Context: an optimization exercise on an open-source flow, tuned for small area, a short achievable clock period and few clock cycles per item. The choices shown serve that exercise and are no tape-out recipe. RTL that was checked went through simulation tests only; none was proved equivalent to the original. The series may have gaps, and a smaller design here may also do less where the tests do not look. Only the layout flow was run in runs 10 and 11; the RTL was not checked for function there. No activity file was given, so power comes from the tool's default toggle rates.

### Placement view, run 1

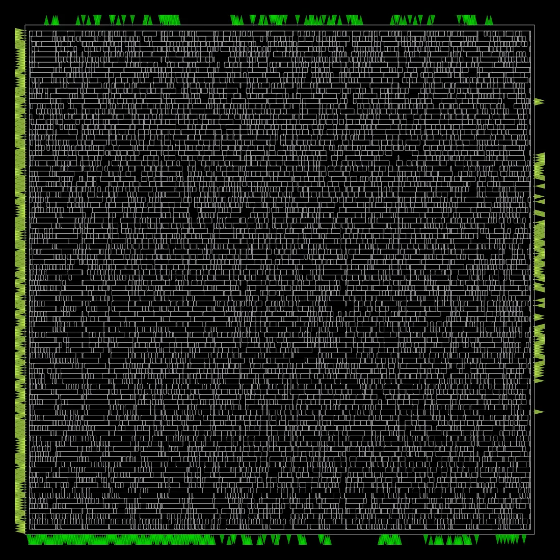
### Signal wires by layer, run 1

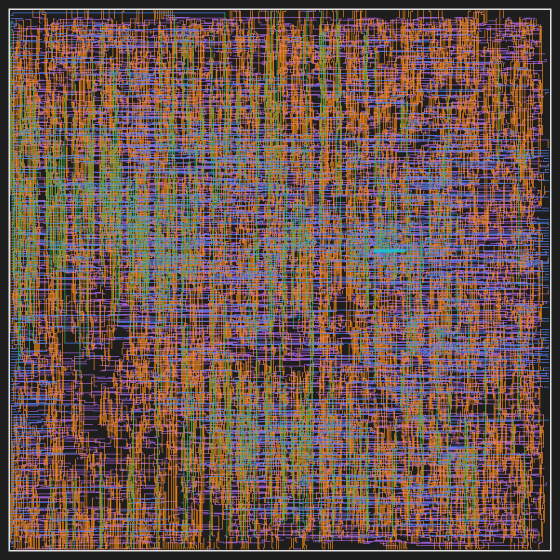
### The clock network, run 1

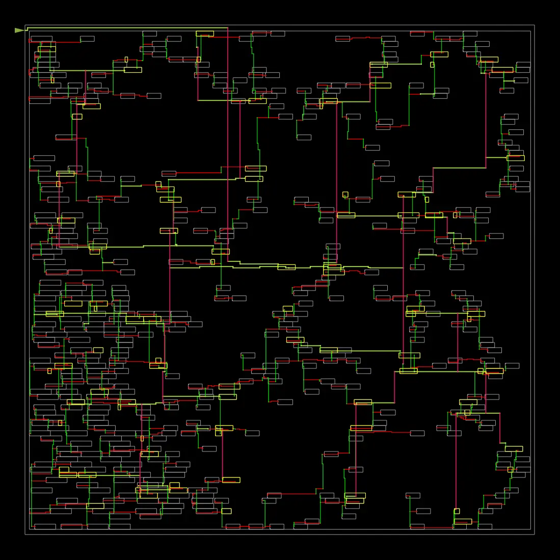
## flow/design.v in outline (module list and top-level ports)
// module SequentialMultiplier128Bit: 3059 lines
module SequentialMultiplier128Bit(
    input [127:0] a,
    input [127:0] b,
    input reset_n,
    input clk,
    output [255:0] p,
    output done
    );
  // ...
==> flow/flow/run.sh <==
#!/bin/bash
# Own layout flow: the standard ORFS flow (standard.sh, unchanged synthesis) with two
# layout settings changed:
#  - the port buffers that buffer_ports inserts are sky130_fd_sc_hd__buf_1 instead of the
#    delay-type buffer it picks by default (every input and output port still gets a buffer);
#  - MATCH_CELL_FOOTPRINT=0, so the timing repair may resize a cell to one of another width.
# Each tool's full output goes to standard.log here and to ORFS's own logs under orfs/logs.
set -euo pipefail
export BUFFER_PORTS_ARGS="-buffer_cell sky130_fd_sc_hd__buf_1"
bash standard.sh MATCH_CELL_FOOTPRINT=0 "BUFFER_PORTS_ARGS=-buffer_cell sky130_fd_sc_hd__buf_1" finish > standard.log 2>&1
test -s out/final.def
==> flow/standard.sh <==
#!/bin/bash
# synth_recipe.tcl (not shown) runs the flow's synth.tcl, then flattens the netlist and writes it again
# the make line also repeats each setting of config.mk as NAME=value (left out here)
make -C /OpenROAD-flow-scripts/flow DESIGN_CONFIG=/design/flow/config.mk WORK_HOME=/design/flow/orfs CLKGATE_MAP_FILE= SYNTH_SCRIPT=/design/flow/synth_recipe.tcl "${@:-finish}"
==> flow/config.mk <==
export PLATFORM = sky130hd
export DESIGN_NAME = SequentialMultiplier128Bit
export DESIGN_NICKNAME = SequentialMultiplier128Bit
export VERILOG_FILES = /design/flow/design.v
export SDC_FILE = /design/flow/constraint.sdc
export NUM_CORES = 4
export LEC_CHECK = 0
export ABC_AREA = 1
export CAP_MARGIN = 20
export CORE_MARGIN = 2
export CORE_UTILIZATION = 65
export PLACE_DENSITY = 0.7
export SETUP_SLACK_MARGIN = 2.7
export SLEW_MARGIN = 20
export TNS_END_PERCENT = 5
==> flow/constraint.sdc <==
create_clock -name core_clock -period 5.5 [get_ports {clk}]
set_input_delay 1.1000 -clock core_clock [delete_from_list [all_inputs] [get_ports {clk}]]
set_output_delay 1.1000 -clock core_clock [all_outputs]
set_load 0.01 [all_outputs]
==> notes.md, run 1 <==
register area share after synthesis 0.221; buffers and inverters on the worst path 3; Hold Path Depth 1; n_taps 931; 1st-pass router iterations 8; Stages on worst setup path 11; crit-path max FO 9; power per cell area 448 nW/um2; Slew HR 0.166; Area Overhead vs Synth 13.3%; # nets final 6991; status no timing/DRC/antenna violations; slowest stage delay, CP 0.50 ns; fin crit share 0.545; Leak 0.0226 uW; post-synth cell types 67; Synth Cell Area 45000 um2; global route total overflow 0; die height 267 um; ANT cells 8; Critical Path RT 6.03 ns; CTS max path bufs 3; RSZ-0062 raised after global routing true; syn_nets 6689; Setup violations, final 0; fin crit period 3.00 ns; CP Data Arrival Time 3.53 ns; DIE WIDTH 267 um; count of non-CTS inverters in the layout 539; fmax 334 MHz; Max VDD drop 310 uV; multi-input combinational area share 0.623; Yosys top cell by area xor2_1; Initial Utilization 0.656; max-cap viol count 0; skew final 0.0459 ns; TritonCTS clock tree built; H-Tree Depth 2; DRT iter0 DRCs 5021; cell with the most instances after synthesis nand2_1; first-pass GRT wire length 237000 um; I/O pins 515; largest class multi-input combinational cells; flops & latches, synth 429; top cells by area, synth xor2_1 13%, dfxtp_1 13%, fa_1 11%, nand2_1 11%, edfxtp_1 8.5%; Clock-cell share 0.0369; Post-synth EDFFs 128; slowest CP cell fa_2; Post-Layout Cell Count 7306; cell area after layout 50900 um2; Reg area 9980 um2; worst r2r path cells 11; Mapped Cells 6022; dominant synthesized flop cell dfxtp_1; largest net degree at the start of global routing 129; Syn Area/Cell 7.47 um2; drc violations 0; Final ANT Viol Nets 0; Final Hold Vio Count 0; Setup TNS Final 0 ns; setup slack, reg-to-reg 2.50 ns; FFs w/ async S/R, synth 0.0210; number of flip-flops in the largest register 129; DP HPWL 104000 um; Post-Place Cell Area 46400 um2; vias in the first global route 41900; layout cells sized above 1 0.0837; crit-path leading delay family buffers and inverters; Worst-Margin Slew 1.24 ns; CP endpoint kind flop; critical path startpoint category flop; Warnings, synthesis 1; vias per inst 6.19; Inst Count DP 7084; crit path kind flop to flop; Synth top cells by count 1306 x nand2_1, 674 x xor2_1, 510 x o22ai_1, 495 x inv_1, 451 x a21oi_1; initial antenna violation count 8; post-synth top area share 0.131; Buffers excl. clock 648
Testbench counts for the RTL of run 1, summed over its fixed seeds: cycles 6,912, items 384.
## Picture notes: 'Placement view'
Seq/total area: 0.196
core footprint: 68600 um2
# rows: 96
# fillers: 5567

## Picture notes: 'Signal wires by layer'
Purple stands for met1, wire length 59.8 mm. Green stands for met4, wire length 11700 um. Orange stands for met2, wire length 71.8 mm. Blue stands for met3, wire length 21.1 mm. Cyan stands for met5, wire length 13.8 um.
final WL: 164000 um
GR Util All Layers: 0.427
Avg WL per Cell: 22.5 um
vias: 45200

## Picture notes: 'The clock network'
Seq Cell Count: 429
clk sinks: 429
CTS Buf Count: 51
Clk Latency, worst-skew pair: 0.67 ns
CLK BUF: 69

## run 1: metal layers
| metal | GRT usage | part of all wire |
|---|---|---|
| met1 | 0.537 | 0.36 |
| met2 | 0.673 | 0.44 |
| met3 | 0.102 | 0.13 |
| met4 | 0.242 | 0.071 |
| met5 | 0 | 0.000079 |
## run 1: timing repair
item                                    4_1_cts  5_1_grt
cloned                                       20       20
buffers inserted                             27       51
gates resized for setup                     169      168
endpoints found under the setup margin      267      243
hold buffers                                  0        0
pin swaps                                    32       57
## run 1: layout by cell type (no fill, tap or decap), types with 11 or more instances in the layout
cell type   synthesis  routed
nor2_1            416     405
fa_1              255     247
nand2_4             7      11
xnor2_2             0      19
nand2_1          1306    1294
dfxtp_1           292     267
buf_1              65     506
nor3_1             27      25
edfxtp_1          128     128
xor2_1            674     666
a31oi_1            19      19
a21o_1             12      12
clkinvlp_4          0      12
a211oi_1           16      16
and2_1             12      12
ha_1              154     154
nand3_1           136     135
nand4_1            20      20
buf_16              0      14
clkbuf_16           0      71
xnor2_1           208     189
a21oi_1           451     441
dfxtp_4             0      12
nor2_2              9      17
o21ai_1            10      20
buf_12              1      15
buf_4             129      71
or2_2              20      20
o21ai_0           157     147
a22oi_1           125      90
a22oi_2             0      35
inv_2              27      34
clkinv_2            1      12
buf_6               3      13
a21oi_2             6      13
inv_1             495     470
o22ai_1           510     504
dfxtp_2             0      13
nand2_2            23      25
## run 1: through the flow
stage	hold slack (ns)	power (uW)	setup WS (ns)
2_1_floorplan	0.420	15000	2.56
3_3_place_gp	0.439	17100	1.60
3_5_place_dp	0.459	17300	1.53
4_1_cts	0.484	21500	2.59
5_1_grt	0.506	24200	2.46
6_report	0.487	22800	2.50
## run 1: where the power goes
part	internal [uW]	switching, uW	total (uW)	leakage (uW)
Sequential	3880	838	4720	0.00379
Clock	2230	1590	3820	0.000897
Combinational	5800	8480	14300	0.0179
Total	11900	10900	22800	0.0226
## run 1: cell families (layout without fill, tap and decap cells)
family,Yosys count,count (layout),synth area share
other,1,9,0.0000834
AOI/OAI and AO/OA,1340,1340,0.176
xor gates and xnor gates,882,882,0.172
adders and majority gates,410,410,0.157
buffers and inverters,940,1283,0.0912
DFF,429,429,0.221
and+or+nand+nor,2020,2022,0.184
### Sequential cells colored by netlist name, run 1

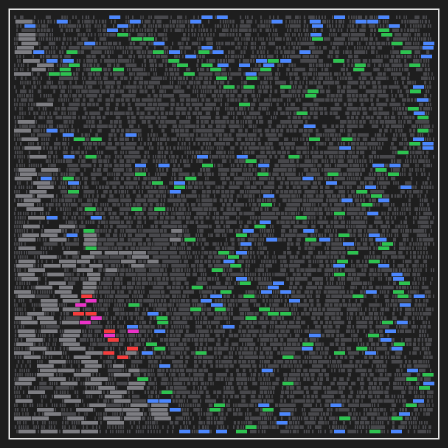

==> run 1 -> run 2 <==
--- a/flow/config.mk
+++ b/flow/config.mk
@@ -8,8 +8,7 @@
 export ABC_AREA = 1
 export CAP_MARGIN = 20
 export CORE_MARGIN = 2
-export CORE_UTILIZATION = 65
-export PLACE_DENSITY = 0.7
-export SETUP_SLACK_MARGIN = 2.7
+export CORE_UTILIZATION = 50
+export SETUP_SLACK_MARGIN = 2.9
 export SLEW_MARGIN = 20
 export TNS_END_PERCENT = 5
### Sequential cells colored by netlist name, run 2

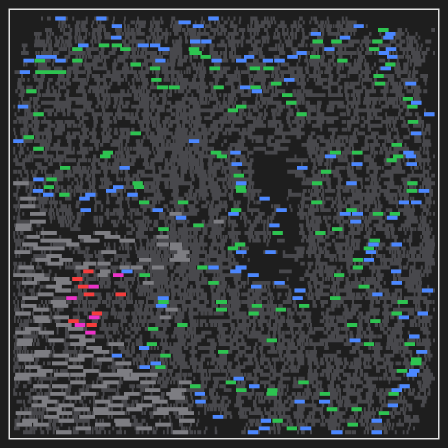
Magenta stands for Cp, sequential cells 6. Red stands for Sp, sequential cells 8. Blue stands for p, sequential cells 128, where all over the die. Green stands for S, sequential cells 129, where all over the die.
Another 158 sequential cells are not colored.

### Signal wires by layer, run 2

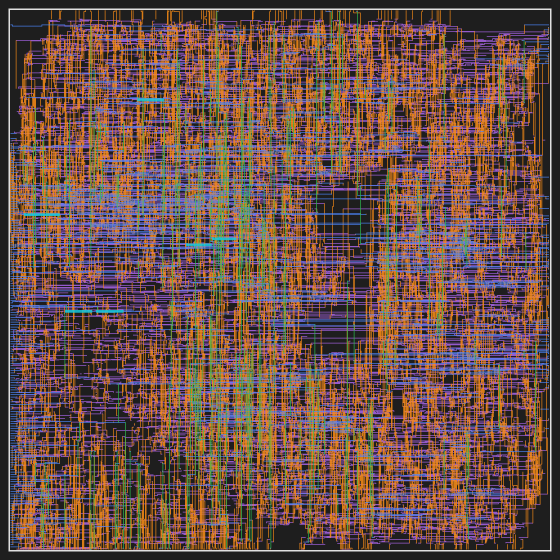
Purple stands for met1, wire length 70.6 mm. Cyan stands for met5, wire length 84.6 um. Green stands for met4, wire length 8810 um. Orange stands for met2, wire length 76.4 mm. Blue stands for met3, wire length 17700 um.
Avg WL per Cell: 22.8 um
vias: 44400
final WL: 174000 um
GR Util All Layers: 0.354

==> run 2 against run 1 <==
  * Sequential share of layout area shrank 0.72 points
  * Synthesized area unchanged
  * Synthesized cell count stayed put
  * Via count shrank 1.8%
  * Combinational power up 5%
  * Total power is 2.7% higher
  * Clock power fell by 2%
  * Die area increased by 30%
  * First-iteration DRC count fell by 14%
  * Setup slack better by 0.13 ns
==> notes.md, run 2 <==
Worst-Margin Slew 0.982 ns (-0.254 ns); fin crit period 2.87 ns (-0.128 ns); buffers and inverters on the worst path 4 (+1); Initial Utilization 0.506 (-0.149); power per cell area 442 nW/um2 (-1.4%); dominant synthesized flop cell dfxtp_1; CTS Hold Bufs 0 (unchanged); core footprint 88800 um2 (+29%); DIE WIDTH 304 um (+14%); fmax 348 MHz (+4.5%); crit path kind primary input to flop; most common cell after layout, fill and taps aside nand2_1; status no timing/DRC/antenna violations; Mapped Cells 6022 (unchanged); vias per inst 5.83 (-5.8%); commonest cells after routing, fill and taps aside 1276 x nand2_1, 660 x xor2_1, 488 x buf_1, 479 x o22ai_1, 450 x inv_1; CTS Buf Count 55 (+7.8%); # nets final 7068 (+1.1%); Post-synth EDFFs 128 (unchanged); Net Switching 11100 uW (+2.0%); Final Hold Vio Count 0 (unchanged); slowest CP cell fa_1; slowest stage delay, CP 0.43 ns (-0.07 ns); layout cells sized above 1 0.126 (+0.0428); TritonCTS clock tree built; sw frac 0.475 (-0.00290); drc violations 0 (unchanged); flops & latches, synth 429 (unchanged); crit-path leading delay family buffers and inverters; first-pass GRT wire length 255000 um (+7.4%); Critical Path RT 6.03 ns (about the same); vias in the first global route 42300 (+0.91%); skew final 0.0547 ns (+0.00876 ns); Logic pwr share 0.640 (+0.014); Pint 12300 uW (+3.2%); Synth top cells by count 1306 x nand2_1, 674 x xor2_1, 510 x o22ai_1, 495 x inv_1, 451 x a21oi_1; cell with the most instances after synthesis nand2_1; Fin Hold WS 0.411 ns (-0.0753 ns); crit-path max FO 8 (-1); Syn Area/Cell 7.47 um2 (unchanged); Warnings, synthesis 1 (unchanged); Setup violations, final 0 (unchanged); Area Overhead vs Synth 18.0%; CTS max path bufs 3 (unchanged); CP Data Arrival Time 3.40 ns (-0.13 ns); Clk Latency, worst-skew pair 0.68 ns (about the same); max-cap viol count 0 (unchanged); top cells by area, synth xor2_1 13%, dfxtp_1 13%, fa_1 11%, nand2_1 11%, edfxtp_1 8.5%; fin crit share 0.522 (-0.0234); critical path startpoint category primary input; DP HPWL 109000 um (+5.0%); Yosys top cell by area xor2_1; Post-Layout Cell Count 7613 (+4.2%); largest net degree at the start of global routing 129 (unchanged); die height 304 um (+14%); post-synth cell types 67 (unchanged); global route total overflow 0 (unchanged); syn_nets 6689 (unchanged); Leak 0.0231 uW (+2.2%); # fillers 8269 (+49%); post-synth top area share 0.131 (unchanged); Final ANT Viol Nets 0 (unchanged); # rows 109 (+14%); Stages on worst setup path 13 (+2); H-Tree Depth 2 (unchanged); Max VDD drop 287 uV (-7.4%); Synth Cell Area 45000 um2 (unchanged); Seq pwr share 0.200 (-0.007); setup slack, reg-to-reg 2.69 ns (+0.19 ns)
run 2: per-layer routing:
metal	share of wire	track usage
met5	0.00048	0
met4	0.051	0.154
met3	0.10	0.0744
met2	0.44	0.556
met1	0.41	0.470
run 2: repair_timing:
action	in CTS	in global routing
setup endpoints to repair	268	316
setup buffers	72	64
gates cloned	31	14
pin swaps	87	145
resized for setup	328	258
run 2: logic make-up (layout without fill, tap and decap cells):
group,Yosys count,after routing,share of synthesized area
AO/OA/AOI/OAI,1340,1340,0.176
buffers and inverters,940,1358,0.0912
flip-flops,429,429,0.221
XOR/XNOR,882,882,0.172
adder cells (fa/ha/maj),410,410,0.157
AND/OR/NAND/NOR,2020,2024,0.184
other,1,5,0.0000834
run 2: power by group through the flow:
stage / combinational, uW / clock, uW / sequential [uW]
floorplan: 10700 / 0 / 4310
global placement: 12600 / 0 / 4690
detailed placement: 12800 / 0 / 4680
CTS: 13700 / 3780 / 4640
global route: 16400 / 3900 / 4750
finish: 15000 / 3750 / 4700
run 2: cell type report:
class	count	area (um2)	area share
Timing Repair inverter	15	169	0.00318
Tap cell	1165	1460	0.0275
Sequential cell	429	10000	0.189
Timing Repair Buffer	718	4560	0.0860
Antenna cell	4	10.0	0.000189
Clock inverter	30	318	0.00599
Multi-Input combinational cell	4657	32600	0.615
Inverter	525	2350	0.0444
Clock buffer	70	1520	0.0287
run 2: through the flow:
step	worst slack, ns	total power [uW]	instance area (um2)	utilization
after floorplan	2.60	15000	45100	-
after global placement	1.88	17300	46800	0.528
after detailed placement	1.81	17400	46800	0.528
after CTS	2.73	22100	51100	0.576
after global routing	2.59	25000	53000	0.597
final	2.63	23400	53000	0.597
### Placement by cell class, run 2

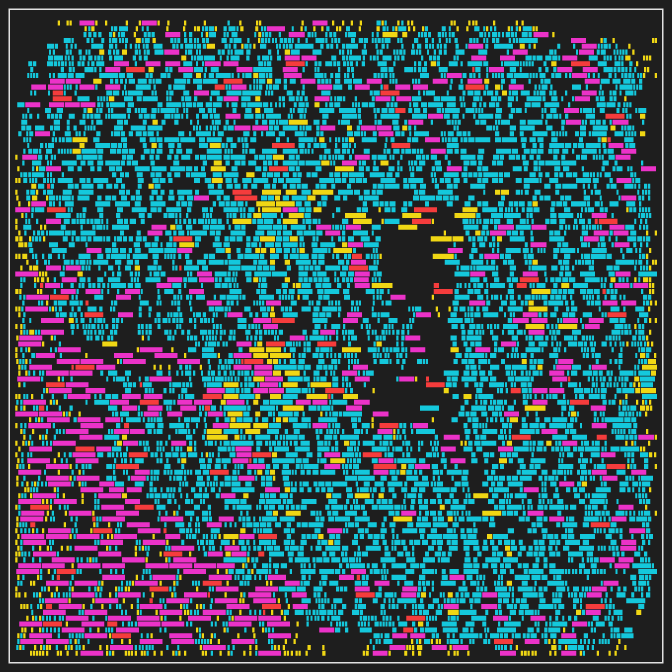

==> run 2 -> run 3 <==
--- a/flow/config.mk
+++ b/flow/config.mk
@@ -6,9 +6,9 @@
 export NUM_CORES = 4
 export LEC_CHECK = 0
 export ABC_AREA = 1
-export CAP_MARGIN = 20
+export CAP_MARGIN = 10
 export CORE_MARGIN = 2
 export CORE_UTILIZATION = 50
-export SETUP_SLACK_MARGIN = 2.9
-export SLEW_MARGIN = 20
+export SETUP_SLACK_MARGIN = 2.7
+export SLEW_MARGIN = 10
 export TNS_END_PERCENT = 5
### Placement by cell class, run 3

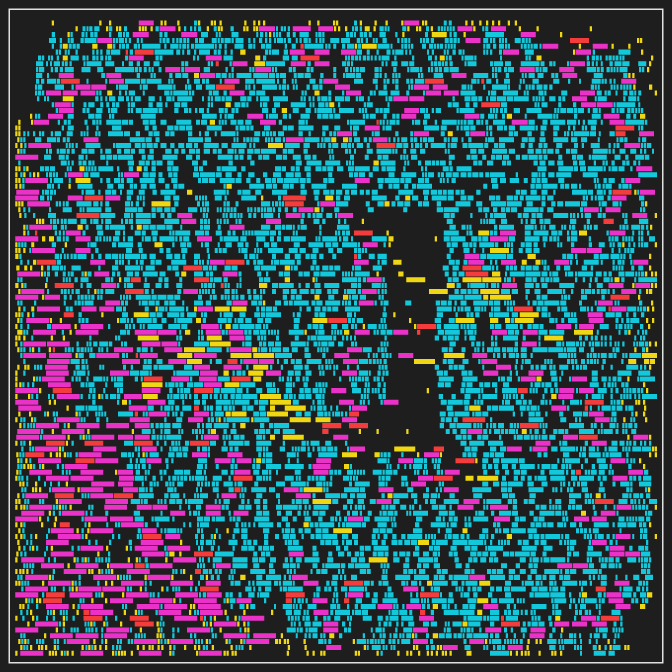
Yellow stands for other buffers and delay cells, cells 667, share of their area 8.1%. Magenta stands for flip-flops, cells 429, share of their area 20%. Red stands for clock drivers and dummy loads, cells 99, share of their area 3.7%. Cyan stands for all other logic, cells 5195, share of their area 68%.

### Pin map, run 3

Bar = 100 um. Pins as bars across the die edge, other pins in gray.
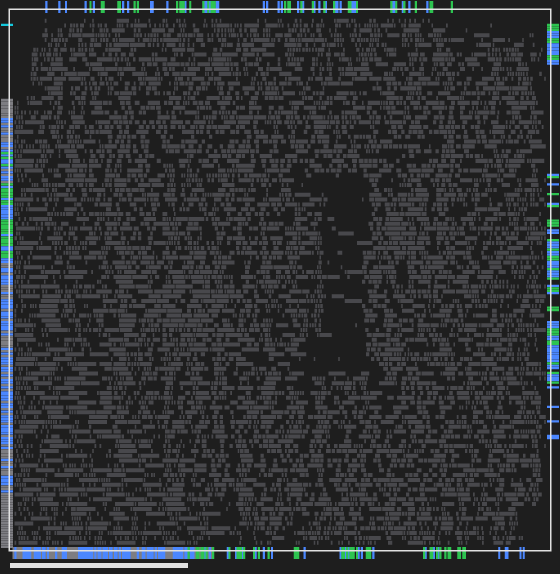
Cyan stands for clk, pins 1, direction input, edge left. Blue stands for p, pins 256, direction output, edge 88 bottom, 82 left, 50 right, 36 top. Green stands for b, pins 128, direction input, edge 40 bottom, 34 top, 31 right, 23 left.
All pins by edge: 187 left, 177 bottom, 81 right, 70 top.
DIE WIDTH: 304 um
I/O Buffers: 514
die height: 304 um

==> run 3 against run 2 <==
  * Critical endpoint is now p[167]$_DFF_P_
  * Still clean on timing, DRC and antenna
  * Worst hold slack gained 0.054 ns
  * Global-route usage shrank 1.0 points
  * Synthesized area is the same
  * Setup slack gained 0.077 ns
  * Combinational power shrank 5%
==> notes.md, run 3 <==
# fillers 8460 (+2.3%); TritonCTS clock tree built; Max VDD drop 249 uV (-13%); global route total overflow 0 (unchanged); Post-Place Cell Area 46700 um2 (-0.35%); vias 44000 (-0.80%); largest net degree at the start of global routing 129 (unchanged); GR Util All Layers 0.343 (-0.0104); core footprint 88800 um2 (unchanged); post-synth top area share 0.131 (unchanged); Yosys top cell by area xor2_1; CTS Buf Count 53 (-3.6%); CP Data Arrival Time 3.29 ns (-0.11 ns); cell area after layout 51800 um2 (-2.3%); Synth Cell Area 45000 um2 (unchanged); Warnings, synthesis 1 (unchanged); dominant synthesized flop cell dfxtp_1; Clk Latency, worst-skew pair 0.67 ns (about the same); Setup violations, final 0 (unchanged); Worst-Margin Slew 1.02 ns (+0.0334 ns); status no timing/DRC/antenna violations; H-Tree Depth 2 (unchanged); Fin Hold WS 0.465 ns (+0.0537 ns); crit-path max FO 12 (+4); crit path kind flop to flop; syn_nets 6689 (unchanged); # rows 109 (unchanged); Initial Utilization 0.506 (unchanged); critical path startpoint category flop; vias in the first global route 42000 (-0.69%); Post-Layout Cell Count 7559 (-0.71%); Final ANT Viol Nets 0 (unchanged); Post-synth EDFFs 128 (unchanged); Avg WL per Cell 22.4 um (-1.8%); Leak 0.0227 uW (-1.6%); Mapped Cells 6022 (unchanged); post-synth cell types 67 (unchanged); Synth top cells by count 1306 x nand2_1, 674 x xor2_1, 510 x o22ai_1, 495 x inv_1, 451 x a21oi_1; first-pass GRT wire length 249000 um (-2.0%); setup slack, reg-to-reg 2.71 ns (+0.02 ns); flops & latches, synth 429 (unchanged); power per cell area 441 nW/um2 (-0.15%); CTS max path bufs 3 (unchanged); fmax 358 MHz (+2.8%); fin crit period 2.79 ns (-0.0774 ns); Syn Area/Cell 7.47 um2 (unchanged); # nets final 7013 (-0.78%); layout cells sized above 1 0.103 (-0.0237); cell with the most instances after synthesis nand2_1; PnR worst setup slack 2.71 ns (+0.0774 ns); most common cell after layout, fill and taps aside nand2_1
## run 3: logic make-up (layout without fill, tap and decap cells)
group | Yosys count | count (layout) | share of synthesized area
flops | 429 | 429 | 0.221
other cells | 1 | 5 | 0.0000834
xor+xnor | 882 | 882 | 0.172
simple gates | 2020 | 2023 | 0.184
fa+ha+maj | 410 | 410 | 0.157
buf+inv | 940 | 1305 | 0.0912
compound gates | 1340 | 1340 | 0.176
## run 3: area by class of cell
type	count	area, um2	area share
Antenna cell	4	10.0	0.000193
Clock buffer	74	1600	0.0309
Clock inverter	25	268	0.00517
Inverter	525	2200	0.0425
Multi-Input combinational cell	4656	32000	0.618
Sequential cell	429	10000	0.194
Tap cell	1165	1460	0.0281
Timing Repair Buffer	667	4060	0.0783
Timing Repair inverter	14	155	0.00299
## run 3: timing repair
action | CTS | global route
gates cloned | 19 | 20
gates resized for setup | 181 | 293
endpoints found under the hold margin | 0 | 0
pin swaps | 18 | 97
endpoints found under the setup margin | 267 | 229
buffers inserted | 32 | 61
## run 3: worst max-delay path: stages, from the launching register on
cell and delay, ns:
dfrtp_4 0.44, clkinvlp_4 0.15, nand2_8 0.15, clkinv_16 0.13
buf_16 0.19, a22oi_1 0.19, fa_1 0.49, xnor2_1 0.20
xor2_1 0.22, or2_2 0.14, nand2_1 0.05, a21oi_1 0.18
a21oi_1 0.06
## run 3: per-layer routing
metal  share of wire  global-route usage  vias up
li1                -                   -    20600
met1            0.41               0.452    20800
met2            0.45               0.553     2162
met3           0.099              0.0731      428
met4           0.045               0.129       10
met5          0.0011                   0        -
## run 3: through the flow
step            util  total power [uW]
6_report       0.584             22900
2_1_floorplan      -             15000
5_1_grt        0.584             24500
3_3_place_gp   0.526             17300
3_5_place_dp   0.526             17400
4_1_cts        0.563             21700
## run 3: power by group
part           switching, uW  internal [uW]  leakage, uW  total [uW]
logic                   8410           5910       0.0180       14300
registers                821           3900      0.00380        4720
clock network           1670           2150     0.000913        3820
total                  10900          12000       0.0227       22900
### Sequential cells colored by netlist name, run 3

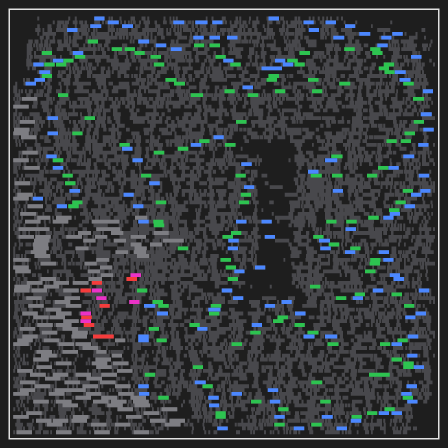

==> run 3 -> run 4 <==
--- a/flow/config.mk
+++ b/flow/config.mk
@@ -6,9 +6,9 @@
 export NUM_CORES = 4
 export LEC_CHECK = 0
 export ABC_AREA = 1
-export CAP_MARGIN = 10
+export CAP_MARGIN = 20
 export CORE_MARGIN = 2
 export CORE_UTILIZATION = 50
 export SETUP_SLACK_MARGIN = 2.7
-export SLEW_MARGIN = 10
-export TNS_END_PERCENT = 5
+export SLEW_MARGIN = 20
+export TNS_END_PERCENT = 15
### Sequential cells colored by netlist name, run 4

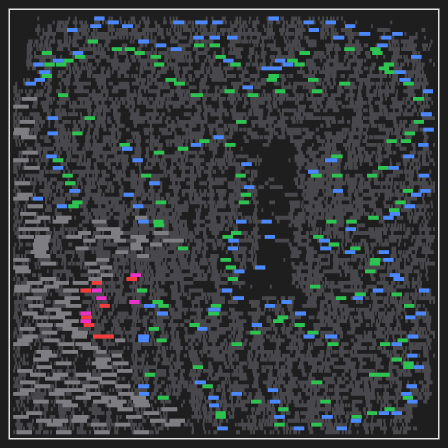
Blue stands for p, sequential cells 128, where all over the die. Green stands for S, sequential cells 129, where all over the die. Magenta stands for Cp, sequential cells 6. Red stands for Sp, sequential cells 8.
Another 158 sequential cells are not colored.

### Signal wires by layer, run 4

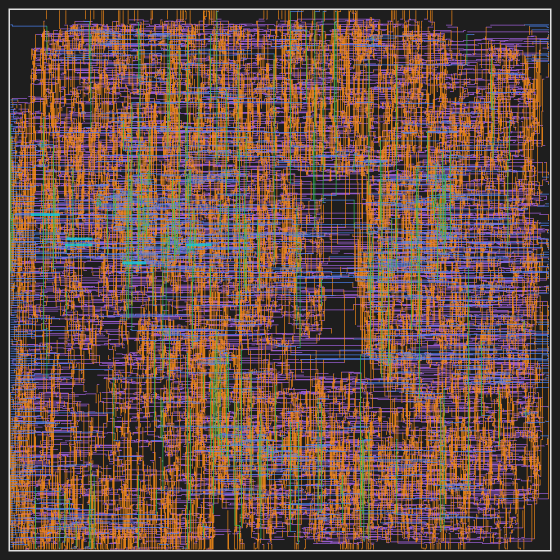
Purple stands for met1, wire length 70.0 mm. Cyan stands for met5, wire length 66.2 um. Blue stands for met3, wire length 15800 um. Green stands for met4, wire length 7260 um. Orange stands for met2, wire length 77.0 mm.
vias: 44100
GR Util All Layers: 0.345

==> run 4 against run 3 <==
  * Largest power group unchanged
  * Cell count about the same
  * First-iteration DRC count up 2.4%
  * Critical path type is now primary input to flop
  * Still clean
  * Total power increased by 0.36%
==> notes.md, run 4 <==
PnR worst setup slack 2.72 ns (+0.00954 ns); power per cell area 441 nW/um2 (about the same); largest net degree at the start of global routing 129 (unchanged); Initial Utilization 0.506 (unchanged); status no timing/DRC/antenna violations; CTS max path bufs 3 (unchanged); first-pass GRT wire length 250000 um (+0.27%); layout cells sized above 1 0.110 (+0.00722); Avg WL per Cell 22.5 um (+0.61%); Worst-Margin Slew 1.02 ns (+0.00104 ns); most common cell after layout, fill and taps aside nand2_1; die height 304 um (unchanged); H-Tree Depth 2 (unchanged); DP HPWL 110000 um; post-synth top area share 0.131 (unchanged); cell with the most instances after synthesis nand2_1; Yosys top cell by area xor2_1; crit path kind primary input to flop; crit-path max FO 8 (-4); Post-synth EDFFs 128 (unchanged); syn_nets 6689 (unchanged); Setup TNS Final 0 ns; vias per inst 5.84; Syn Area/Cell 7.47 um2 (unchanged); Fin Hold WS 0.479 ns (+0.0137 ns); Synth top cells by count 1306 x nand2_1, 674 x xor2_1, 510 x o22ai_1, 495 x inv_1, 451 x a21oi_1; Clk Latency, worst-skew pair 0.67 ns (about the same); fin crit period 2.78 ns (-0.00954 ns); initial antenna violation count 9; Setup violations, final 0 (unchanged); post-synth cell types 67 (unchanged); Post-Layout Cell Count 7556 (-0.040%); TritonCTS clock tree built; critical path startpoint category primary input; Mapped Cells 6022 (unchanged); DIE WIDTH 304 um (unchanged); # rows 109 (unchanged); core footprint 88800 um2 (unchanged); I/O Buffers 514 (unchanged); flops & latches, synth 429 (unchanged); Critical Path RT 6.02 ns; dominant synthesized flop cell dfxtp_1; Warnings, synthesis 1 (unchanged); register area share after synthesis 0.221; setup slack, reg-to-reg 2.72 ns (about the same); vias in the first global route 42100 (+0.21%); Max VDD drop 249 uV (-0.14%); Final ANT Viol Nets 0 (unchanged); die footprint 92300 um2; global route total overflow 0 (unchanged); # nets final 7012 (-0.014%); CP Data Arrival Time 3.31 ns (+0.02 ns)
run 4: through the flow:
step	area (um2)	util	power, uW
global placement	46700	0.526	17300
CTS	50000	0.563	21700
detailed placement	46700	0.526	17400
global route	52000	0.586	24600
finish	52000	0.586	22900
floorplan	45000	-	15000
run 4: where the power goes:
part	leakage (uW)	switching (uW)	total [uW]	internal (uW)
logic	0.0181	8450	14400	5940
registers	0.00380	829	4730	3900
clock network	0.000913	1670	3820	2150
total	0.0228	10900	22900	12000
run 4: area by class of cell:
| cell class | instances | area (um2) |
|---|---|---|
| multi-input cells | 4657 | 32300 |
| diodes | 2 | 5.00 |
| repair buffers | 666 | 4050 |
| flip-flops and latches | 429 | 10000 |
| repair inverters | 13 | 141 |
| clock inverters | 25 | 268 |
| inverters | 525 | 2190 |
| well taps | 1165 | 1460 |
| clock buffers | 74 | 1600 |
| fillers | 8450 | 36800 |
run 4: what timing repair did:
action                     CTS  global route
resized for setup          185           341
cloned                      21            21
buffers inserted            33            56
pin swaps                   21           113
setup endpoints to repair  267           225
run 4: kinds of logic (layout without fill, tap and decap cells):
kind of cell | count (synthesis) | in the layout | share of synthesized area
other cells | 1 | 3 | 0.0000834
compound gates | 1340 | 1340 | 0.176
buf+inv | 940 | 1303 | 0.0912
xor+xnor | 882 | 882 | 0.172
fa+ha+maj | 410 | 410 | 0.157
flops | 429 | 429 | 0.221
simple gates | 2020 | 2024 | 0.184
run 4: per-layer routing:
| metal | part of all wire | global-route usage | up-vias | wire length, um |
|---|---|---|---|---|
| met4 | 0.043 | 0.130 | 10 | 7260 |
| li1 | - | - | 20600 | - |
| met2 | 0.45 | 0.555 | 2133 | 77000 |
| met5 | 0.00039 | 0 | - | 66 |
| met1 | 0.41 | 0.454 | 21000 | 70000 |
| met3 | 0.093 | 0.0723 | 417 | 15800 |
run 4: critical path, cell delays in order:
cell	delay, ns
buf_1	0.14
clkinvlp_4	0.27
o22ai_2	0.23
xor2_1	0.24
fa_1	0.47
xnor2_1	0.22
xor2_1	0.24
or2_2	0.15
nand2_1	0.05
a21oi_1	0.15
a21oi_1	0.05
### Pin map, run 4

Bar = 100 um. Pins as bars across the die edge, other pins in gray.
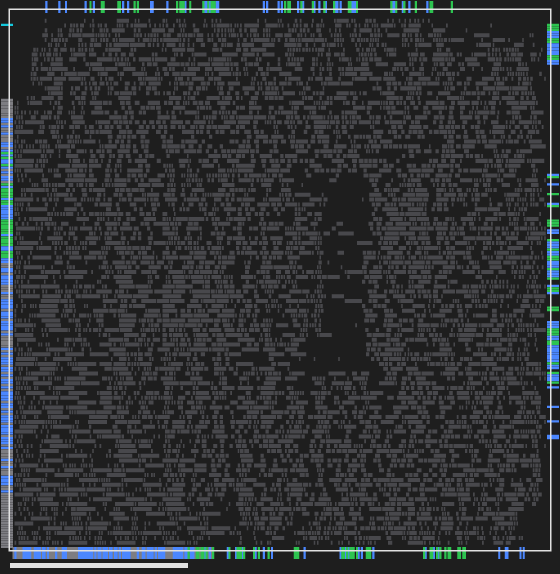

==> run 4 -> run 5 <==
--- a/flow/config.mk
+++ b/flow/config.mk
@@ -8,7 +8,7 @@
 export ABC_AREA = 1
 export CAP_MARGIN = 20
 export CORE_MARGIN = 2
-export CORE_UTILIZATION = 50
+export CORE_UTILIZATION = 45
 export SETUP_SLACK_MARGIN = 2.7
 export SLEW_MARGIN = 20
-export TNS_END_PERCENT = 15
+export TNS_END_PERCENT = 5
### Pin map, run 5

Bar = 100 um. Pins as bars across the die edge, other pins in gray.
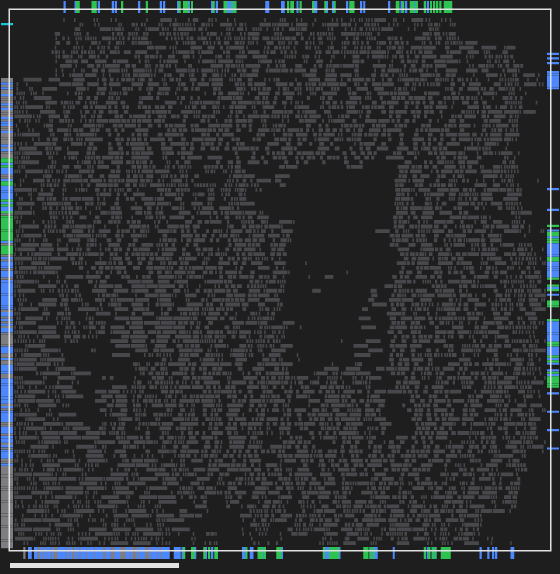
Cyan stands for clk, pins 1, direction input, edge left. Blue stands for p, pins 256, direction output, edge 89 left, 83 bottom, 51 right, 33 top. Green stands for b, pins 128, direction input, edge 44 top, 37 bottom, 24 right, 23 left.
All pins by edge: 206 left, 157 bottom, 77 top, 75 right.
die height: 320 um
DIE WIDTH: 320 um

### Signal wires by layer, run 5

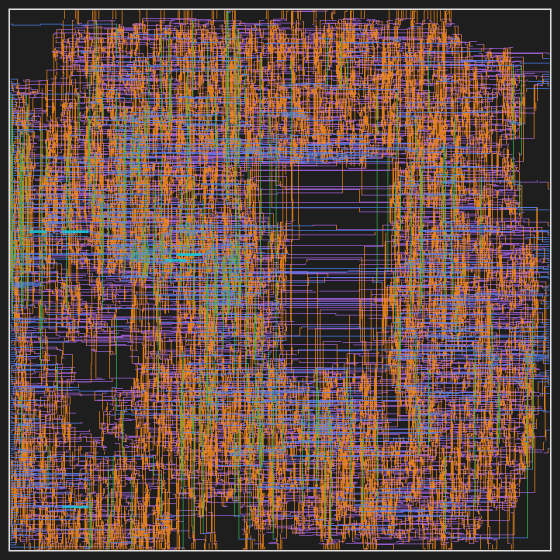
Green stands for met4, wire length 8120 um. Purple stands for met1, wire length 71.8 mm. Orange stands for met2, wire length 80.0 mm. Cyan stands for met5, wire length 59.8 um. Blue stands for met3, wire length 18300 um.

==> run 5 against run 4 <==
  * Global-route usage down 3.2 points
  * Final area up 0.82%
  * Total power up 1.2%
  * Critical endpoint is now p[129]$_DFF_P_
  * Still clean
  * Fmax down 0.99%
  * Largest cell class unchanged
  * Register-to-register slack about the same
==> notes.md, run 5 <==
Warnings, synthesis 1 (unchanged); I/O Buffers 514 (unchanged); Initial Utilization 0.456 (-0.0509); H-Tree Depth 2 (unchanged); # rows 115 (+5.5%); core footprint 98700 um2 (+11%); CTS max path bufs 3 (unchanged); layout cells sized above 1 0.105 (-0.00480); vias per inst 5.79 (-0.85%); Avg WL per Cell 23.1 um (+2.5%); Clk Latency, worst-skew pair 0.71 ns (+0.04 ns); largest net degree at the start of global routing 108 (-16%); PnR worst setup slack 2.69 ns (-0.0278 ns); slowest stage delay, CP 0.51 ns (+0.04 ns); TritonCTS clock tree built; # nets final 7047 (+0.50%); crit path cell chain clkbuf_2, clkinvlp_4, o22ai_1, xor2_1, fa_1, xnor2_1, xor2_1, or2_2, nand2_1, a21oi_1, a21oi_1; Worst-Margin Slew 0.931 ns (-0.0858 ns); Final ANT Viol Nets 0 (unchanged); setup slack, reg-to-reg 2.71 ns (about the same); most common cell after layout, fill and taps aside nand2_1; Synth top cells by count 1306 x nand2_1, 674 x xor2_1, 510 x o22ai_1, 495 x inv_1, 451 x a21oi_1; fin crit period 2.81 ns (+0.0278 ns); crit path kind primary input to flop; Setup violations, final 0 (unchanged); vias in the first global route 41500 (-1.4%); Critical Path RT 6.07 ns (+0.05 ns); status no timing/DRC/antenna violations; Post-Route Utilization 0.531 (-0.0546); flops & latches, synth 429 (unchanged); initial antenna violation count 15 (+6); GR Util All Layers 0.312 (-0.0322); post-synth top area share 0.131 (unchanged); first-pass GRT wire length 249000 um (-0.63%); Setup TNS Final 0 ns (unchanged); Mapped Cells 6022 (unchanged); # fillers 9623 (+14%); syn_nets 6689 (unchanged); post-synth cell types 67 (unchanged); dominant synthesized flop cell dfxtp_1; Syn Area/Cell 7.47 um2 (unchanged); register area share after synthesis 0.221 (unchanged); slowest CP cell fa_1; Fin Hold WS 0.334 ns (-0.144 ns); Yosys top cell by area xor2_1; global route total overflow 0 (unchanged); DP HPWL 109000 um (-0.46%); vias 44700 (+1.3%); die footprint 102000 um2 (+11%); Reg area 10000 um2 (-0.22%); critical path startpoint category primary input; CP Data Arrival Time 3.38 ns (+0.07 ns)
-- run 5: report_power, final --
group | switching, uW | total [uW] | internal (uW)
combinational | 8600 | 14700 | 6080
sequential | 812 | 4710 | 3900
clock | 1640 | 3820 | 2180
-- run 5: critical path: cells and delay by family --
family                   cells  cell delay [ns]
XOR/XNOR                     3             0.69
AO/OA/AOI/OAI                3             0.50
adder cells (fa/ha/maj)      1             0.51
AND/OR/NAND/NOR              2             0.22
buffers and inverters        2             0.38
-- run 5: cell families after synthesis --
| logic type | count (synthesis) | synth area share |
|---|---|---|
| buffers and inverters | 940 | 0.0912 |
| adder cells (fa/ha/maj) | 410 | 0.157 |
| flip-flops | 429 | 0.221 |
| AO/OA/AOI/OAI | 1340 | 0.176 |
| XOR/XNOR | 882 | 0.172 |
| other | 1 | 0.0000834 |
| AND/OR/NAND/NOR | 2020 | 0.184 |
-- run 5: area by class of cell --
| cell class | count | area share |
|---|---|---|
| repair buffers | 697 | 0.0829 |
| inverters | 525 | 0.0419 |
| diodes | 7 | 0.000334 |
| flip-flops and latches | 429 | 0.191 |
| repair inverters | 16 | 0.00303 |
| clock buffers | 82 | 0.0301 |
| multi-input cells | 4657 | 0.615 |
| well taps | 1287 | 0.0307 |
| clock inverters | 18 | 0.00523 |
-- run 5: metrics by stage --
step / instance area, um2 / instances / power, uW
floorplan: 45000 / 6022 / 15000
global placement: 46900 / 7450 / 17300
detailed placement: 46900 / 7450 / 17500
CTS: 50400 / 7607 / 21800
global route: 52400 / 7717 / 24800
finish: 52400 / 7718 / 23200
-- run 5: layer usage --
layer | share of wire | global-route usage | up-vias
li1 | - | - | 20700
met1 | 0.40 | 0.408 | 21300
met2 | 0.45 | 0.508 | 2284
met3 | 0.10 | 0.0684 | 451
met4 | 0.046 | 0.111 | 10
met5 | 0.00033 | 0 | -
-- run 5: timing repair --
item | CTS | global route
gates cloned | 23 | 35
pin swaps | 23 | 117
setup endpoints to repair | 261 | 240
buffers inserted | 34 | 69
gates resized for setup | 224 | 268
### The clock network, run 5

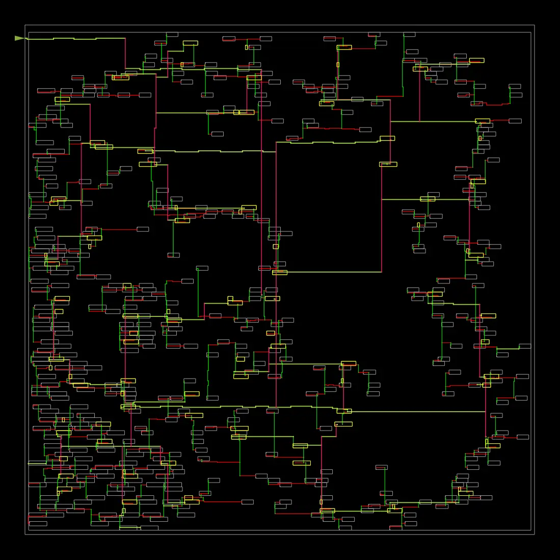

==> run 5 -> run 6 <==
--- a/flow/config.mk
+++ b/flow/config.mk
@@ -8,7 +8,7 @@
 export ABC_AREA = 1
 export CAP_MARGIN = 20
 export CORE_MARGIN = 2
-export CORE_UTILIZATION = 45
+export CORE_UTILIZATION = 55
 export SETUP_SLACK_MARGIN = 2.7
 export SLEW_MARGIN = 20
 export TNS_END_PERCENT = 5
### The clock network, run 6

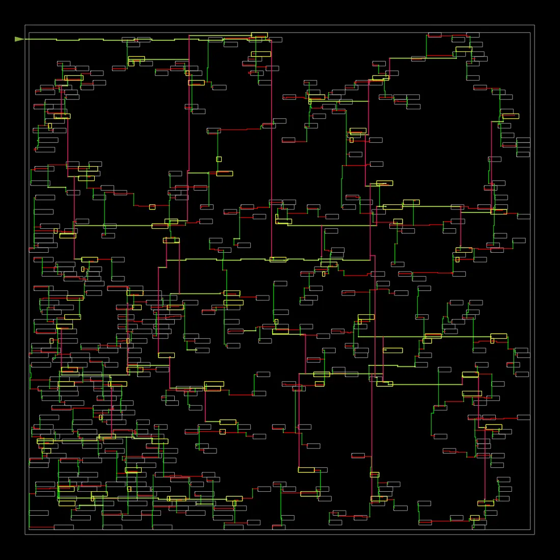
CTS Buf Count: 53
skew final: 0.0384 ns
P_clk: 3860 uW
CLK BUF: 72

### Placement by cell class, run 6

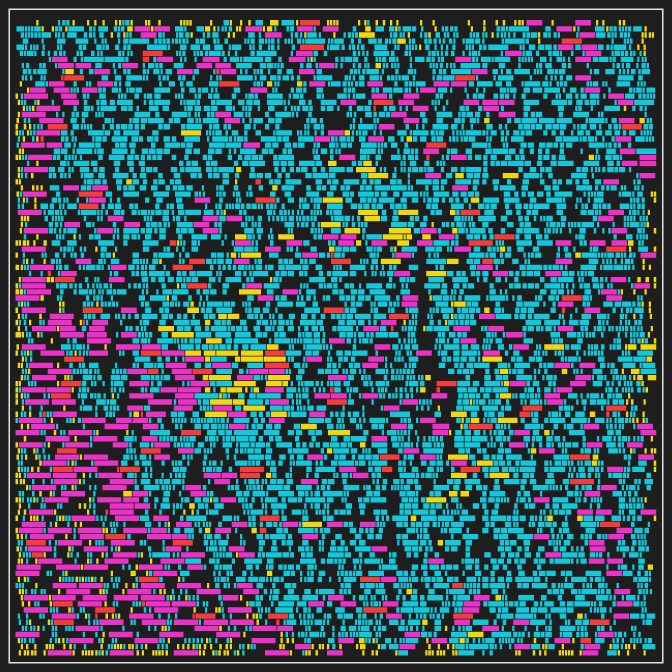
Yellow stands for other buffers and delay cells, cells 655, share of their area 7.8%. Red stands for clock drivers and dummy loads, cells 97, share of their area 3.7%. Magenta stands for flip-flops, cells 429, share of their area 20%. Cyan stands for all other logic, cells 5197, share of their area 69%.

==> run 6 against run 5 <==
  * Synthesized area stayed put
  * First-iteration DRC count is 3.9% lower
  * Still clean on timing, DRC and antenna
  * Global-route usage is 6.0 points higher
  * Fmax is 3.6% lower
  * Combinational power is 3% lower
  * Synthesized cell count stayed put
  * Final area is 1.2% lower
  * Worst hold slack better by 0.14 ns
  * Highest routed layer unchanged
  * Flip-flop and latch count stayed put
  * Die area is 18% lower
  * Via count hardly changed
  * Critical path depth is 1 higher
==> notes.md, run 6 <==
status no timing/DRC/antenna violations; number of flip-flops in the largest register 129; met3 Usage GRT 0.0784 (+0.00998); main combinational cell family by area after synthesis simple AND/OR/NAND/NOR gates; crit-path leading delay family compound AO/OA/AOI/OAI gates; global route total overflow 0 (unchanged); dominant synthesized flop cell dfxtp_1; Initial Utilization 0.557 (+0.102); register area share after synthesis 0.221 (unchanged); CP Data Arrival Time 3.43 ns (+0.05 ns); Warnings, synthesis 1 (unchanged); worst r2r path cells 12; crit path kind primary input to flop; # fillers 7321 (-24%); Synth Area in Adders 0.157 (unchanged); DIE WIDTH 290 um (-9.4%); Critical Path RT 6.02 ns (-0.05 ns); Post-Synth Simple-Gate Area 0.184 (unchanged); Post-Route Utilization 0.642 (+0.111); slowest CP cell fa_1; Clk Latency, worst-skew pair 0.67 ns (-0.04 ns); largest net degree at the start of global routing 129 (+19%); crit path cell chain buf_1, inv_1, o22ai_1, xor2_1, fa_1, nand2_1, inv_1, nor2_1, xor2_1, o21ai_0, a21oi_1, a21oi_1; Setup TNS Final 0 ns (unchanged); flops & latches, synth 429 (unchanged); vias in the first global route 41500 (-0.0072%); Syn Area/Cell 7.47 um2 (unchanged); Mapped Cells 6022 (unchanged); # rows 104 (-9.6%); syn_nets 6689 (unchanged); critical path startpoint category primary input; cell area after layout 51800 um2 (-1.2%); CTS max path bufs 3 (unchanged); post-synth cell types 67 (unchanged); Synth Area in XOR/XNOR 0.172 (unchanged); H-Tree Depth 2 (unchanged); slowest stage delay, CP 0.47 ns (-0.04 ns); Avg WL per Cell 23.2 um (+0.53%); post-synth top area share 0.131 (unchanged); core footprint 80700 um2 (-18%); Inst Count DP 7220 (-3.1%); Yosys top cell by area xor2_1; layout cells sized above 1 0.0981 (-0.00708); vias per inst 6.01 (+3.8%); DP HPWL 108000 um (-1.0%); fin crit period 2.92 ns (+0.106 ns); Stages on worst setup path 12 (+1); buffers and inverters on the worst path 3 (+1); Area Overhead vs Synth 15.2%; vias 44700 (+0.081%); most common cell after layout, fill and taps aside nand2_1; Post-Place Cell Area 46600 um2 (-0.65%); I/O Buffers 514 (unchanged); Setup violations, final 0 (unchanged); # nets final 7003 (-0.62%); die footprint 84100 um2 (-18%); GR Util All Layers 0.373 (+0.0604); Post-Layout Cell Count 7441 (-3.6%); setup slack, reg-to-reg 2.63 ns (-0.08 ns); Worst-Margin Slew 1.04 ns (+0.112 ns); Final ANT Viol Nets 0 (unchanged); first-pass GRT wire length 246000 um (-1.2%)
[run 6: final cells by class]
| class | instances | area (um2) | share of cell area |
|---|---|---|---|
| Antenna cell | 3 | 7.51 | 0.000145 |
| Inverter | 525 | 2230 | 0.0431 |
| Timing Repair inverter | 14 | 140 | 0.00270 |
| Clock inverter | 25 | 353 | 0.00681 |
| Sequential cell | 429 | 10000 | 0.193 |
| Tap cell | 1060 | 1330 | 0.0256 |
| Multi-Input combinational cell | 4658 | 32300 | 0.623 |
| Timing Repair Buffer | 655 | 3950 | 0.0763 |
| Clock buffer | 72 | 1530 | 0.0296 |
[run 6: kinds of logic (layout without fill, tap and decap cells)]
group	Yosys count	after routing
buffers and inverters	940	1291
adders and majority gates	410	410
AOI/OAI and AO/OA	1340	1340
xor gates and xnor gates	882	882
DFF	429	429
and+or+nand+nor	2020	2025
other	1	4
[run 6: per-layer routing]
layer / vias to the layer above / wire length (um)
li1: 20600 / -
met1: 21200 / 68800
met2: 2426 / 76800
met3: 476 / 18700
met4: 12 / 8340
met5: - / 154
[run 6: where the power goes]
part	switching, uW	leakage [uW]	internal, uW
Combinational	8450	0.0180	5780
Sequential	820	0.00379	3890
Clock	1620	0.000926	2250
[run 6: per-stage QoR]
step           setup slack [ns]  hold WS [ns]  total power (uW)
2_1_floorplan              2.56         0.420             15000
3_3_place_gp               1.88         0.446             17200
3_5_place_dp               1.85         0.453             17400
4_1_cts                    2.62         0.494             21600
5_1_grt                    2.55         0.480             24300
6_report                   2.58         0.473             22800
[run 6: timing repair]
| item | 4_1_cts | 5_1_grt |
|---|---|---|
| pin swaps | 12 | 86 |
| setup endpoints to repair | 266 | 272 |
| gates resized for setup | 182 | 299 |
| cloned | 23 | 25 |
| buffers inserted | 22 | 51 |
| hold buffers | 0 | 0 |
### Placement view, run 6

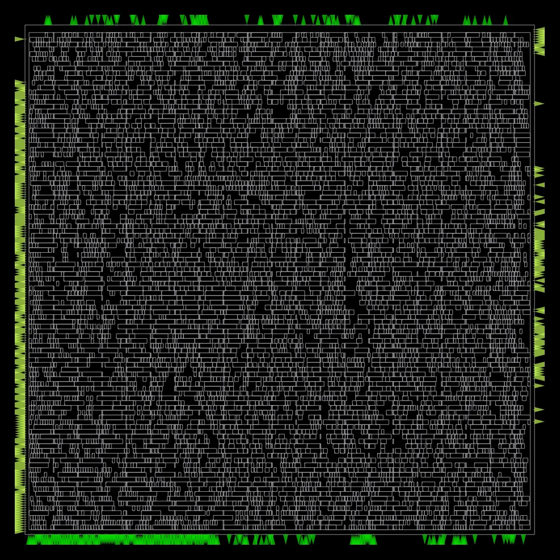

==> run 6 -> run 7 <==
--- a/flow/config.mk
+++ b/flow/config.mk
@@ -8,7 +8,8 @@
 export ABC_AREA = 1
 export CAP_MARGIN = 20
 export CORE_MARGIN = 2
-export CORE_UTILIZATION = 55
+export CORE_UTILIZATION = 50
+export GPL_ROUTABILITY_DRIVEN = 0
 export SETUP_SLACK_MARGIN = 2.7
 export SLEW_MARGIN = 20
 export TNS_END_PERCENT = 5
### Placement view, run 7

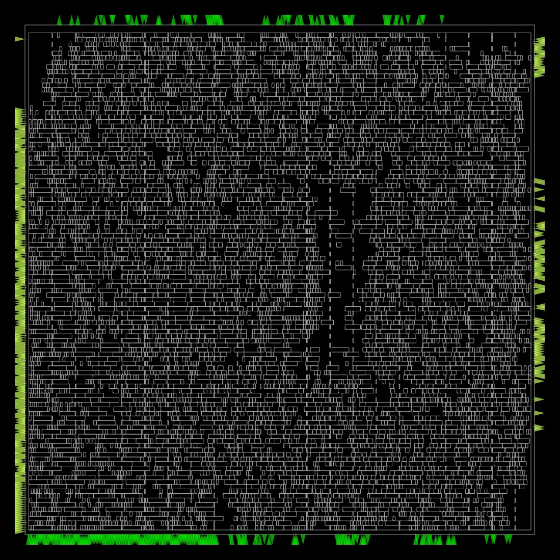
Post-Layout Cell Count: 7562
# fillers: 8470
Seq/total area: 0.195

==> run 7 against run 6 <==
  * Final area fell by 0.71%
  * Non-clock buffer count rose by 14
  * Fmax rose by 2.4%
  * Largest power group unchanged
  * Still clean on timing, DRC and antenna
==> notes.md, run 7 <==
Warnings, synthesis 1 (unchanged); Clock power frac 0.172 (+0.003); worst r2r path cells 8 (-4); I/O Buffers 514 (unchanged); flops & latches, synth 429 (unchanged); number of flip-flops in the largest register 129 (unchanged); CTS Buf Count 54 (+1.9%); Avg WL per Cell 22.9 um (-1.4%); Fin Hold WS 0.477 ns (+0.00477 ns); power per cell area 443 nW/um2; fin crit period 2.85 ns (-0.0678 ns); Setup TNS Final 0 ns (unchanged); Post-Place Cell Area 46700 um2 (+0.23%); vias in the first global route 41700 (+0.44%); core footprint 88800 um2 (+10%); slowest stage delay, CP 0.52 ns (+0.05 ns); post-synth cell types 67 (unchanged); Seq pwr share 0.206 (about the same); Mapped Cells 6022 (unchanged); vias 44000 (-1.6%); buffers and inverters on the worst path 1 (-2); first-pass GRT wire length 250000 um (+1.7%); dominant synthesized flop cell dfxtp_1; CP Data Arrival Time 3.34 ns (-0.09 ns); Pwr Total 22800 uW (about the same); Yosys top cell by area xor2_1; drc violations 0; Net Switching 10900 uW (+0.12%); top cells by area, synth xor2_1 13%, dfxtp_1 13%, fa_1 11%, nand2_1 11%, edfxtp_1 8.5%; register area share after synthesis 0.221 (unchanged); # nets final 7018 (+0.21%); CTS Hold Bufs 0 (unchanged); Area Overhead vs Synth 14.4%; slowest CP cell dfrtp_4; Critical Path RT 5.99 ns (-0.03 ns); largest net degree at the start of global routing 129 (unchanged); GR Util All Layers 0.345 (-0.0276); CTS max path bufs 3 (unchanged); DIE WIDTH 304 um (+4.8%); DP HPWL 108000 um (+0.14%); Initial Utilization 0.506 (-0.0509); setup slack, reg-to-reg 2.65 ns (+0.02 ns); status no timing/DRC/antenna violations; most common cell after layout, fill and taps aside nand2_1; crit path kind flop to flop; crit path cell chain buf_16, a22oi_1, fa_1, xnor2_1, xor2_1, o21ai_0, a21oi_1, a21oi_1; global route total overflow 0 (unchanged); Setup violations, final 0 (unchanged); # rows 109 (+4.8%); crit-path leading delay family compound AO/OA/AOI/OAI gates; Final ANT Viol Nets 0 (unchanged); most frequent CP cell a21oi_1; Stages on worst setup path 8 (-4); critical path startpoint category flop; Syn Area/Cell 7.47 um2 (unchanged); syn_nets 6689 (unchanged); cell area after layout 51400 um2 (-0.71%); Pint 11900 uW (-0.23%); vias per inst 5.82 (-3.1%); post-synth top area share 0.131 (unchanged)
### Placement by cell class, run 7

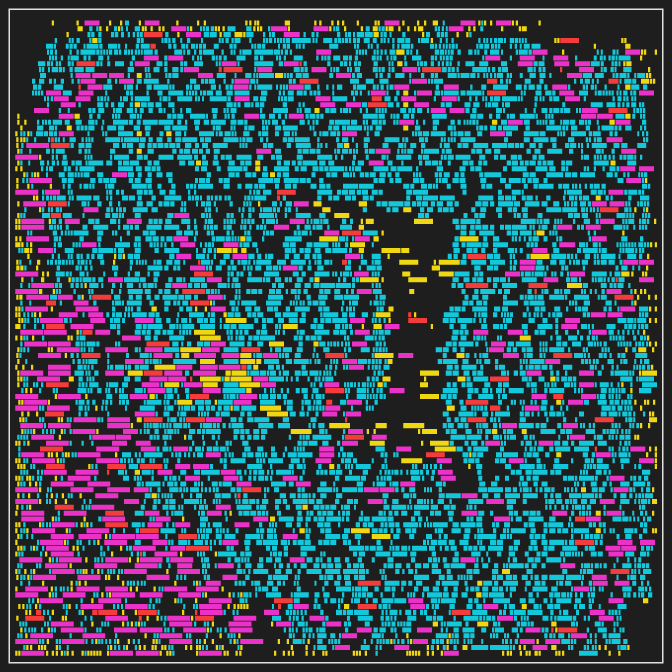
Red stands for clock drivers and dummy loads, cells 99, share of their area 3.8%. Yellow stands for other buffers and delay cells, cells 669, share of their area 8.1%. Magenta stands for flip-flops, cells 429, share of their area 20%. Cyan stands for all other logic, cells 5197, share of their area 68%.

[run 7: through the flow]
step                std cells   util  setup WS [ns]
global route             7561  0.579           2.57
floorplan                6022      -           2.56
CTS                      7469  0.561           2.57
global placement         7320  0.526           1.69
finish                   7562  0.579           2.65
detailed placement       7320  0.526           1.59
[run 7: cell type report]
| cell class | instances | area [um2] |
|---|---|---|
| Fill cell | 8470 | 37300 |
| Tap cell | 1165 | 1460 |
| Antenna cell | 3 | 7.51 |
| Timing Repair Buffer | 669 | 4030 |
| Sequential cell | 429 | 10000 |
| Clock buffer | 72 | 1510 |
| Clock inverter | 27 | 397 |
| Timing Repair inverter | 14 | 166 |
| Multi-Input combinational cell | 4658 | 31700 |
| Inverter | 525 | 2220 |
[run 7: cell families (layout without fill, tap and decap cells)]
| group | after synthesis | count (layout) | synth area share |
|---|---|---|---|
| AND/OR/NAND/NOR | 2020 | 2025 | 0.184 |
| AO/OA/AOI/OAI | 1340 | 1340 | 0.176 |
| buffers and inverters | 940 | 1307 | 0.0912 |
| XOR/XNOR | 882 | 882 | 0.172 |
| flip-flops | 429 | 429 | 0.221 |
| adder cells (fa/ha/maj) | 410 | 410 | 0.157 |
| other | 1 | 4 | 0.0000834 |
[run 7: timing repair]
item,in CTS,in global routing
pin swaps,13,104
setup endpoints to repair,266,261
resized for setup,142,234
buffers inserted,28,65
gates cloned,22,25
[run 7: power groups by stage]
stage | clock network, uW | registers (uW) | logic (uW)
finish | 3920 | 4700 | 14200
global route | 4060 | 4740 | 15600
CTS | 3940 | 4640 | 13200
detailed placement | 0 | 4710 | 12800
global placement | 0 | 4720 | 12600
floorplan | 0 | 4310 | 10700
[run 7: routing by layer]
metal	global-route usage	vias up	routed length, um
li1	-	20600	-
met1	0.457	20800	70100
met2	0.551	2170	77100
met3	0.0697	431	17600
met4	0.142	4	8230
met5	0	-	22
[run 7: worst reg2reg max path, cell delays in order, from the launching register on]
cell and delay (ns):
dfrtp_4 0.52, buf_16 0.23, a22oi_1 0.48, fa_1 0.50, xnor2_1 0.25, xor2_1 0.25, o21ai_0 0.14, a21oi_1 0.23
a21oi_1 0.06
### The clock network, run 7

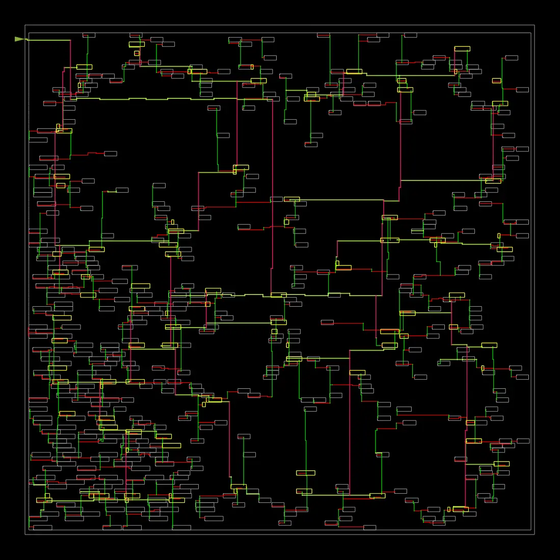

==> run 7 -> run 8 <==
--- a/flow/config.mk
+++ b/flow/config.mk
@@ -9,7 +9,6 @@
 export CAP_MARGIN = 20
 export CORE_MARGIN = 2
 export CORE_UTILIZATION = 50
-export GPL_ROUTABILITY_DRIVEN = 0
 export SETUP_SLACK_MARGIN = 2.7
 export SLEW_MARGIN = 20
 export TNS_END_PERCENT = 5
### The clock network, run 8

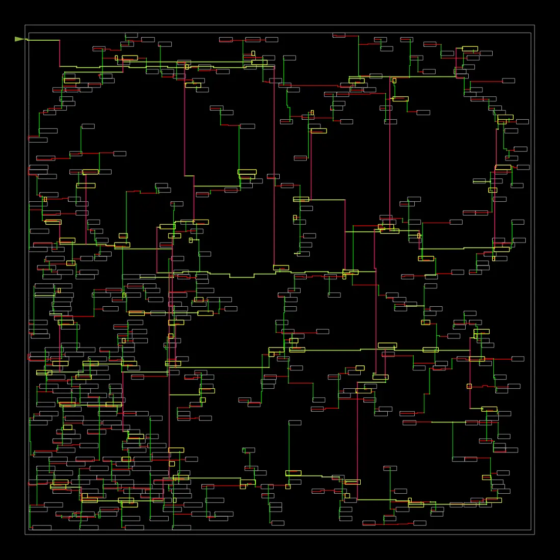
CLK BUF: 74
P_clk: 3820 uW
skew final: 0.0372 ns

==> run 8 against run 7 <==
  * Highest routed layer unchanged
  * Combinational power about the same
  * Flip-flop and latch count unchanged
  * Still clean
  * Global-route usage decreased by 0.20 points
  * Clock skew decreased by 0.015 ns
  * Total power increased by 0.32%
  * Sequential share of layout area decreased by 0.095 points
  * Worst hold slack got worse by 0.013 ns
  * Synthesized area unchanged
  * Cell count about the same
  * Clock power decreased by 3%
  * Register-to-register slack improved by 0.06 ns
==> notes.md, run 8 <==
register area share after synthesis 0.221 (unchanged); Inst Count DP 7324 (+0.055%); critical path startpoint category flop; # nets final 7013 (-0.071%); layout cells sized above 1 0.103; DP HPWL 110000 um (+1.4%); first-pass GRT wire length 249000 um (-0.18%); Setup violations, final 0 (unchanged); largest net degree at the start of global routing 129 (unchanged); top cells by area, synth xor2_1 13%, dfxtp_1 13%, fa_1 11%, nand2_1 11%, edfxtp_1 8.5%; slowest CP cell fa_1; drc violations 0 (unchanged); crit path kind flop to flop; Critical Path RT 6.00 ns (about the same); CP endpoint kind flop; met3 Usage GRT 0.0731 (+0.00341); flops & latches, synth 429 (unchanged); post-synth top area share 0.131 (unchanged); Leak 0.0227 uW; number of flip-flops in the largest register 129 (unchanged); CTS Hold Bufs 0 (unchanged); setup slack, reg-to-reg 2.71 ns (+0.06 ns); GR Util met2 0.553 (+0.00149); most frequent CP cell a21oi_1; fin crit period 2.79 ns (-0.0565 ns); fin crit share 0.508; Clk Tree Root Cell clkbuf_16; TritonCTS clock tree built; worst r2r path cells 12 (+4); vias 44000 (+0.023%); Yosys top cell by area xor2_1; Post-Layout Cell Count 7559 (-0.040%); slowest stage delay, CP 0.49 ns (-0.03 ns); Initial Utilization 0.506 (unchanged); initial antenna violation count 10; # rows 109 (unchanged); Setup TNS Final 0 ns (unchanged); max-cap viol count 0; Most Used Layer, Global Route met2; buffers and inverters on the worst path 3 (+2); CTS Buf Count 53 (-1.9%); Mapped Cells 6022 (unchanged); power per cell area 441 nW/um2 (-0.43%); status no timing/DRC/antenna violations; Area Overhead vs Synth 15.3%; global route total overflow 0 (unchanged); CP Data Arrival Time 3.29 ns (-0.05 ns); GR Util All Layers 0.343 (-0.00203); DIE WIDTH 304 um (unchanged); M1 GR Usage 0.452 (-0.00436); post-synth cell types 67 (unchanged); Stages on worst setup path 12 (+4); Hold Path Class flop to flop; Final ANT Viol Nets 0 (unchanged); dominant synthesized flop cell dfxtp_1; vias in the first global route 42000 (+0.75%); CTS max path bufs 3 (unchanged); most common cell after layout, fill and taps aside nand2_1; I/O Buffers 514 (unchanged); Avg WL per Cell 22.4 um (-2.2%); crit-path leading delay family adder cells; syn_nets 6689 (unchanged); H-Tree Depth 2; Warnings, synthesis 1 (unchanged); 1st-pass router iterations 6; vias per inst 5.82 (about the same); crit path cell chain clkinvlp_4, nand2_8, clkinv_16, buf_16, a22oi_1, fa_1, xnor2_1, xor2_1, or2_2, nand2_1, a21oi_1, a21oi_1; Syn Area/Cell 7.47 um2 (unchanged)
### Placement view, run 8

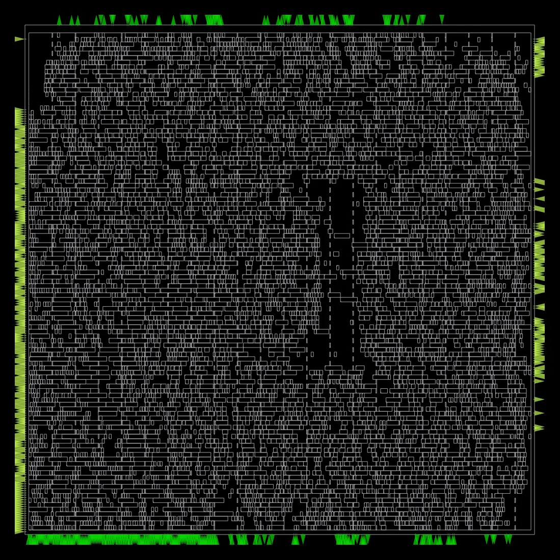
core footprint: 88800 um2
Seq/total area: 0.194
n_taps: 1165
# fillers: 8460

run 8: per-layer routing:
layer  up-vias  part of all wire
met5         -            0.0011
met4        10             0.045
met3       428             0.099
met2      2162              0.45
met1     20800              0.41
li1      20600                 -
run 8: layout make-up:
cell class	count	area, um2	share of cell area
Clock inverter	25	268	0.00517
Timing Repair inverter	14	155	0.00299
Timing Repair Buffer	667	4060	0.0783
Tap cell	1165	1460	0.0281
Clock buffer	74	1600	0.0309
Antenna cell	4	10.0	0.000193
Sequential cell	429	10000	0.194
Inverter	525	2200	0.0425
Multi-Input combinational cell	4656	32000	0.618
run 8: logic make-up (layout without fill, tap and decap cells):
group	Yosys count	count (layout)	synth area share
compound gates	1340	1340	0.176
simple gates	2020	2023	0.184
fa+ha+maj	410	410	0.157
buf+inv	940	1305	0.0912
other cells	1	5	0.0000834
xor+xnor	882	882	0.172
flops	429	429	0.221
run 8: through the flow:
stage                     power [uW]  hold slack (ns)  setup WS [ns]   util  instance area [um2]
final                          22900            0.465           2.71  0.584                51800
after global routing           24500            0.477           2.59  0.584                51800
after CTS                      21700            0.474           2.66  0.563                49900
after detailed placement       17400            0.449           1.56  0.526                46700
after global placement         17300            0.452           1.68  0.526                46700
after floorplan                15000            0.420           2.56      -                45000
run 8: where the power goes:
part,switching [uW],internal (uW),total (uW)
Combinational,8410,5910,14300
Sequential,821,3900,4720
Clock,1670,2150,3820
Total,10900,12000,22900
run 8: timing repair:
item | 4_1_cts | 5_1_grt
setup buffers | 32 | 61
setup endpoints to repair | 267 | 229
pin swaps | 18 | 97
cloned | 19 | 20
gates resized for setup | 181 | 293
### Signal wires by layer, run 8

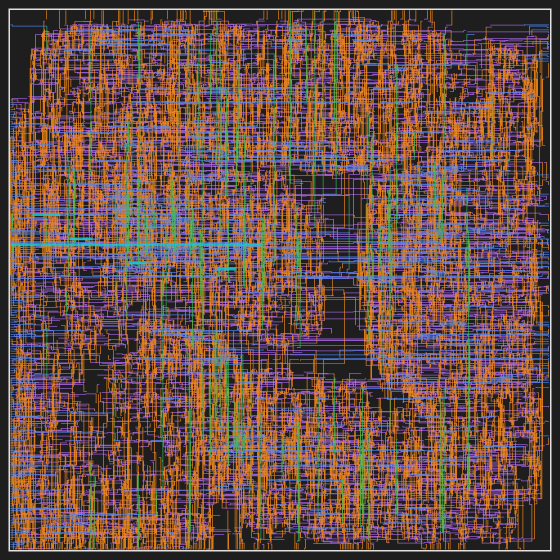

==> run 8 -> run 9 <==
--- a/flow/config.mk
+++ b/flow/config.mk
@@ -9,6 +9,7 @@
 export CAP_MARGIN = 20
 export CORE_MARGIN = 2
 export CORE_UTILIZATION = 50
+export GPL_TIMING_DRIVEN = 0
 export SETUP_SLACK_MARGIN = 2.7
 export SLEW_MARGIN = 20
 export TNS_END_PERCENT = 5
### Signal wires by layer, run 9

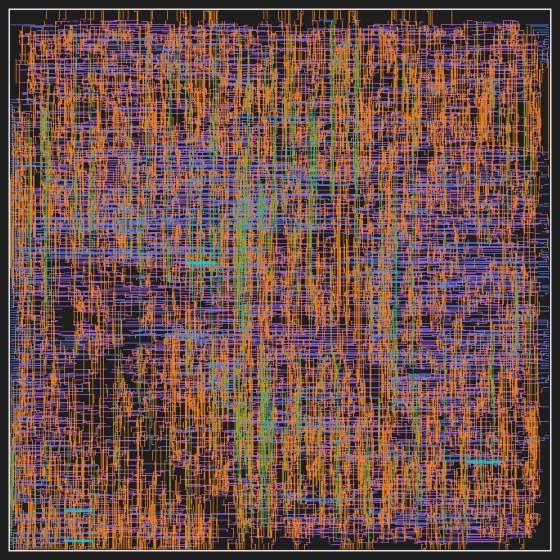
Cyan stands for met5, wire length 60.7 um. Green stands for met4, wire length 8390 um. Blue stands for met3, wire length 16600 um. Purple stands for met1, wire length 71.9 mm. Orange stands for met2, wire length 78.7 mm.

==> run 9 against run 8 <==
  * Synthesized cell count is the same
  * First-iteration DRC count grew 19%
  * Via count is 2.3% higher
  * Synthesized area stayed put
  * Die area did not move
  * Total power increased by 4.9%
  * Flip-flop and latch count stayed put
  * Global-route usage up 2.4 points
  * Non-clock buffer count grew 341
  * Sequential power fell by 1%
  * Critical path type is now primary input to flop
==> notes.md, run 9 <==
clk sinks 429; FFs w/ async S/R, synth 0.0210; Mapped Cells 6022 (unchanged); largest net degree at the start of global routing 65 (-50%); post-synth cell types 67 (unchanged); # fillers 8496 (+0.43%); area used by multi-input combinational logic 32700 um2 (+1.9%); crit path kind primary input to flop; flops & latches, synth 429 (unchanged); Initial Utilization 0.506 (unchanged); fin crit period 2.89 ns (+0.0953 ns); Post-synth EDFFs 128; Yosys top cell by area xor2_1; highest routed layer met5; pins over their slew limit 0; Avg WL per Cell 22.3 um (-0.47%); Worst-path clk slew 0.06 ns; crit-path max FO 8; # rows 109 (unchanged); Setup violations, final 0 (unchanged); Worst-Margin Slew 1.18 ns; drc violations 0 (unchanged); routed length on met2 78700 um (+4.1%); Fin Hold WS 0.272 ns (-0.193 ns); power per cell area 447 nW/um2 (+1.4%); max-cap viol count 0 (unchanged); RSZ-0062 raised after global routing true; slowest stage delay, CP 0.47 ns (-0.02 ns); vias 45100 (+2.3%); final WL 176000 um; cell with the most instances after synthesis nand2_1; vias per inst 5.71 (-1.9%); Max VDD drop 299 uV; I/O pins 515; Final ANT Viol Nets 0 (unchanged); Pint 12800 uW (+7.2%); syn_nets 6689 (unchanged); skew final 0.0409 ns (+0.00368 ns); status no timing/DRC/antenna violations; vias in the first global route 42600 (+1.5%); dominant synthesized flop cell dfxtp_1; Reg area 9990 um2 (-0.41%); CTS max path bufs 3 (unchanged); Clk Latency, worst-skew pair 0.70 ns; crit path cell chain buf_1, inv_1, o22ai_1, xor2_1, fa_1, nand2_1, inv_1, nor2_1, xor2_1, o21ai_0, a21oi_1, a31oi_1; CP endpoint kind flop; Clock power frac 0.160 (-0.007); setup slack, reg-to-reg 2.65 ns (-0.06 ns); H-Tree Depth 2 (unchanged); Warnings, synthesis 1 (unchanged); Hold Path Class primary input to async pin; most common cell after layout, fill and taps aside nand2_1; fin crit share 0.525 (+0.0173); Clk Tree Root Cell clkbuf_16; slowest CP cell fa_1; Synth top cells by count 1306 x nand2_1, 674 x xor2_1, 510 x o22ai_1, 495 x inv_1, 451 x a21oi_1; GR Util All Layers 0.367 (+0.0242); Syn Area/Cell 7.47 um2 (unchanged); worst r2r path cells 13 (+1); 1st-pass router iterations 6 (unchanged); first-pass GRT wire length 260000 um (+4.3%); CTS Hold Bufs 0 (unchanged); Critical Path RT 6.05 ns (+0.05 ns); Area Overhead vs Synth 19.3%; layout cells sized above 1 0.151 (+0.0478); number of flip-flops in the largest register 129 (unchanged); register area share after synthesis 0.221 (unchanged); M1 WL 71900 um (+4.1%); CTS Buf Count 54 (+1.9%); DP HPWL 134000 um (+22%); post-synth top area share 0.131 (unchanged); Seq pwr share 0.194 (-0.012); commonest cells after routing, fill and taps aside 1273 x nand2_1, 646 x xor2_1, 507 x buf_1, 475 x o22ai_1, 471 x inv_1; Net Switching 11200 uW (+2.4%); DRT iter0 DRCs 4736; TritonCTS clock tree built; critical path startpoint category primary input; fmax 346 MHz; initial antenna violation count 9 (-1); Leak 0.0239 uW (+5.2%); WL met3 16600 um (-0.42%); gpl congestion 0.993; CP Data Arrival Time 3.44 ns (+0.15 ns); core footprint 88800 um2 (unchanged); Final Hold Vio Count 0; top cells by area, synth xor2_1 13%, dfxtp_1 13%, fa_1 11%, nand2_1 11%, edfxtp_1 8.5%; # nets final 7339 (+4.6%); sw frac 0.466 (-0.0113); Setup TNS Final 0 ns (unchanged); I/O Buffers 514 (unchanged); global route total overflow 0 (unchanged); die footprint 92300 um2; Logic pwr share 0.646 (+0.020); Slew HR 0.216; Synth Cell Area 45000 um2
### Pin map, run 9

Bar = 100 um. Pins as bars across the die edge, other pins in gray.
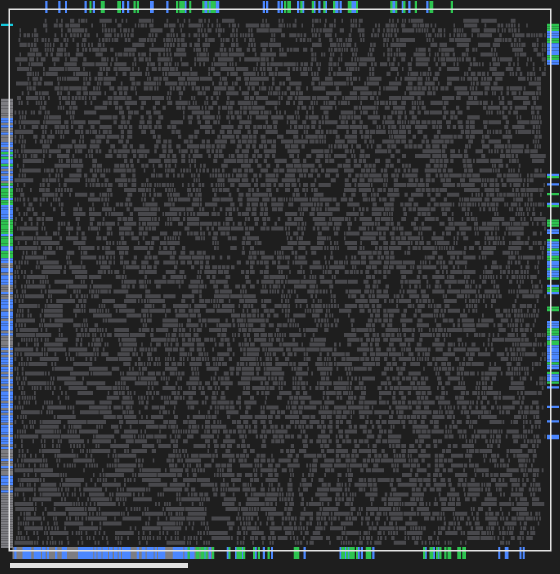
Blue stands for p, pins 256, direction output, edge 88 bottom, 82 left, 50 right, 36 top. Cyan stands for clk, pins 1, direction input, edge left. Green stands for b, pins 128, direction input, edge 40 bottom, 34 top, 31 right, 23 left.
All pins by edge: 187 left, 177 bottom, 81 right, 70 top.
die height: 304 um
DIE WIDTH: 304 um

-- run 9: area by class of cell --
| class | count | share of cell area |
|---|---|---|
| clock inverter | 32 | 0.00637 |
| sequential | 429 | 0.186 |
| inverter | 525 | 0.0382 |
| buffer | 415 | 0.0551 |
| timing repair buffer | 593 | 0.0495 |
| antenna | 4 | 0.000187 |
| tap | 1165 | 0.0272 |
| clock buffer | 70 | 0.0288 |
| multi-input combinational | 4654 | 0.609 |
-- run 9: timing repair --
item / 4_1_cts / 5_1_grt
endpoints found under the setup margin: 395 / 340
gates cloned: 3 / 1
buffers inserted: 38 / 35
gates resized for setup: 678 / 505
pin swaps: 57 / 154
-- run 9: routing by layer --
| layer | vias up | track usage |
|---|---|---|
| met5 | - | 0 |
| met3 | 403 | 0.0768 |
| met1 | 21300 | 0.484 |
| li1 | 21200 | - |
| met2 | 2091 | 0.584 |
| met4 | 8 | 0.158 |
-- run 9: through the flow --
| step | cells | total power, uW | instance area (um2) | util | setup slack [ns] |
|---|---|---|---|---|---|
| after global placement | 7701 | 18000 | 48400 | 0.545 | 0.893 |
| after global routing | 7886 | 25600 | 53600 | 0.604 | 2.55 |
| after CTS | 7847 | 22600 | 51900 | 0.584 | 2.56 |
| after detailed placement | 7704 | 18200 | 48500 | 0.546 | 0.778 |
| after floorplan | 6022 | 15000 | 45000 | - | 2.56 |
| final | 7887 | 24000 | 53700 | 0.604 | 2.61 |
-- run 9: power by group through the flow --
stage	sequential, uW	clock, uW	combinational [uW]
after floorplan	4310	0	10700
after global placement	4630	0	13400
after detailed placement	4630	0	13500
after CTS	4610	3880	14100
after global routing	4710	3980	16900
final	4650	3840	15500
-- run 9: kinds of logic (layout without fill, tap and decap cells) --
kind of cell | after synthesis | after routing | share of synthesized area
flops | 429 | 429 | 0.221
fa+ha+maj | 410 | 410 | 0.157
buf+inv | 940 | 1635 | 0.0912
simple gates | 2020 | 2021 | 0.184
xor+xnor | 882 | 882 | 0.172
compound gates | 1340 | 1340 | 0.176
other cells | 1 | 5 | 0.0000834
-- run 9: worst max-delay path, delay by kind of cell --
family | cells | cell delay, ns
fa+ha+maj | 1 | 0.47
buf+inv | 3 | 0.52
simple gates | 2 | 0.22
compound gates | 4 | 0.73
xor+xnor | 2 | 0.40
### Placement view, run 9

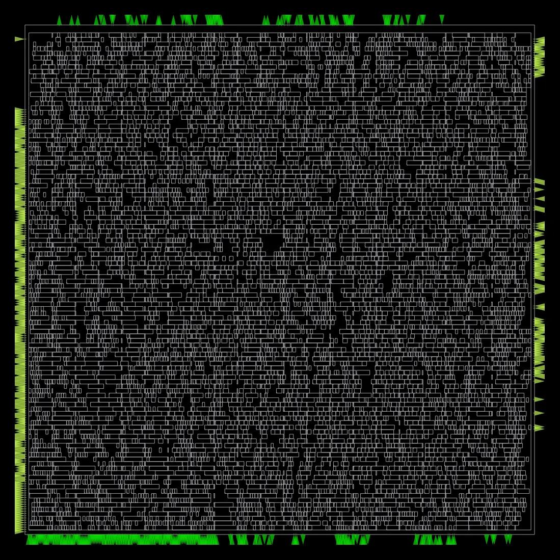

==> run 9 -> run 10 <==
--- a/flow/design.v
+++ b/flow/design.v
@@ -10,6 +10,7 @@
   reg [4:0] cnt;
   reg done_r;
   reg shen;      
+  reg nzc;       
   reg nz;        
   reg [130:0] S, C;
   reg [127:0] pl;
@@ -36,7 +37,7 @@
   assign pp3[63:0] = (({64{one[3]}} & b[63:0]) | ({64{two[3]}} & {b[62:0], 1'b0})) ^ {64{neg[3]}};
   assign pp3[128:64] = ~(({65{one[3]}} & {1'b0, b[127:64]}) | ({65{two[3]}} & b[127:63])) ^ {65{negn[3]}};
   wire [130:0] Sg = nz ? S : {3'b0, b & {128{pl[0]}}};
-  wire [130:0] Cg = nz ? C : (131'd1 << 130);
+  wire [130:0] Cg = nzc ? C : (131'd1 << 130);
   wire hs0, hc0;
   assign hs0 = Sg[0] ^ Cg[0];
   assign hc0 = Sg[0] & Cg[0];
@@ -3025,9 +3026,11 @@
       done_r <= 1'b0;
       shen <= 1'b1;
       nz <= 1'b0;
+      nzc <= 1'b0;
       fin <= 1'b0;
     end else begin
       nz <= 1'b1;
+      nzc <= reset_n;
       if (cnt == 5'd15) fin <= 1'b1;
       if (!last) cnt <= cnt + 5'd1;
       if (last) done_r <= 1'b1;
--- a/flow/config.mk
+++ b/flow/config.mk
@@ -9,7 +9,6 @@
 export CAP_MARGIN = 20
 export CORE_MARGIN = 2
 export CORE_UTILIZATION = 50
-export GPL_TIMING_DRIVEN = 0
 export SETUP_SLACK_MARGIN = 2.7
 export SLEW_MARGIN = 20
 export TNS_END_PERCENT = 5
### Placement view, run 10

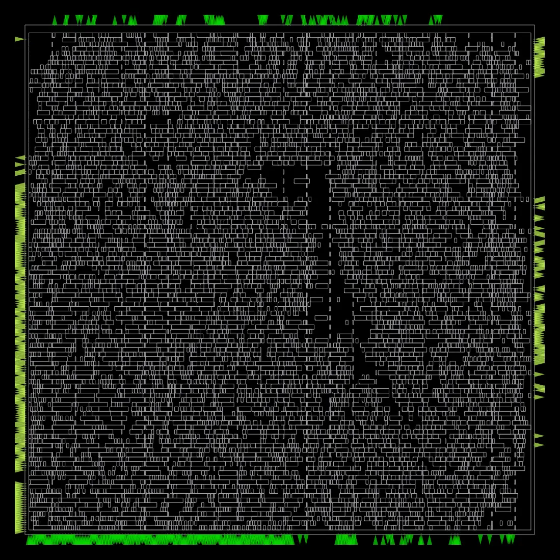
Post-Route Utilization: 0.591
Post-Layout Cell Count: 7609

==> run 10 against run 9 <==
  * Count of clock-buffer cells in the layout unchanged
  * Total power down 3.3%
  * Fmax is 1.2% higher
  * First-iteration DRC count shrank 4.8%
  * Combinational power fell by 6%
  * Clock power grew 2%
  * Synthesized area hardly changed
  * Routed wire length rose by 0.58%
  * Register-to-register slack barely moved
  * Via count fell by 0.57%
  * Worst hold slack better by 0.21 ns
==> notes.md, run 10 <==
Mapped Cells 6045 (+0.38%); die footprint 92400 um2 (about the same); Hold Path Depth 1; Area Overhead vs Synth 16.7%; setup slack, reg-to-reg 2.65 ns (about the same); DP HPWL 108000 um (-20%); # nets final 7060 (-3.8%); Setup TNS Final 0 ns (unchanged); Post-synth EDFFs 128 (unchanged); Setup violations, final 0 (unchanged); Leak 0.0229 uW (-4.2%); DRT iter0 DRCs 4510 (-4.8%); Inst Count DP 7345 (-4.7%); worst r2r path cells 13 (unchanged); CTS Hold Bufs 0 (unchanged); most common cell after layout, fill and taps aside nand2_1; fin crit share 0.519 (-0.00628); max-cap viol count 0 (unchanged); # rows 109 (unchanged); dominant synthesized flop cell dfxtp_1; layout cells sized above 1 0.107 (-0.0440); CP Data Arrival Time 3.40 ns (-0.04 ns); CTS Buf Count 55 (+1.9%); 1st-pass router iterations 6 (unchanged); Avg WL per Cell 23.2 um (+4.3%); core footprint 88800 um2 (unchanged); gpl congestion 0.903 (-9.0%); Worst-path clk slew 0.06 ns (about the same); Hold Path Class flop to flop; Max VDD drop 269 uV (-10%); Final ANT Viol Nets 0 (unchanged); Slew HR 0.292 (+0.0763); pins over their slew limit 0 (unchanged); initial antenna violation count 8 (-1); final WL 177000 um (+0.58%); GR Util All Layers 0.353 (-0.0148); clk sinks 430 (+0.23%); Warnings, synthesis 1 (unchanged); critical path startpoint category flop; vias in the first global route 42300 (-0.79%); vias 44800 (-0.57%); fmax 350 MHz (+1.2%); post-synth cell types 56 (-16%); power per cell area 442 nW/um2 (-1.2%); cell with the most instances after synthesis nand2_1; fin crit period 2.85 ns (-0.0346 ns); drc violations 0 (unchanged); Post-Place Cell Area 46800 um2 (-3.4%); Pwr Total 23200 uW (-3.3%); number of flip-flops in the largest register 129 (unchanged); Final Hold Vio Count 0 (unchanged); crit path kind flop to flop; Clk Tree Root Cell clkbuf_16; commonest cells after routing, fill and taps aside 1265 x nand2_1, 647 x xor2_1, 494 x buf_1, 489 x o22ai_1, 474 x inv_1; Clk Latency, worst-skew pair 0.70 ns (about the same); syn_nets 6712 (+0.34%); first-pass GRT wire length 255000 um (-2.1%); skew final 0.0577 ns (+0.0168 ns); PnR worst setup slack 2.65 ns (+0.0346 ns); cell area after layout 52500 um2 (-2.2%); CTS max path bufs 3 (unchanged); FFs w/ async S/R, synth 0.0233 (+0.00228); TritonCTS clock tree built; pre-CTS WS 1.63 ns (+0.850 ns); DIE WIDTH 304 um (about the same); Syn Area/Cell 7.44 um2 (-0.36%); Synth Cell Area 45000 um2 (about the same); register area share after synthesis 0.221 (+0.000501); H-Tree Depth 2 (unchanged); I/O pins 515 (unchanged); Critical Path RT 6.05 ns (about the same); I/O Buffers 514 (unchanged); top cells by area, synth xor2_1 13%, dfxtp_1 13%, fa_1 11%, nand2_1 11%, edfxtp_1 8.5%; largest net degree at the start of global routing 129 (+98%); vias per inst 5.89 (+3.1%); status no timing/DRC/antenna violations; Initial Utilization 0.507 (about the same); crit-path max FO 8 (unchanged); post-synth top area share 0.130 (-0.00120); CP endpoint kind flop; global route total overflow 0 (unchanged); Worst-Margin Slew 1.06 ns (-0.114 ns); Yosys top cell by area xor2_1; Synth top cells by count 1292 x nand2_1, 668 x xor2_1, 510 x o22ai_1, 505 x inv_1, 466 x a21oi_1; flops & latches, synth 430 (+0.23%); RSZ-0062 raised after global routing true; die height 304 um (about the same)
### Pin map, run 10

Bar = 100 um. Pins as bars across the die edge, other pins in gray.
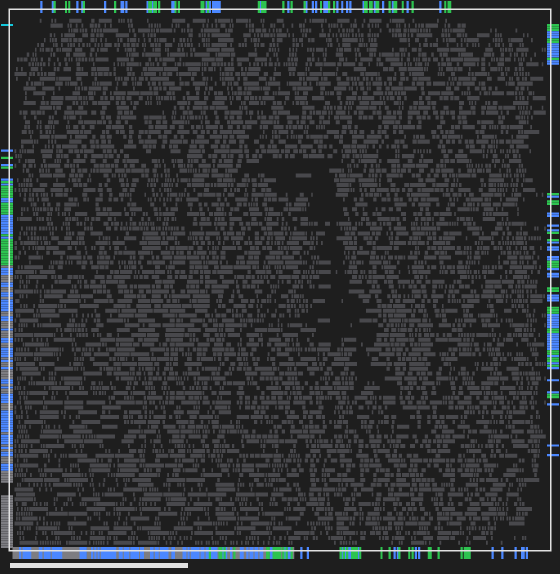
Blue stands for p, pins 256, direction output, edge 107 bottom, 64 left, 48 right, 37 top. Cyan stands for clk, pins 1, direction input, edge left. Green stands for b, pins 128, direction input, edge 39 top, 36 bottom, 28 right, 25 left.
All pins by edge: 210 bottom, 153 left, 76 top, 76 right.

run 10: cell count changes in the layout (fill, tap and decap cells not counted), sizes merged, moves of 9 or more:
cell / delta
a21oi: +12
buf: -163
clkbuf: -152
clkinvlp: +18
nand2: -20
nand3: +12
o21ai: +13
o21bai: +9
xnor2: -10
run 10: cells by family after synthesis:
kind of cell               count (synthesis)  share of synthesized area
buffers and inverters                    947                     0.0913
other                                      1                  0.0000834
and+or+nand+nor                         2007                      0.182
adders and majority gates                410                      0.157
DFF                                      430                      0.221
AOI/OAI and AO/OA                       1384                      0.181
xor gates and xnor gates                 866                      0.169
run 10: metrics by stage:
stage / utilization / hold slack (ns)
4_1_cts: 0.564 / 0.478
2_1_floorplan: - / 0.420
3_5_place_dp: 0.527 / 0.454
5_1_grt: 0.591 / 0.516
6_report: 0.591 / 0.478
3_3_place_gp: 0.527 / 0.456
run 10: routing by layer:
metal  track usage  wire (um)  vias up
met5             0         58        -
met4         0.137       8000        8
met3        0.0765      19500      467
met2         0.551      77400     2378
met1         0.475      71800    21200
li1              -          -    20800
run 10: cell type report:
cell class              instances  area [um2]
clock inverters                34         400
fillers                      8331       36300
flip-flops and latches        430       10000
repair inverters               13         124
multi-input cells            4670       32300
well taps                    1165        1460
clock buffers                  70        1510
diodes                          4        10.0
inverters                     531        2300
repair buffers                692        4320
run 10: critical path, stage by stage, from the launching register on:
cell     delay, ns
dfrtp_4       0.52
nor2_4        0.16
buf_12        0.18
buf_8         0.17
buf_12        0.17
a22oi_1       0.09
fa_1          0.43
nor2_1        0.13
nor2_1        0.08
a21oi_1       0.27
o21ai_0       0.19
inv_1         0.11
nand2_1       0.05
and2_1        0.14
run 10: timing repair:
item / CTS / global route
setup buffers: 41 / 73
resized for setup: 162 / 330
cloned: 24 / 18
pin swaps: 21 / 112
setup endpoints to repair: 267 / 249
hold endpoints to repair: 0 / 0
run 10: power by group:
part / switching (uW) / total (uW) / leakage (uW) / internal [uW]
Sequential: 813 / 4720 / 0.00380 / 3900
Combinational: 8560 / 14600 / 0.0182 / 6000
Clock: 1710 / 3910 / 0.000916 / 2200
### Sequential cells colored by netlist name, run 10

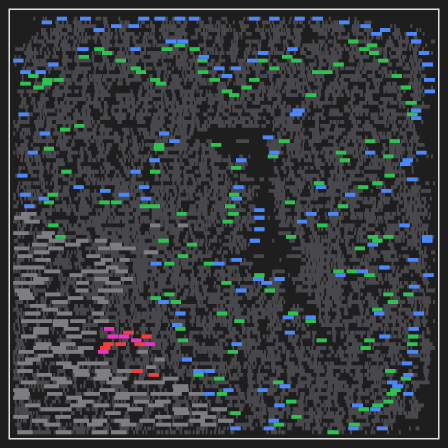

==> run 10 -> run 11 <==
--- a/flow/design.v
+++ b/flow/design.v
@@ -10,7 +10,7 @@
   reg [4:0] cnt;
   reg done_r;
   reg shen;      
-  reg nzc;       
+  reg [127:0] Hr;    
   reg nz;        
   reg [130:0] S, C;
   reg [127:0] pl;
@@ -37,7 +37,7 @@
   assign pp3[63:0] = (({64{one[3]}} & b[63:0]) | ({64{two[3]}} & {b[62:0], 1'b0})) ^ {64{neg[3]}};
   assign pp3[128:64] = ~(({65{one[3]}} & {1'b0, b[127:64]}) | ({65{two[3]}} & b[127:63])) ^ {65{negn[3]}};
   wire [130:0] Sg = nz ? S : {3'b0, b & {128{pl[0]}}};
-  wire [130:0] Cg = nzc ? C : (131'd1 << 130);
+  wire [130:0] Cg = nz ? C : (131'd1 << 130);
   wire hs0, hc0;
   assign hs0 = Sg[0] ^ Cg[0];
   assign hc0 = Sg[0] & Cg[0];
@@ -3026,11 +3026,9 @@
       done_r <= 1'b0;
       shen <= 1'b1;
       nz <= 1'b0;
-      nzc <= 1'b0;
       fin <= 1'b0;
     end else begin
       nz <= 1'b1;
-      nzc <= reset_n;
       if (cnt == 5'd15) fin <= 1'b1;
       if (!last) cnt <= cnt + 5'd1;
       if (last) done_r <= 1'b1;
@@ -3042,9 +3040,10 @@
     two <= two_n;
     neg <= neg_n;
     negn <= ~neg_n;
-    S <= Sn[138:8] & {131{~fin}};
-    C <= fin ? {3'b0, H} : Cn[138:8];
-    if (ld | fin) begin
+    S <= Sn[138:8];
+    C <= Cn[138:8];
+    if (fin & ~done_r) Hr <= H;
+    if (ld) begin
       Sp <= 8'd0;
       Cp <= 7'd0;
       nlp <= 1'b0;
@@ -3058,6 +3057,6 @@
     if (ld) pl <= a;
     else if (shen) pl <= {Lb, pl[127:8]};
   end
-  assign p = {C[127:0], pl};
+  assign p = {Hr, pl};
   assign done = done_r;
 endmodule
### Sequential cells colored by netlist name, run 11

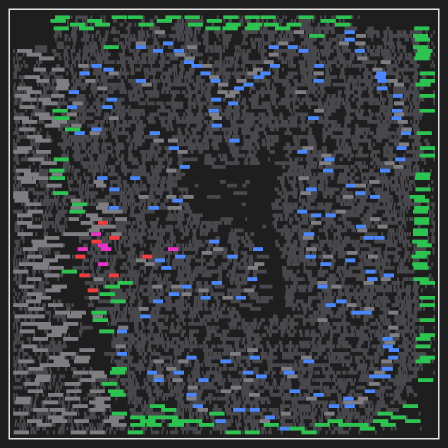
Green stands for Hr, sequential cells 128, where all over the die. Blue stands for S, sequential cells 129, where all over the die. Magenta stands for Cp, sequential cells 6, where middle left. Red stands for Sp, sequential cells 8, where middle left.

### Placement view, run 11

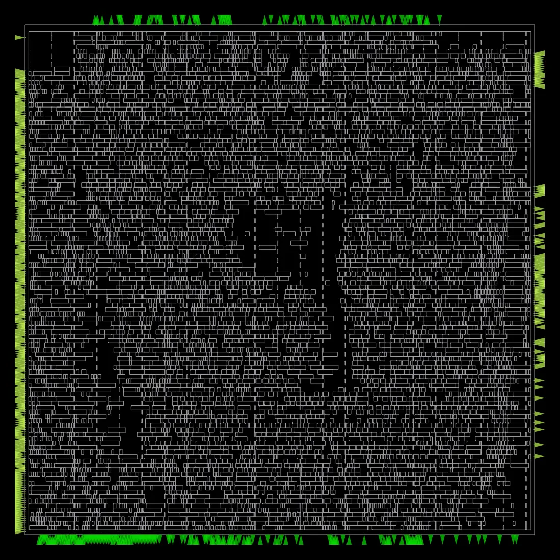
Post-Layout Cell Count: 7319
# fillers: 8471
Post-Route Utilization: 0.586
n_taps: 1254

==> run 11 against run 10 <==
  * Still clean on timing, DRC and antenna
  * Routed wire length down 13%
  * Flip-flop and latch count up 126
  * Synthesized area up 5.0%
  * Via count down 8.5%
  * Cell count down 3.8%
  * Clock power up 22%
  * Critical path type unchanged
==> notes.md, run 11 <==
CTS Buf Count 71 (+29%); global route total overflow 0 (unchanged); first-pass GRT wire length 234000 um (-8.1%); crit-path max FO 37 (+29); post-synth top area share 0.200 (+0.0699); register area share after synthesis 0.291 (+0.0700); max-cap viol count 0 (unchanged); status no timing/DRC/antenna violations; Leak 0.0244 uW (+6.7%); Synth Cell Area 47200 um2 (+5.0%); CTS max path bufs 3 (unchanged); Initial Utilization 0.505 (-0.00147); Post-Place Cell Area 50200 um2 (+7.2%); Critical Path RT 6.05 ns (about the same); fmax 346 MHz (-1.3%); pins over their slew limit 0 (unchanged); post-synth cell types 57 (+1.8%); die footprint 96900 um2 (+4.9%); TritonCTS clock tree built; Avg WL per Cell 21.1 um (-9.1%); DP HPWL 104000 um (-3.4%); Area Overhead vs Synth 16.1%; Fin Hold WS 0.474 ns (-0.00363 ns); Clk Tree Root Cell clkbuf_16; final WL 155000 um (-13%); pre-CTS WS 1.77 ns (+0.139 ns); Worst-path clk slew 0.06 ns (about the same); dominant synthesized flop cell dfxtp_1; Setup TNS Final 0 ns (unchanged); Clk Latency, worst-skew pair 0.67 ns (-0.03 ns); most common cell after layout, fill and taps aside xor2_1; Syn Area/Cell 8.50 um2 (+14%); largest net degree at the start of global routing 84 (-35%); skew final 0.0373 ns (-0.0205 ns); worst r2r path cells 8 (-5); I/O Buffers 514 (unchanged); flops & latches, synth 556 (+29%); Post-synth EDFFs 256 (+100%); FFs w/ async S/R, synth 0.0162 (-0.00707); Synth top cells by count 1078 x xor2_1, 1008 x nand2_1, 615 x inv_1, 510 x o22ai_1, 291 x dfxtp_1; Warnings, synthesis 1 (unchanged); PnR worst setup slack 2.61 ns (-0.0381 ns); CP endpoint kind flop; setup slack, reg-to-reg 2.61 ns (-0.04 ns); crit path kind flop to flop; syn_nets 6222 (-7.3%); vias in the first global route 40100 (-5.3%); Worst-Margin Slew 0.943 ns (-0.119 ns); critical path startpoint category flop; layout cells sized above 1 0.0787 (-0.0280); # rows 112 (+2.8%); DRT iter0 DRCs 3423 (-24%); drc violations 0 (unchanged); die height 311 um (+2.4%); H-Tree Depth 3 (+1); top cells by area, synth xor2_1 20%, edfxtp_1 16%, dfxtp_1 12%, fa_1 11%, nand2_1 8.0%; cell area after layout 54800 um2 (+4.4%); # nets final 6672 (-5.5%); Final Hold Vio Count 0 (unchanged); Hold Path Depth 1 (unchanged); RSZ-0062 raised after global routing true; cell with the most instances after synthesis xor2_1; vias per inst 5.60 (-4.8%); commonest cells after routing, fill and taps aside 1076 x xor2_1, 970 x nand2_1, 610 x inv_1, 510 x o22ai_1, 508 x buf_1; vias 41000 (-8.5%); power per cell area 663 nW/um2 (+50%); initial antenna violation count 11 (+3); Slew HR 0.371 (+0.0792); fin crit period 2.89 ns (+0.0381 ns); DIE WIDTH 311 um (+2.4%); I/O pins 515 (unchanged); clk sinks 556 (+29%); Max VDD drop 284 uV (+5.4%); fin crit share 0.526 (+0.00693); core footprint 93500 um2 (+5.3%); 1st-pass router iterations 6 (unchanged); CP Data Arrival Time 3.45 ns (+0.05 ns); Setup violations, final 0 (unchanged); Yosys top cell by area xor2_1; Mapped Cells 5555 (-8.1%); gpl congestion 0.884 (-2.1%); GR Util All Layers 0.308 (-0.0446); Hold Path Class flop to flop; Final ANT Viol Nets 0 (unchanged)
-- run 11: cells by family after synthesis --
group	Yosys count	synth area share
simple gates	1454	0.125
xor+xnor	1114	0.207
compound gates	1007	0.130
buf+inv	893	0.0726
flops	556	0.291
fa+ha+maj	530	0.175
other cells	1	0.0000794
-- run 11: what timing repair did --
action                                 CTS  global route
endpoints found under the hold margin    0             0
pin swaps                                6            31
gates cloned                            17             7
hold buffers                             0             0
resized for setup                      118           183
buffers inserted                        17            36
setup endpoints to repair              339           376
-- run 11: cell type report --
type,instances,area (um2)
fill,8471,38700
sequential,556,13800
timing repair inverter,10,82.6
multi-input combinational,4107,31100
antenna,3,7.51
clock buffer,93,1970
timing repair buffer,619,3300
clock inverter,37,358
inverter,640,2620
tap,1254,1570
-- run 11: critical path: stages (launching register included) --
cell	delay (ns)
dfxtp_1	0.34
inv_4	0.49
buf_6	0.42
xor2_1	0.15
fa_1	0.42
xor2_1	0.22
xor2_1	0.24
xor2_1	0.20
xor2_1	0.25
-- run 11: report_power, final --
group / internal (uW) / leakage, uW / switching (uW)
clock: 2740 / 0.00115 / 2020
sequential: 6500 / 0.00498 / 1330
combinational: 10000 / 0.0183 / 13700
-- run 11: routing by layer --
| layer | global-route usage | vias to the layer above | wire length, um |
|---|---|---|---|
| li1 | - | 19300 | - |
| met1 | 0.410 | 19700 | 64400 |
| met2 | 0.494 | 1727 | 70900 |
| met3 | 0.0668 | 290 | 13900 |
| met4 | 0.108 | 16 | 5230 |
| met5 | 0 | - | 115 |
-- run 11: per-stage QoR --
step / util / cells / power, uW
4_1_cts: 0.571 / 7273 / 34700
2_1_floorplan: - / 5555 / 24400
6_report: 0.586 / 7319 / 36300
3_3_place_gp: 0.537 / 7109 / 28900
5_1_grt: 0.586 / 7319 / 39300
3_5_place_dp: 0.537 / 7109 / 29300

## Gallery

The clock network.
(a)
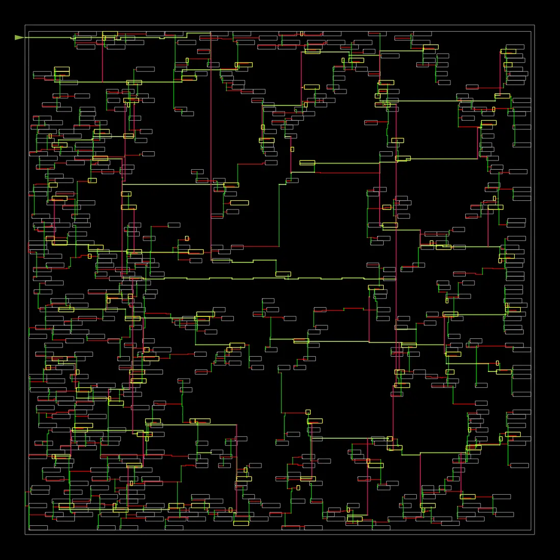
(b)
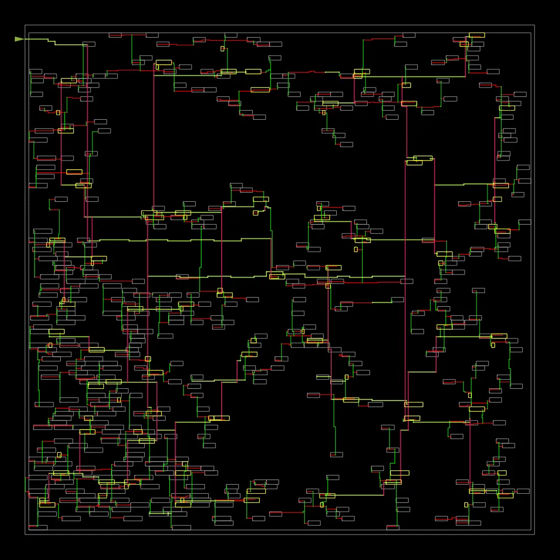
(c)
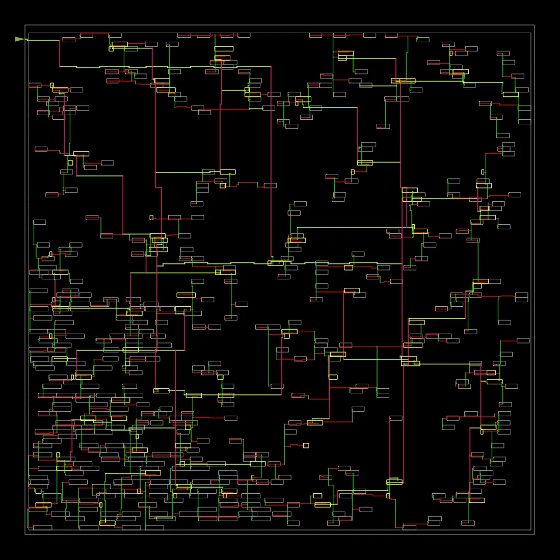
(d)
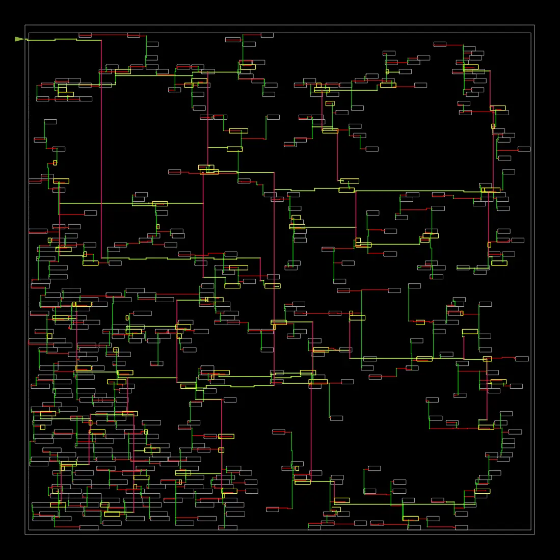
(c) -> run 10
(b) -> run 9
(d) -> run 2
(a) -> run 11
The one with the most sequential cells is (a).
The one with the most clock buffers is (a).


==> notes/layouts.md <==
Pictures saved along the way, in no particular order.

Sequential cells colored by netlist name.
picture 1
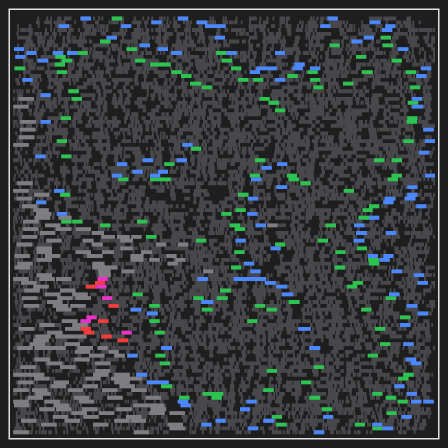
picture 2
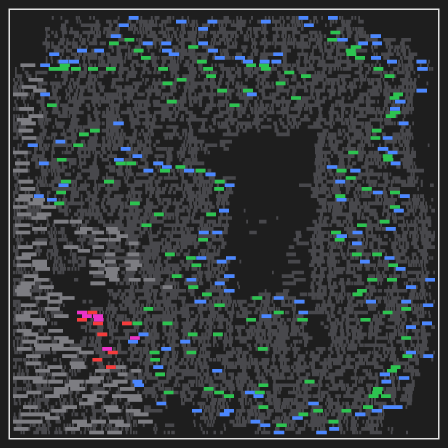
Picture 2 is run 5.
Picture 1 is run 9.

Key to picture 1:
Magenta stands for Cp, sequential cells 6. Red stands for Sp, sequential cells 8, where lower left. Blue stands for p, sequential cells 128, where all over the die. Green stands for S, sequential cells 129, where all over the die.
Another 158 sequential cells are not colored.

==> what the ideal ports hide <==
No port has a modelled driver above. Below, the same layouts with a new extraction and two added sets of constraints. Step 1, drivers: a clkbuf_16 drives clk and a buf_2 each remaining input, both assumed. Step 2 also shifts input and output timing later by t, the mid clock arrival at the registers, as if the neighbouring blocks saw the same clock. Slacks: ideal / step 1 / step 2; pairs: ideal / step 1.
run	t, ns	setup WS [ns]	latest minus earliest clock arrival (ns)
run 1	0.707	2.502 / 2.502 / 1.903	0.046 / 0.046
run 2	0.731	2.630 / 2.682 / 1.951	0.059 / 0.060
run 3	0.724	2.707 / 2.707 / 1.994	0.038 / 0.037
run 4	0.720	2.717 / 2.722 / 2.036	0.039 / 0.039
run 5	0.756	2.689 / 2.710 / 1.987	0.054 / 0.054
run 6	0.728	2.583 / 2.630 / 1.904	0.038 / 0.039
run 7	0.728	2.651 / 2.651 / 1.953	0.057 / 0.057
run 8	0.724	2.707 / 2.707 / 1.994	0.038 / 0.037
run 9	0.756	2.612 / 2.651 / 1.912	0.041 / 0.040
run 10	0.746	2.647 / 2.647 / 2.003	0.058 / 0.058
run 11	0.724	2.609 / 2.609 / 1.957	0.038 / 0.038
After both steps setup and hold are still met in every run listed.
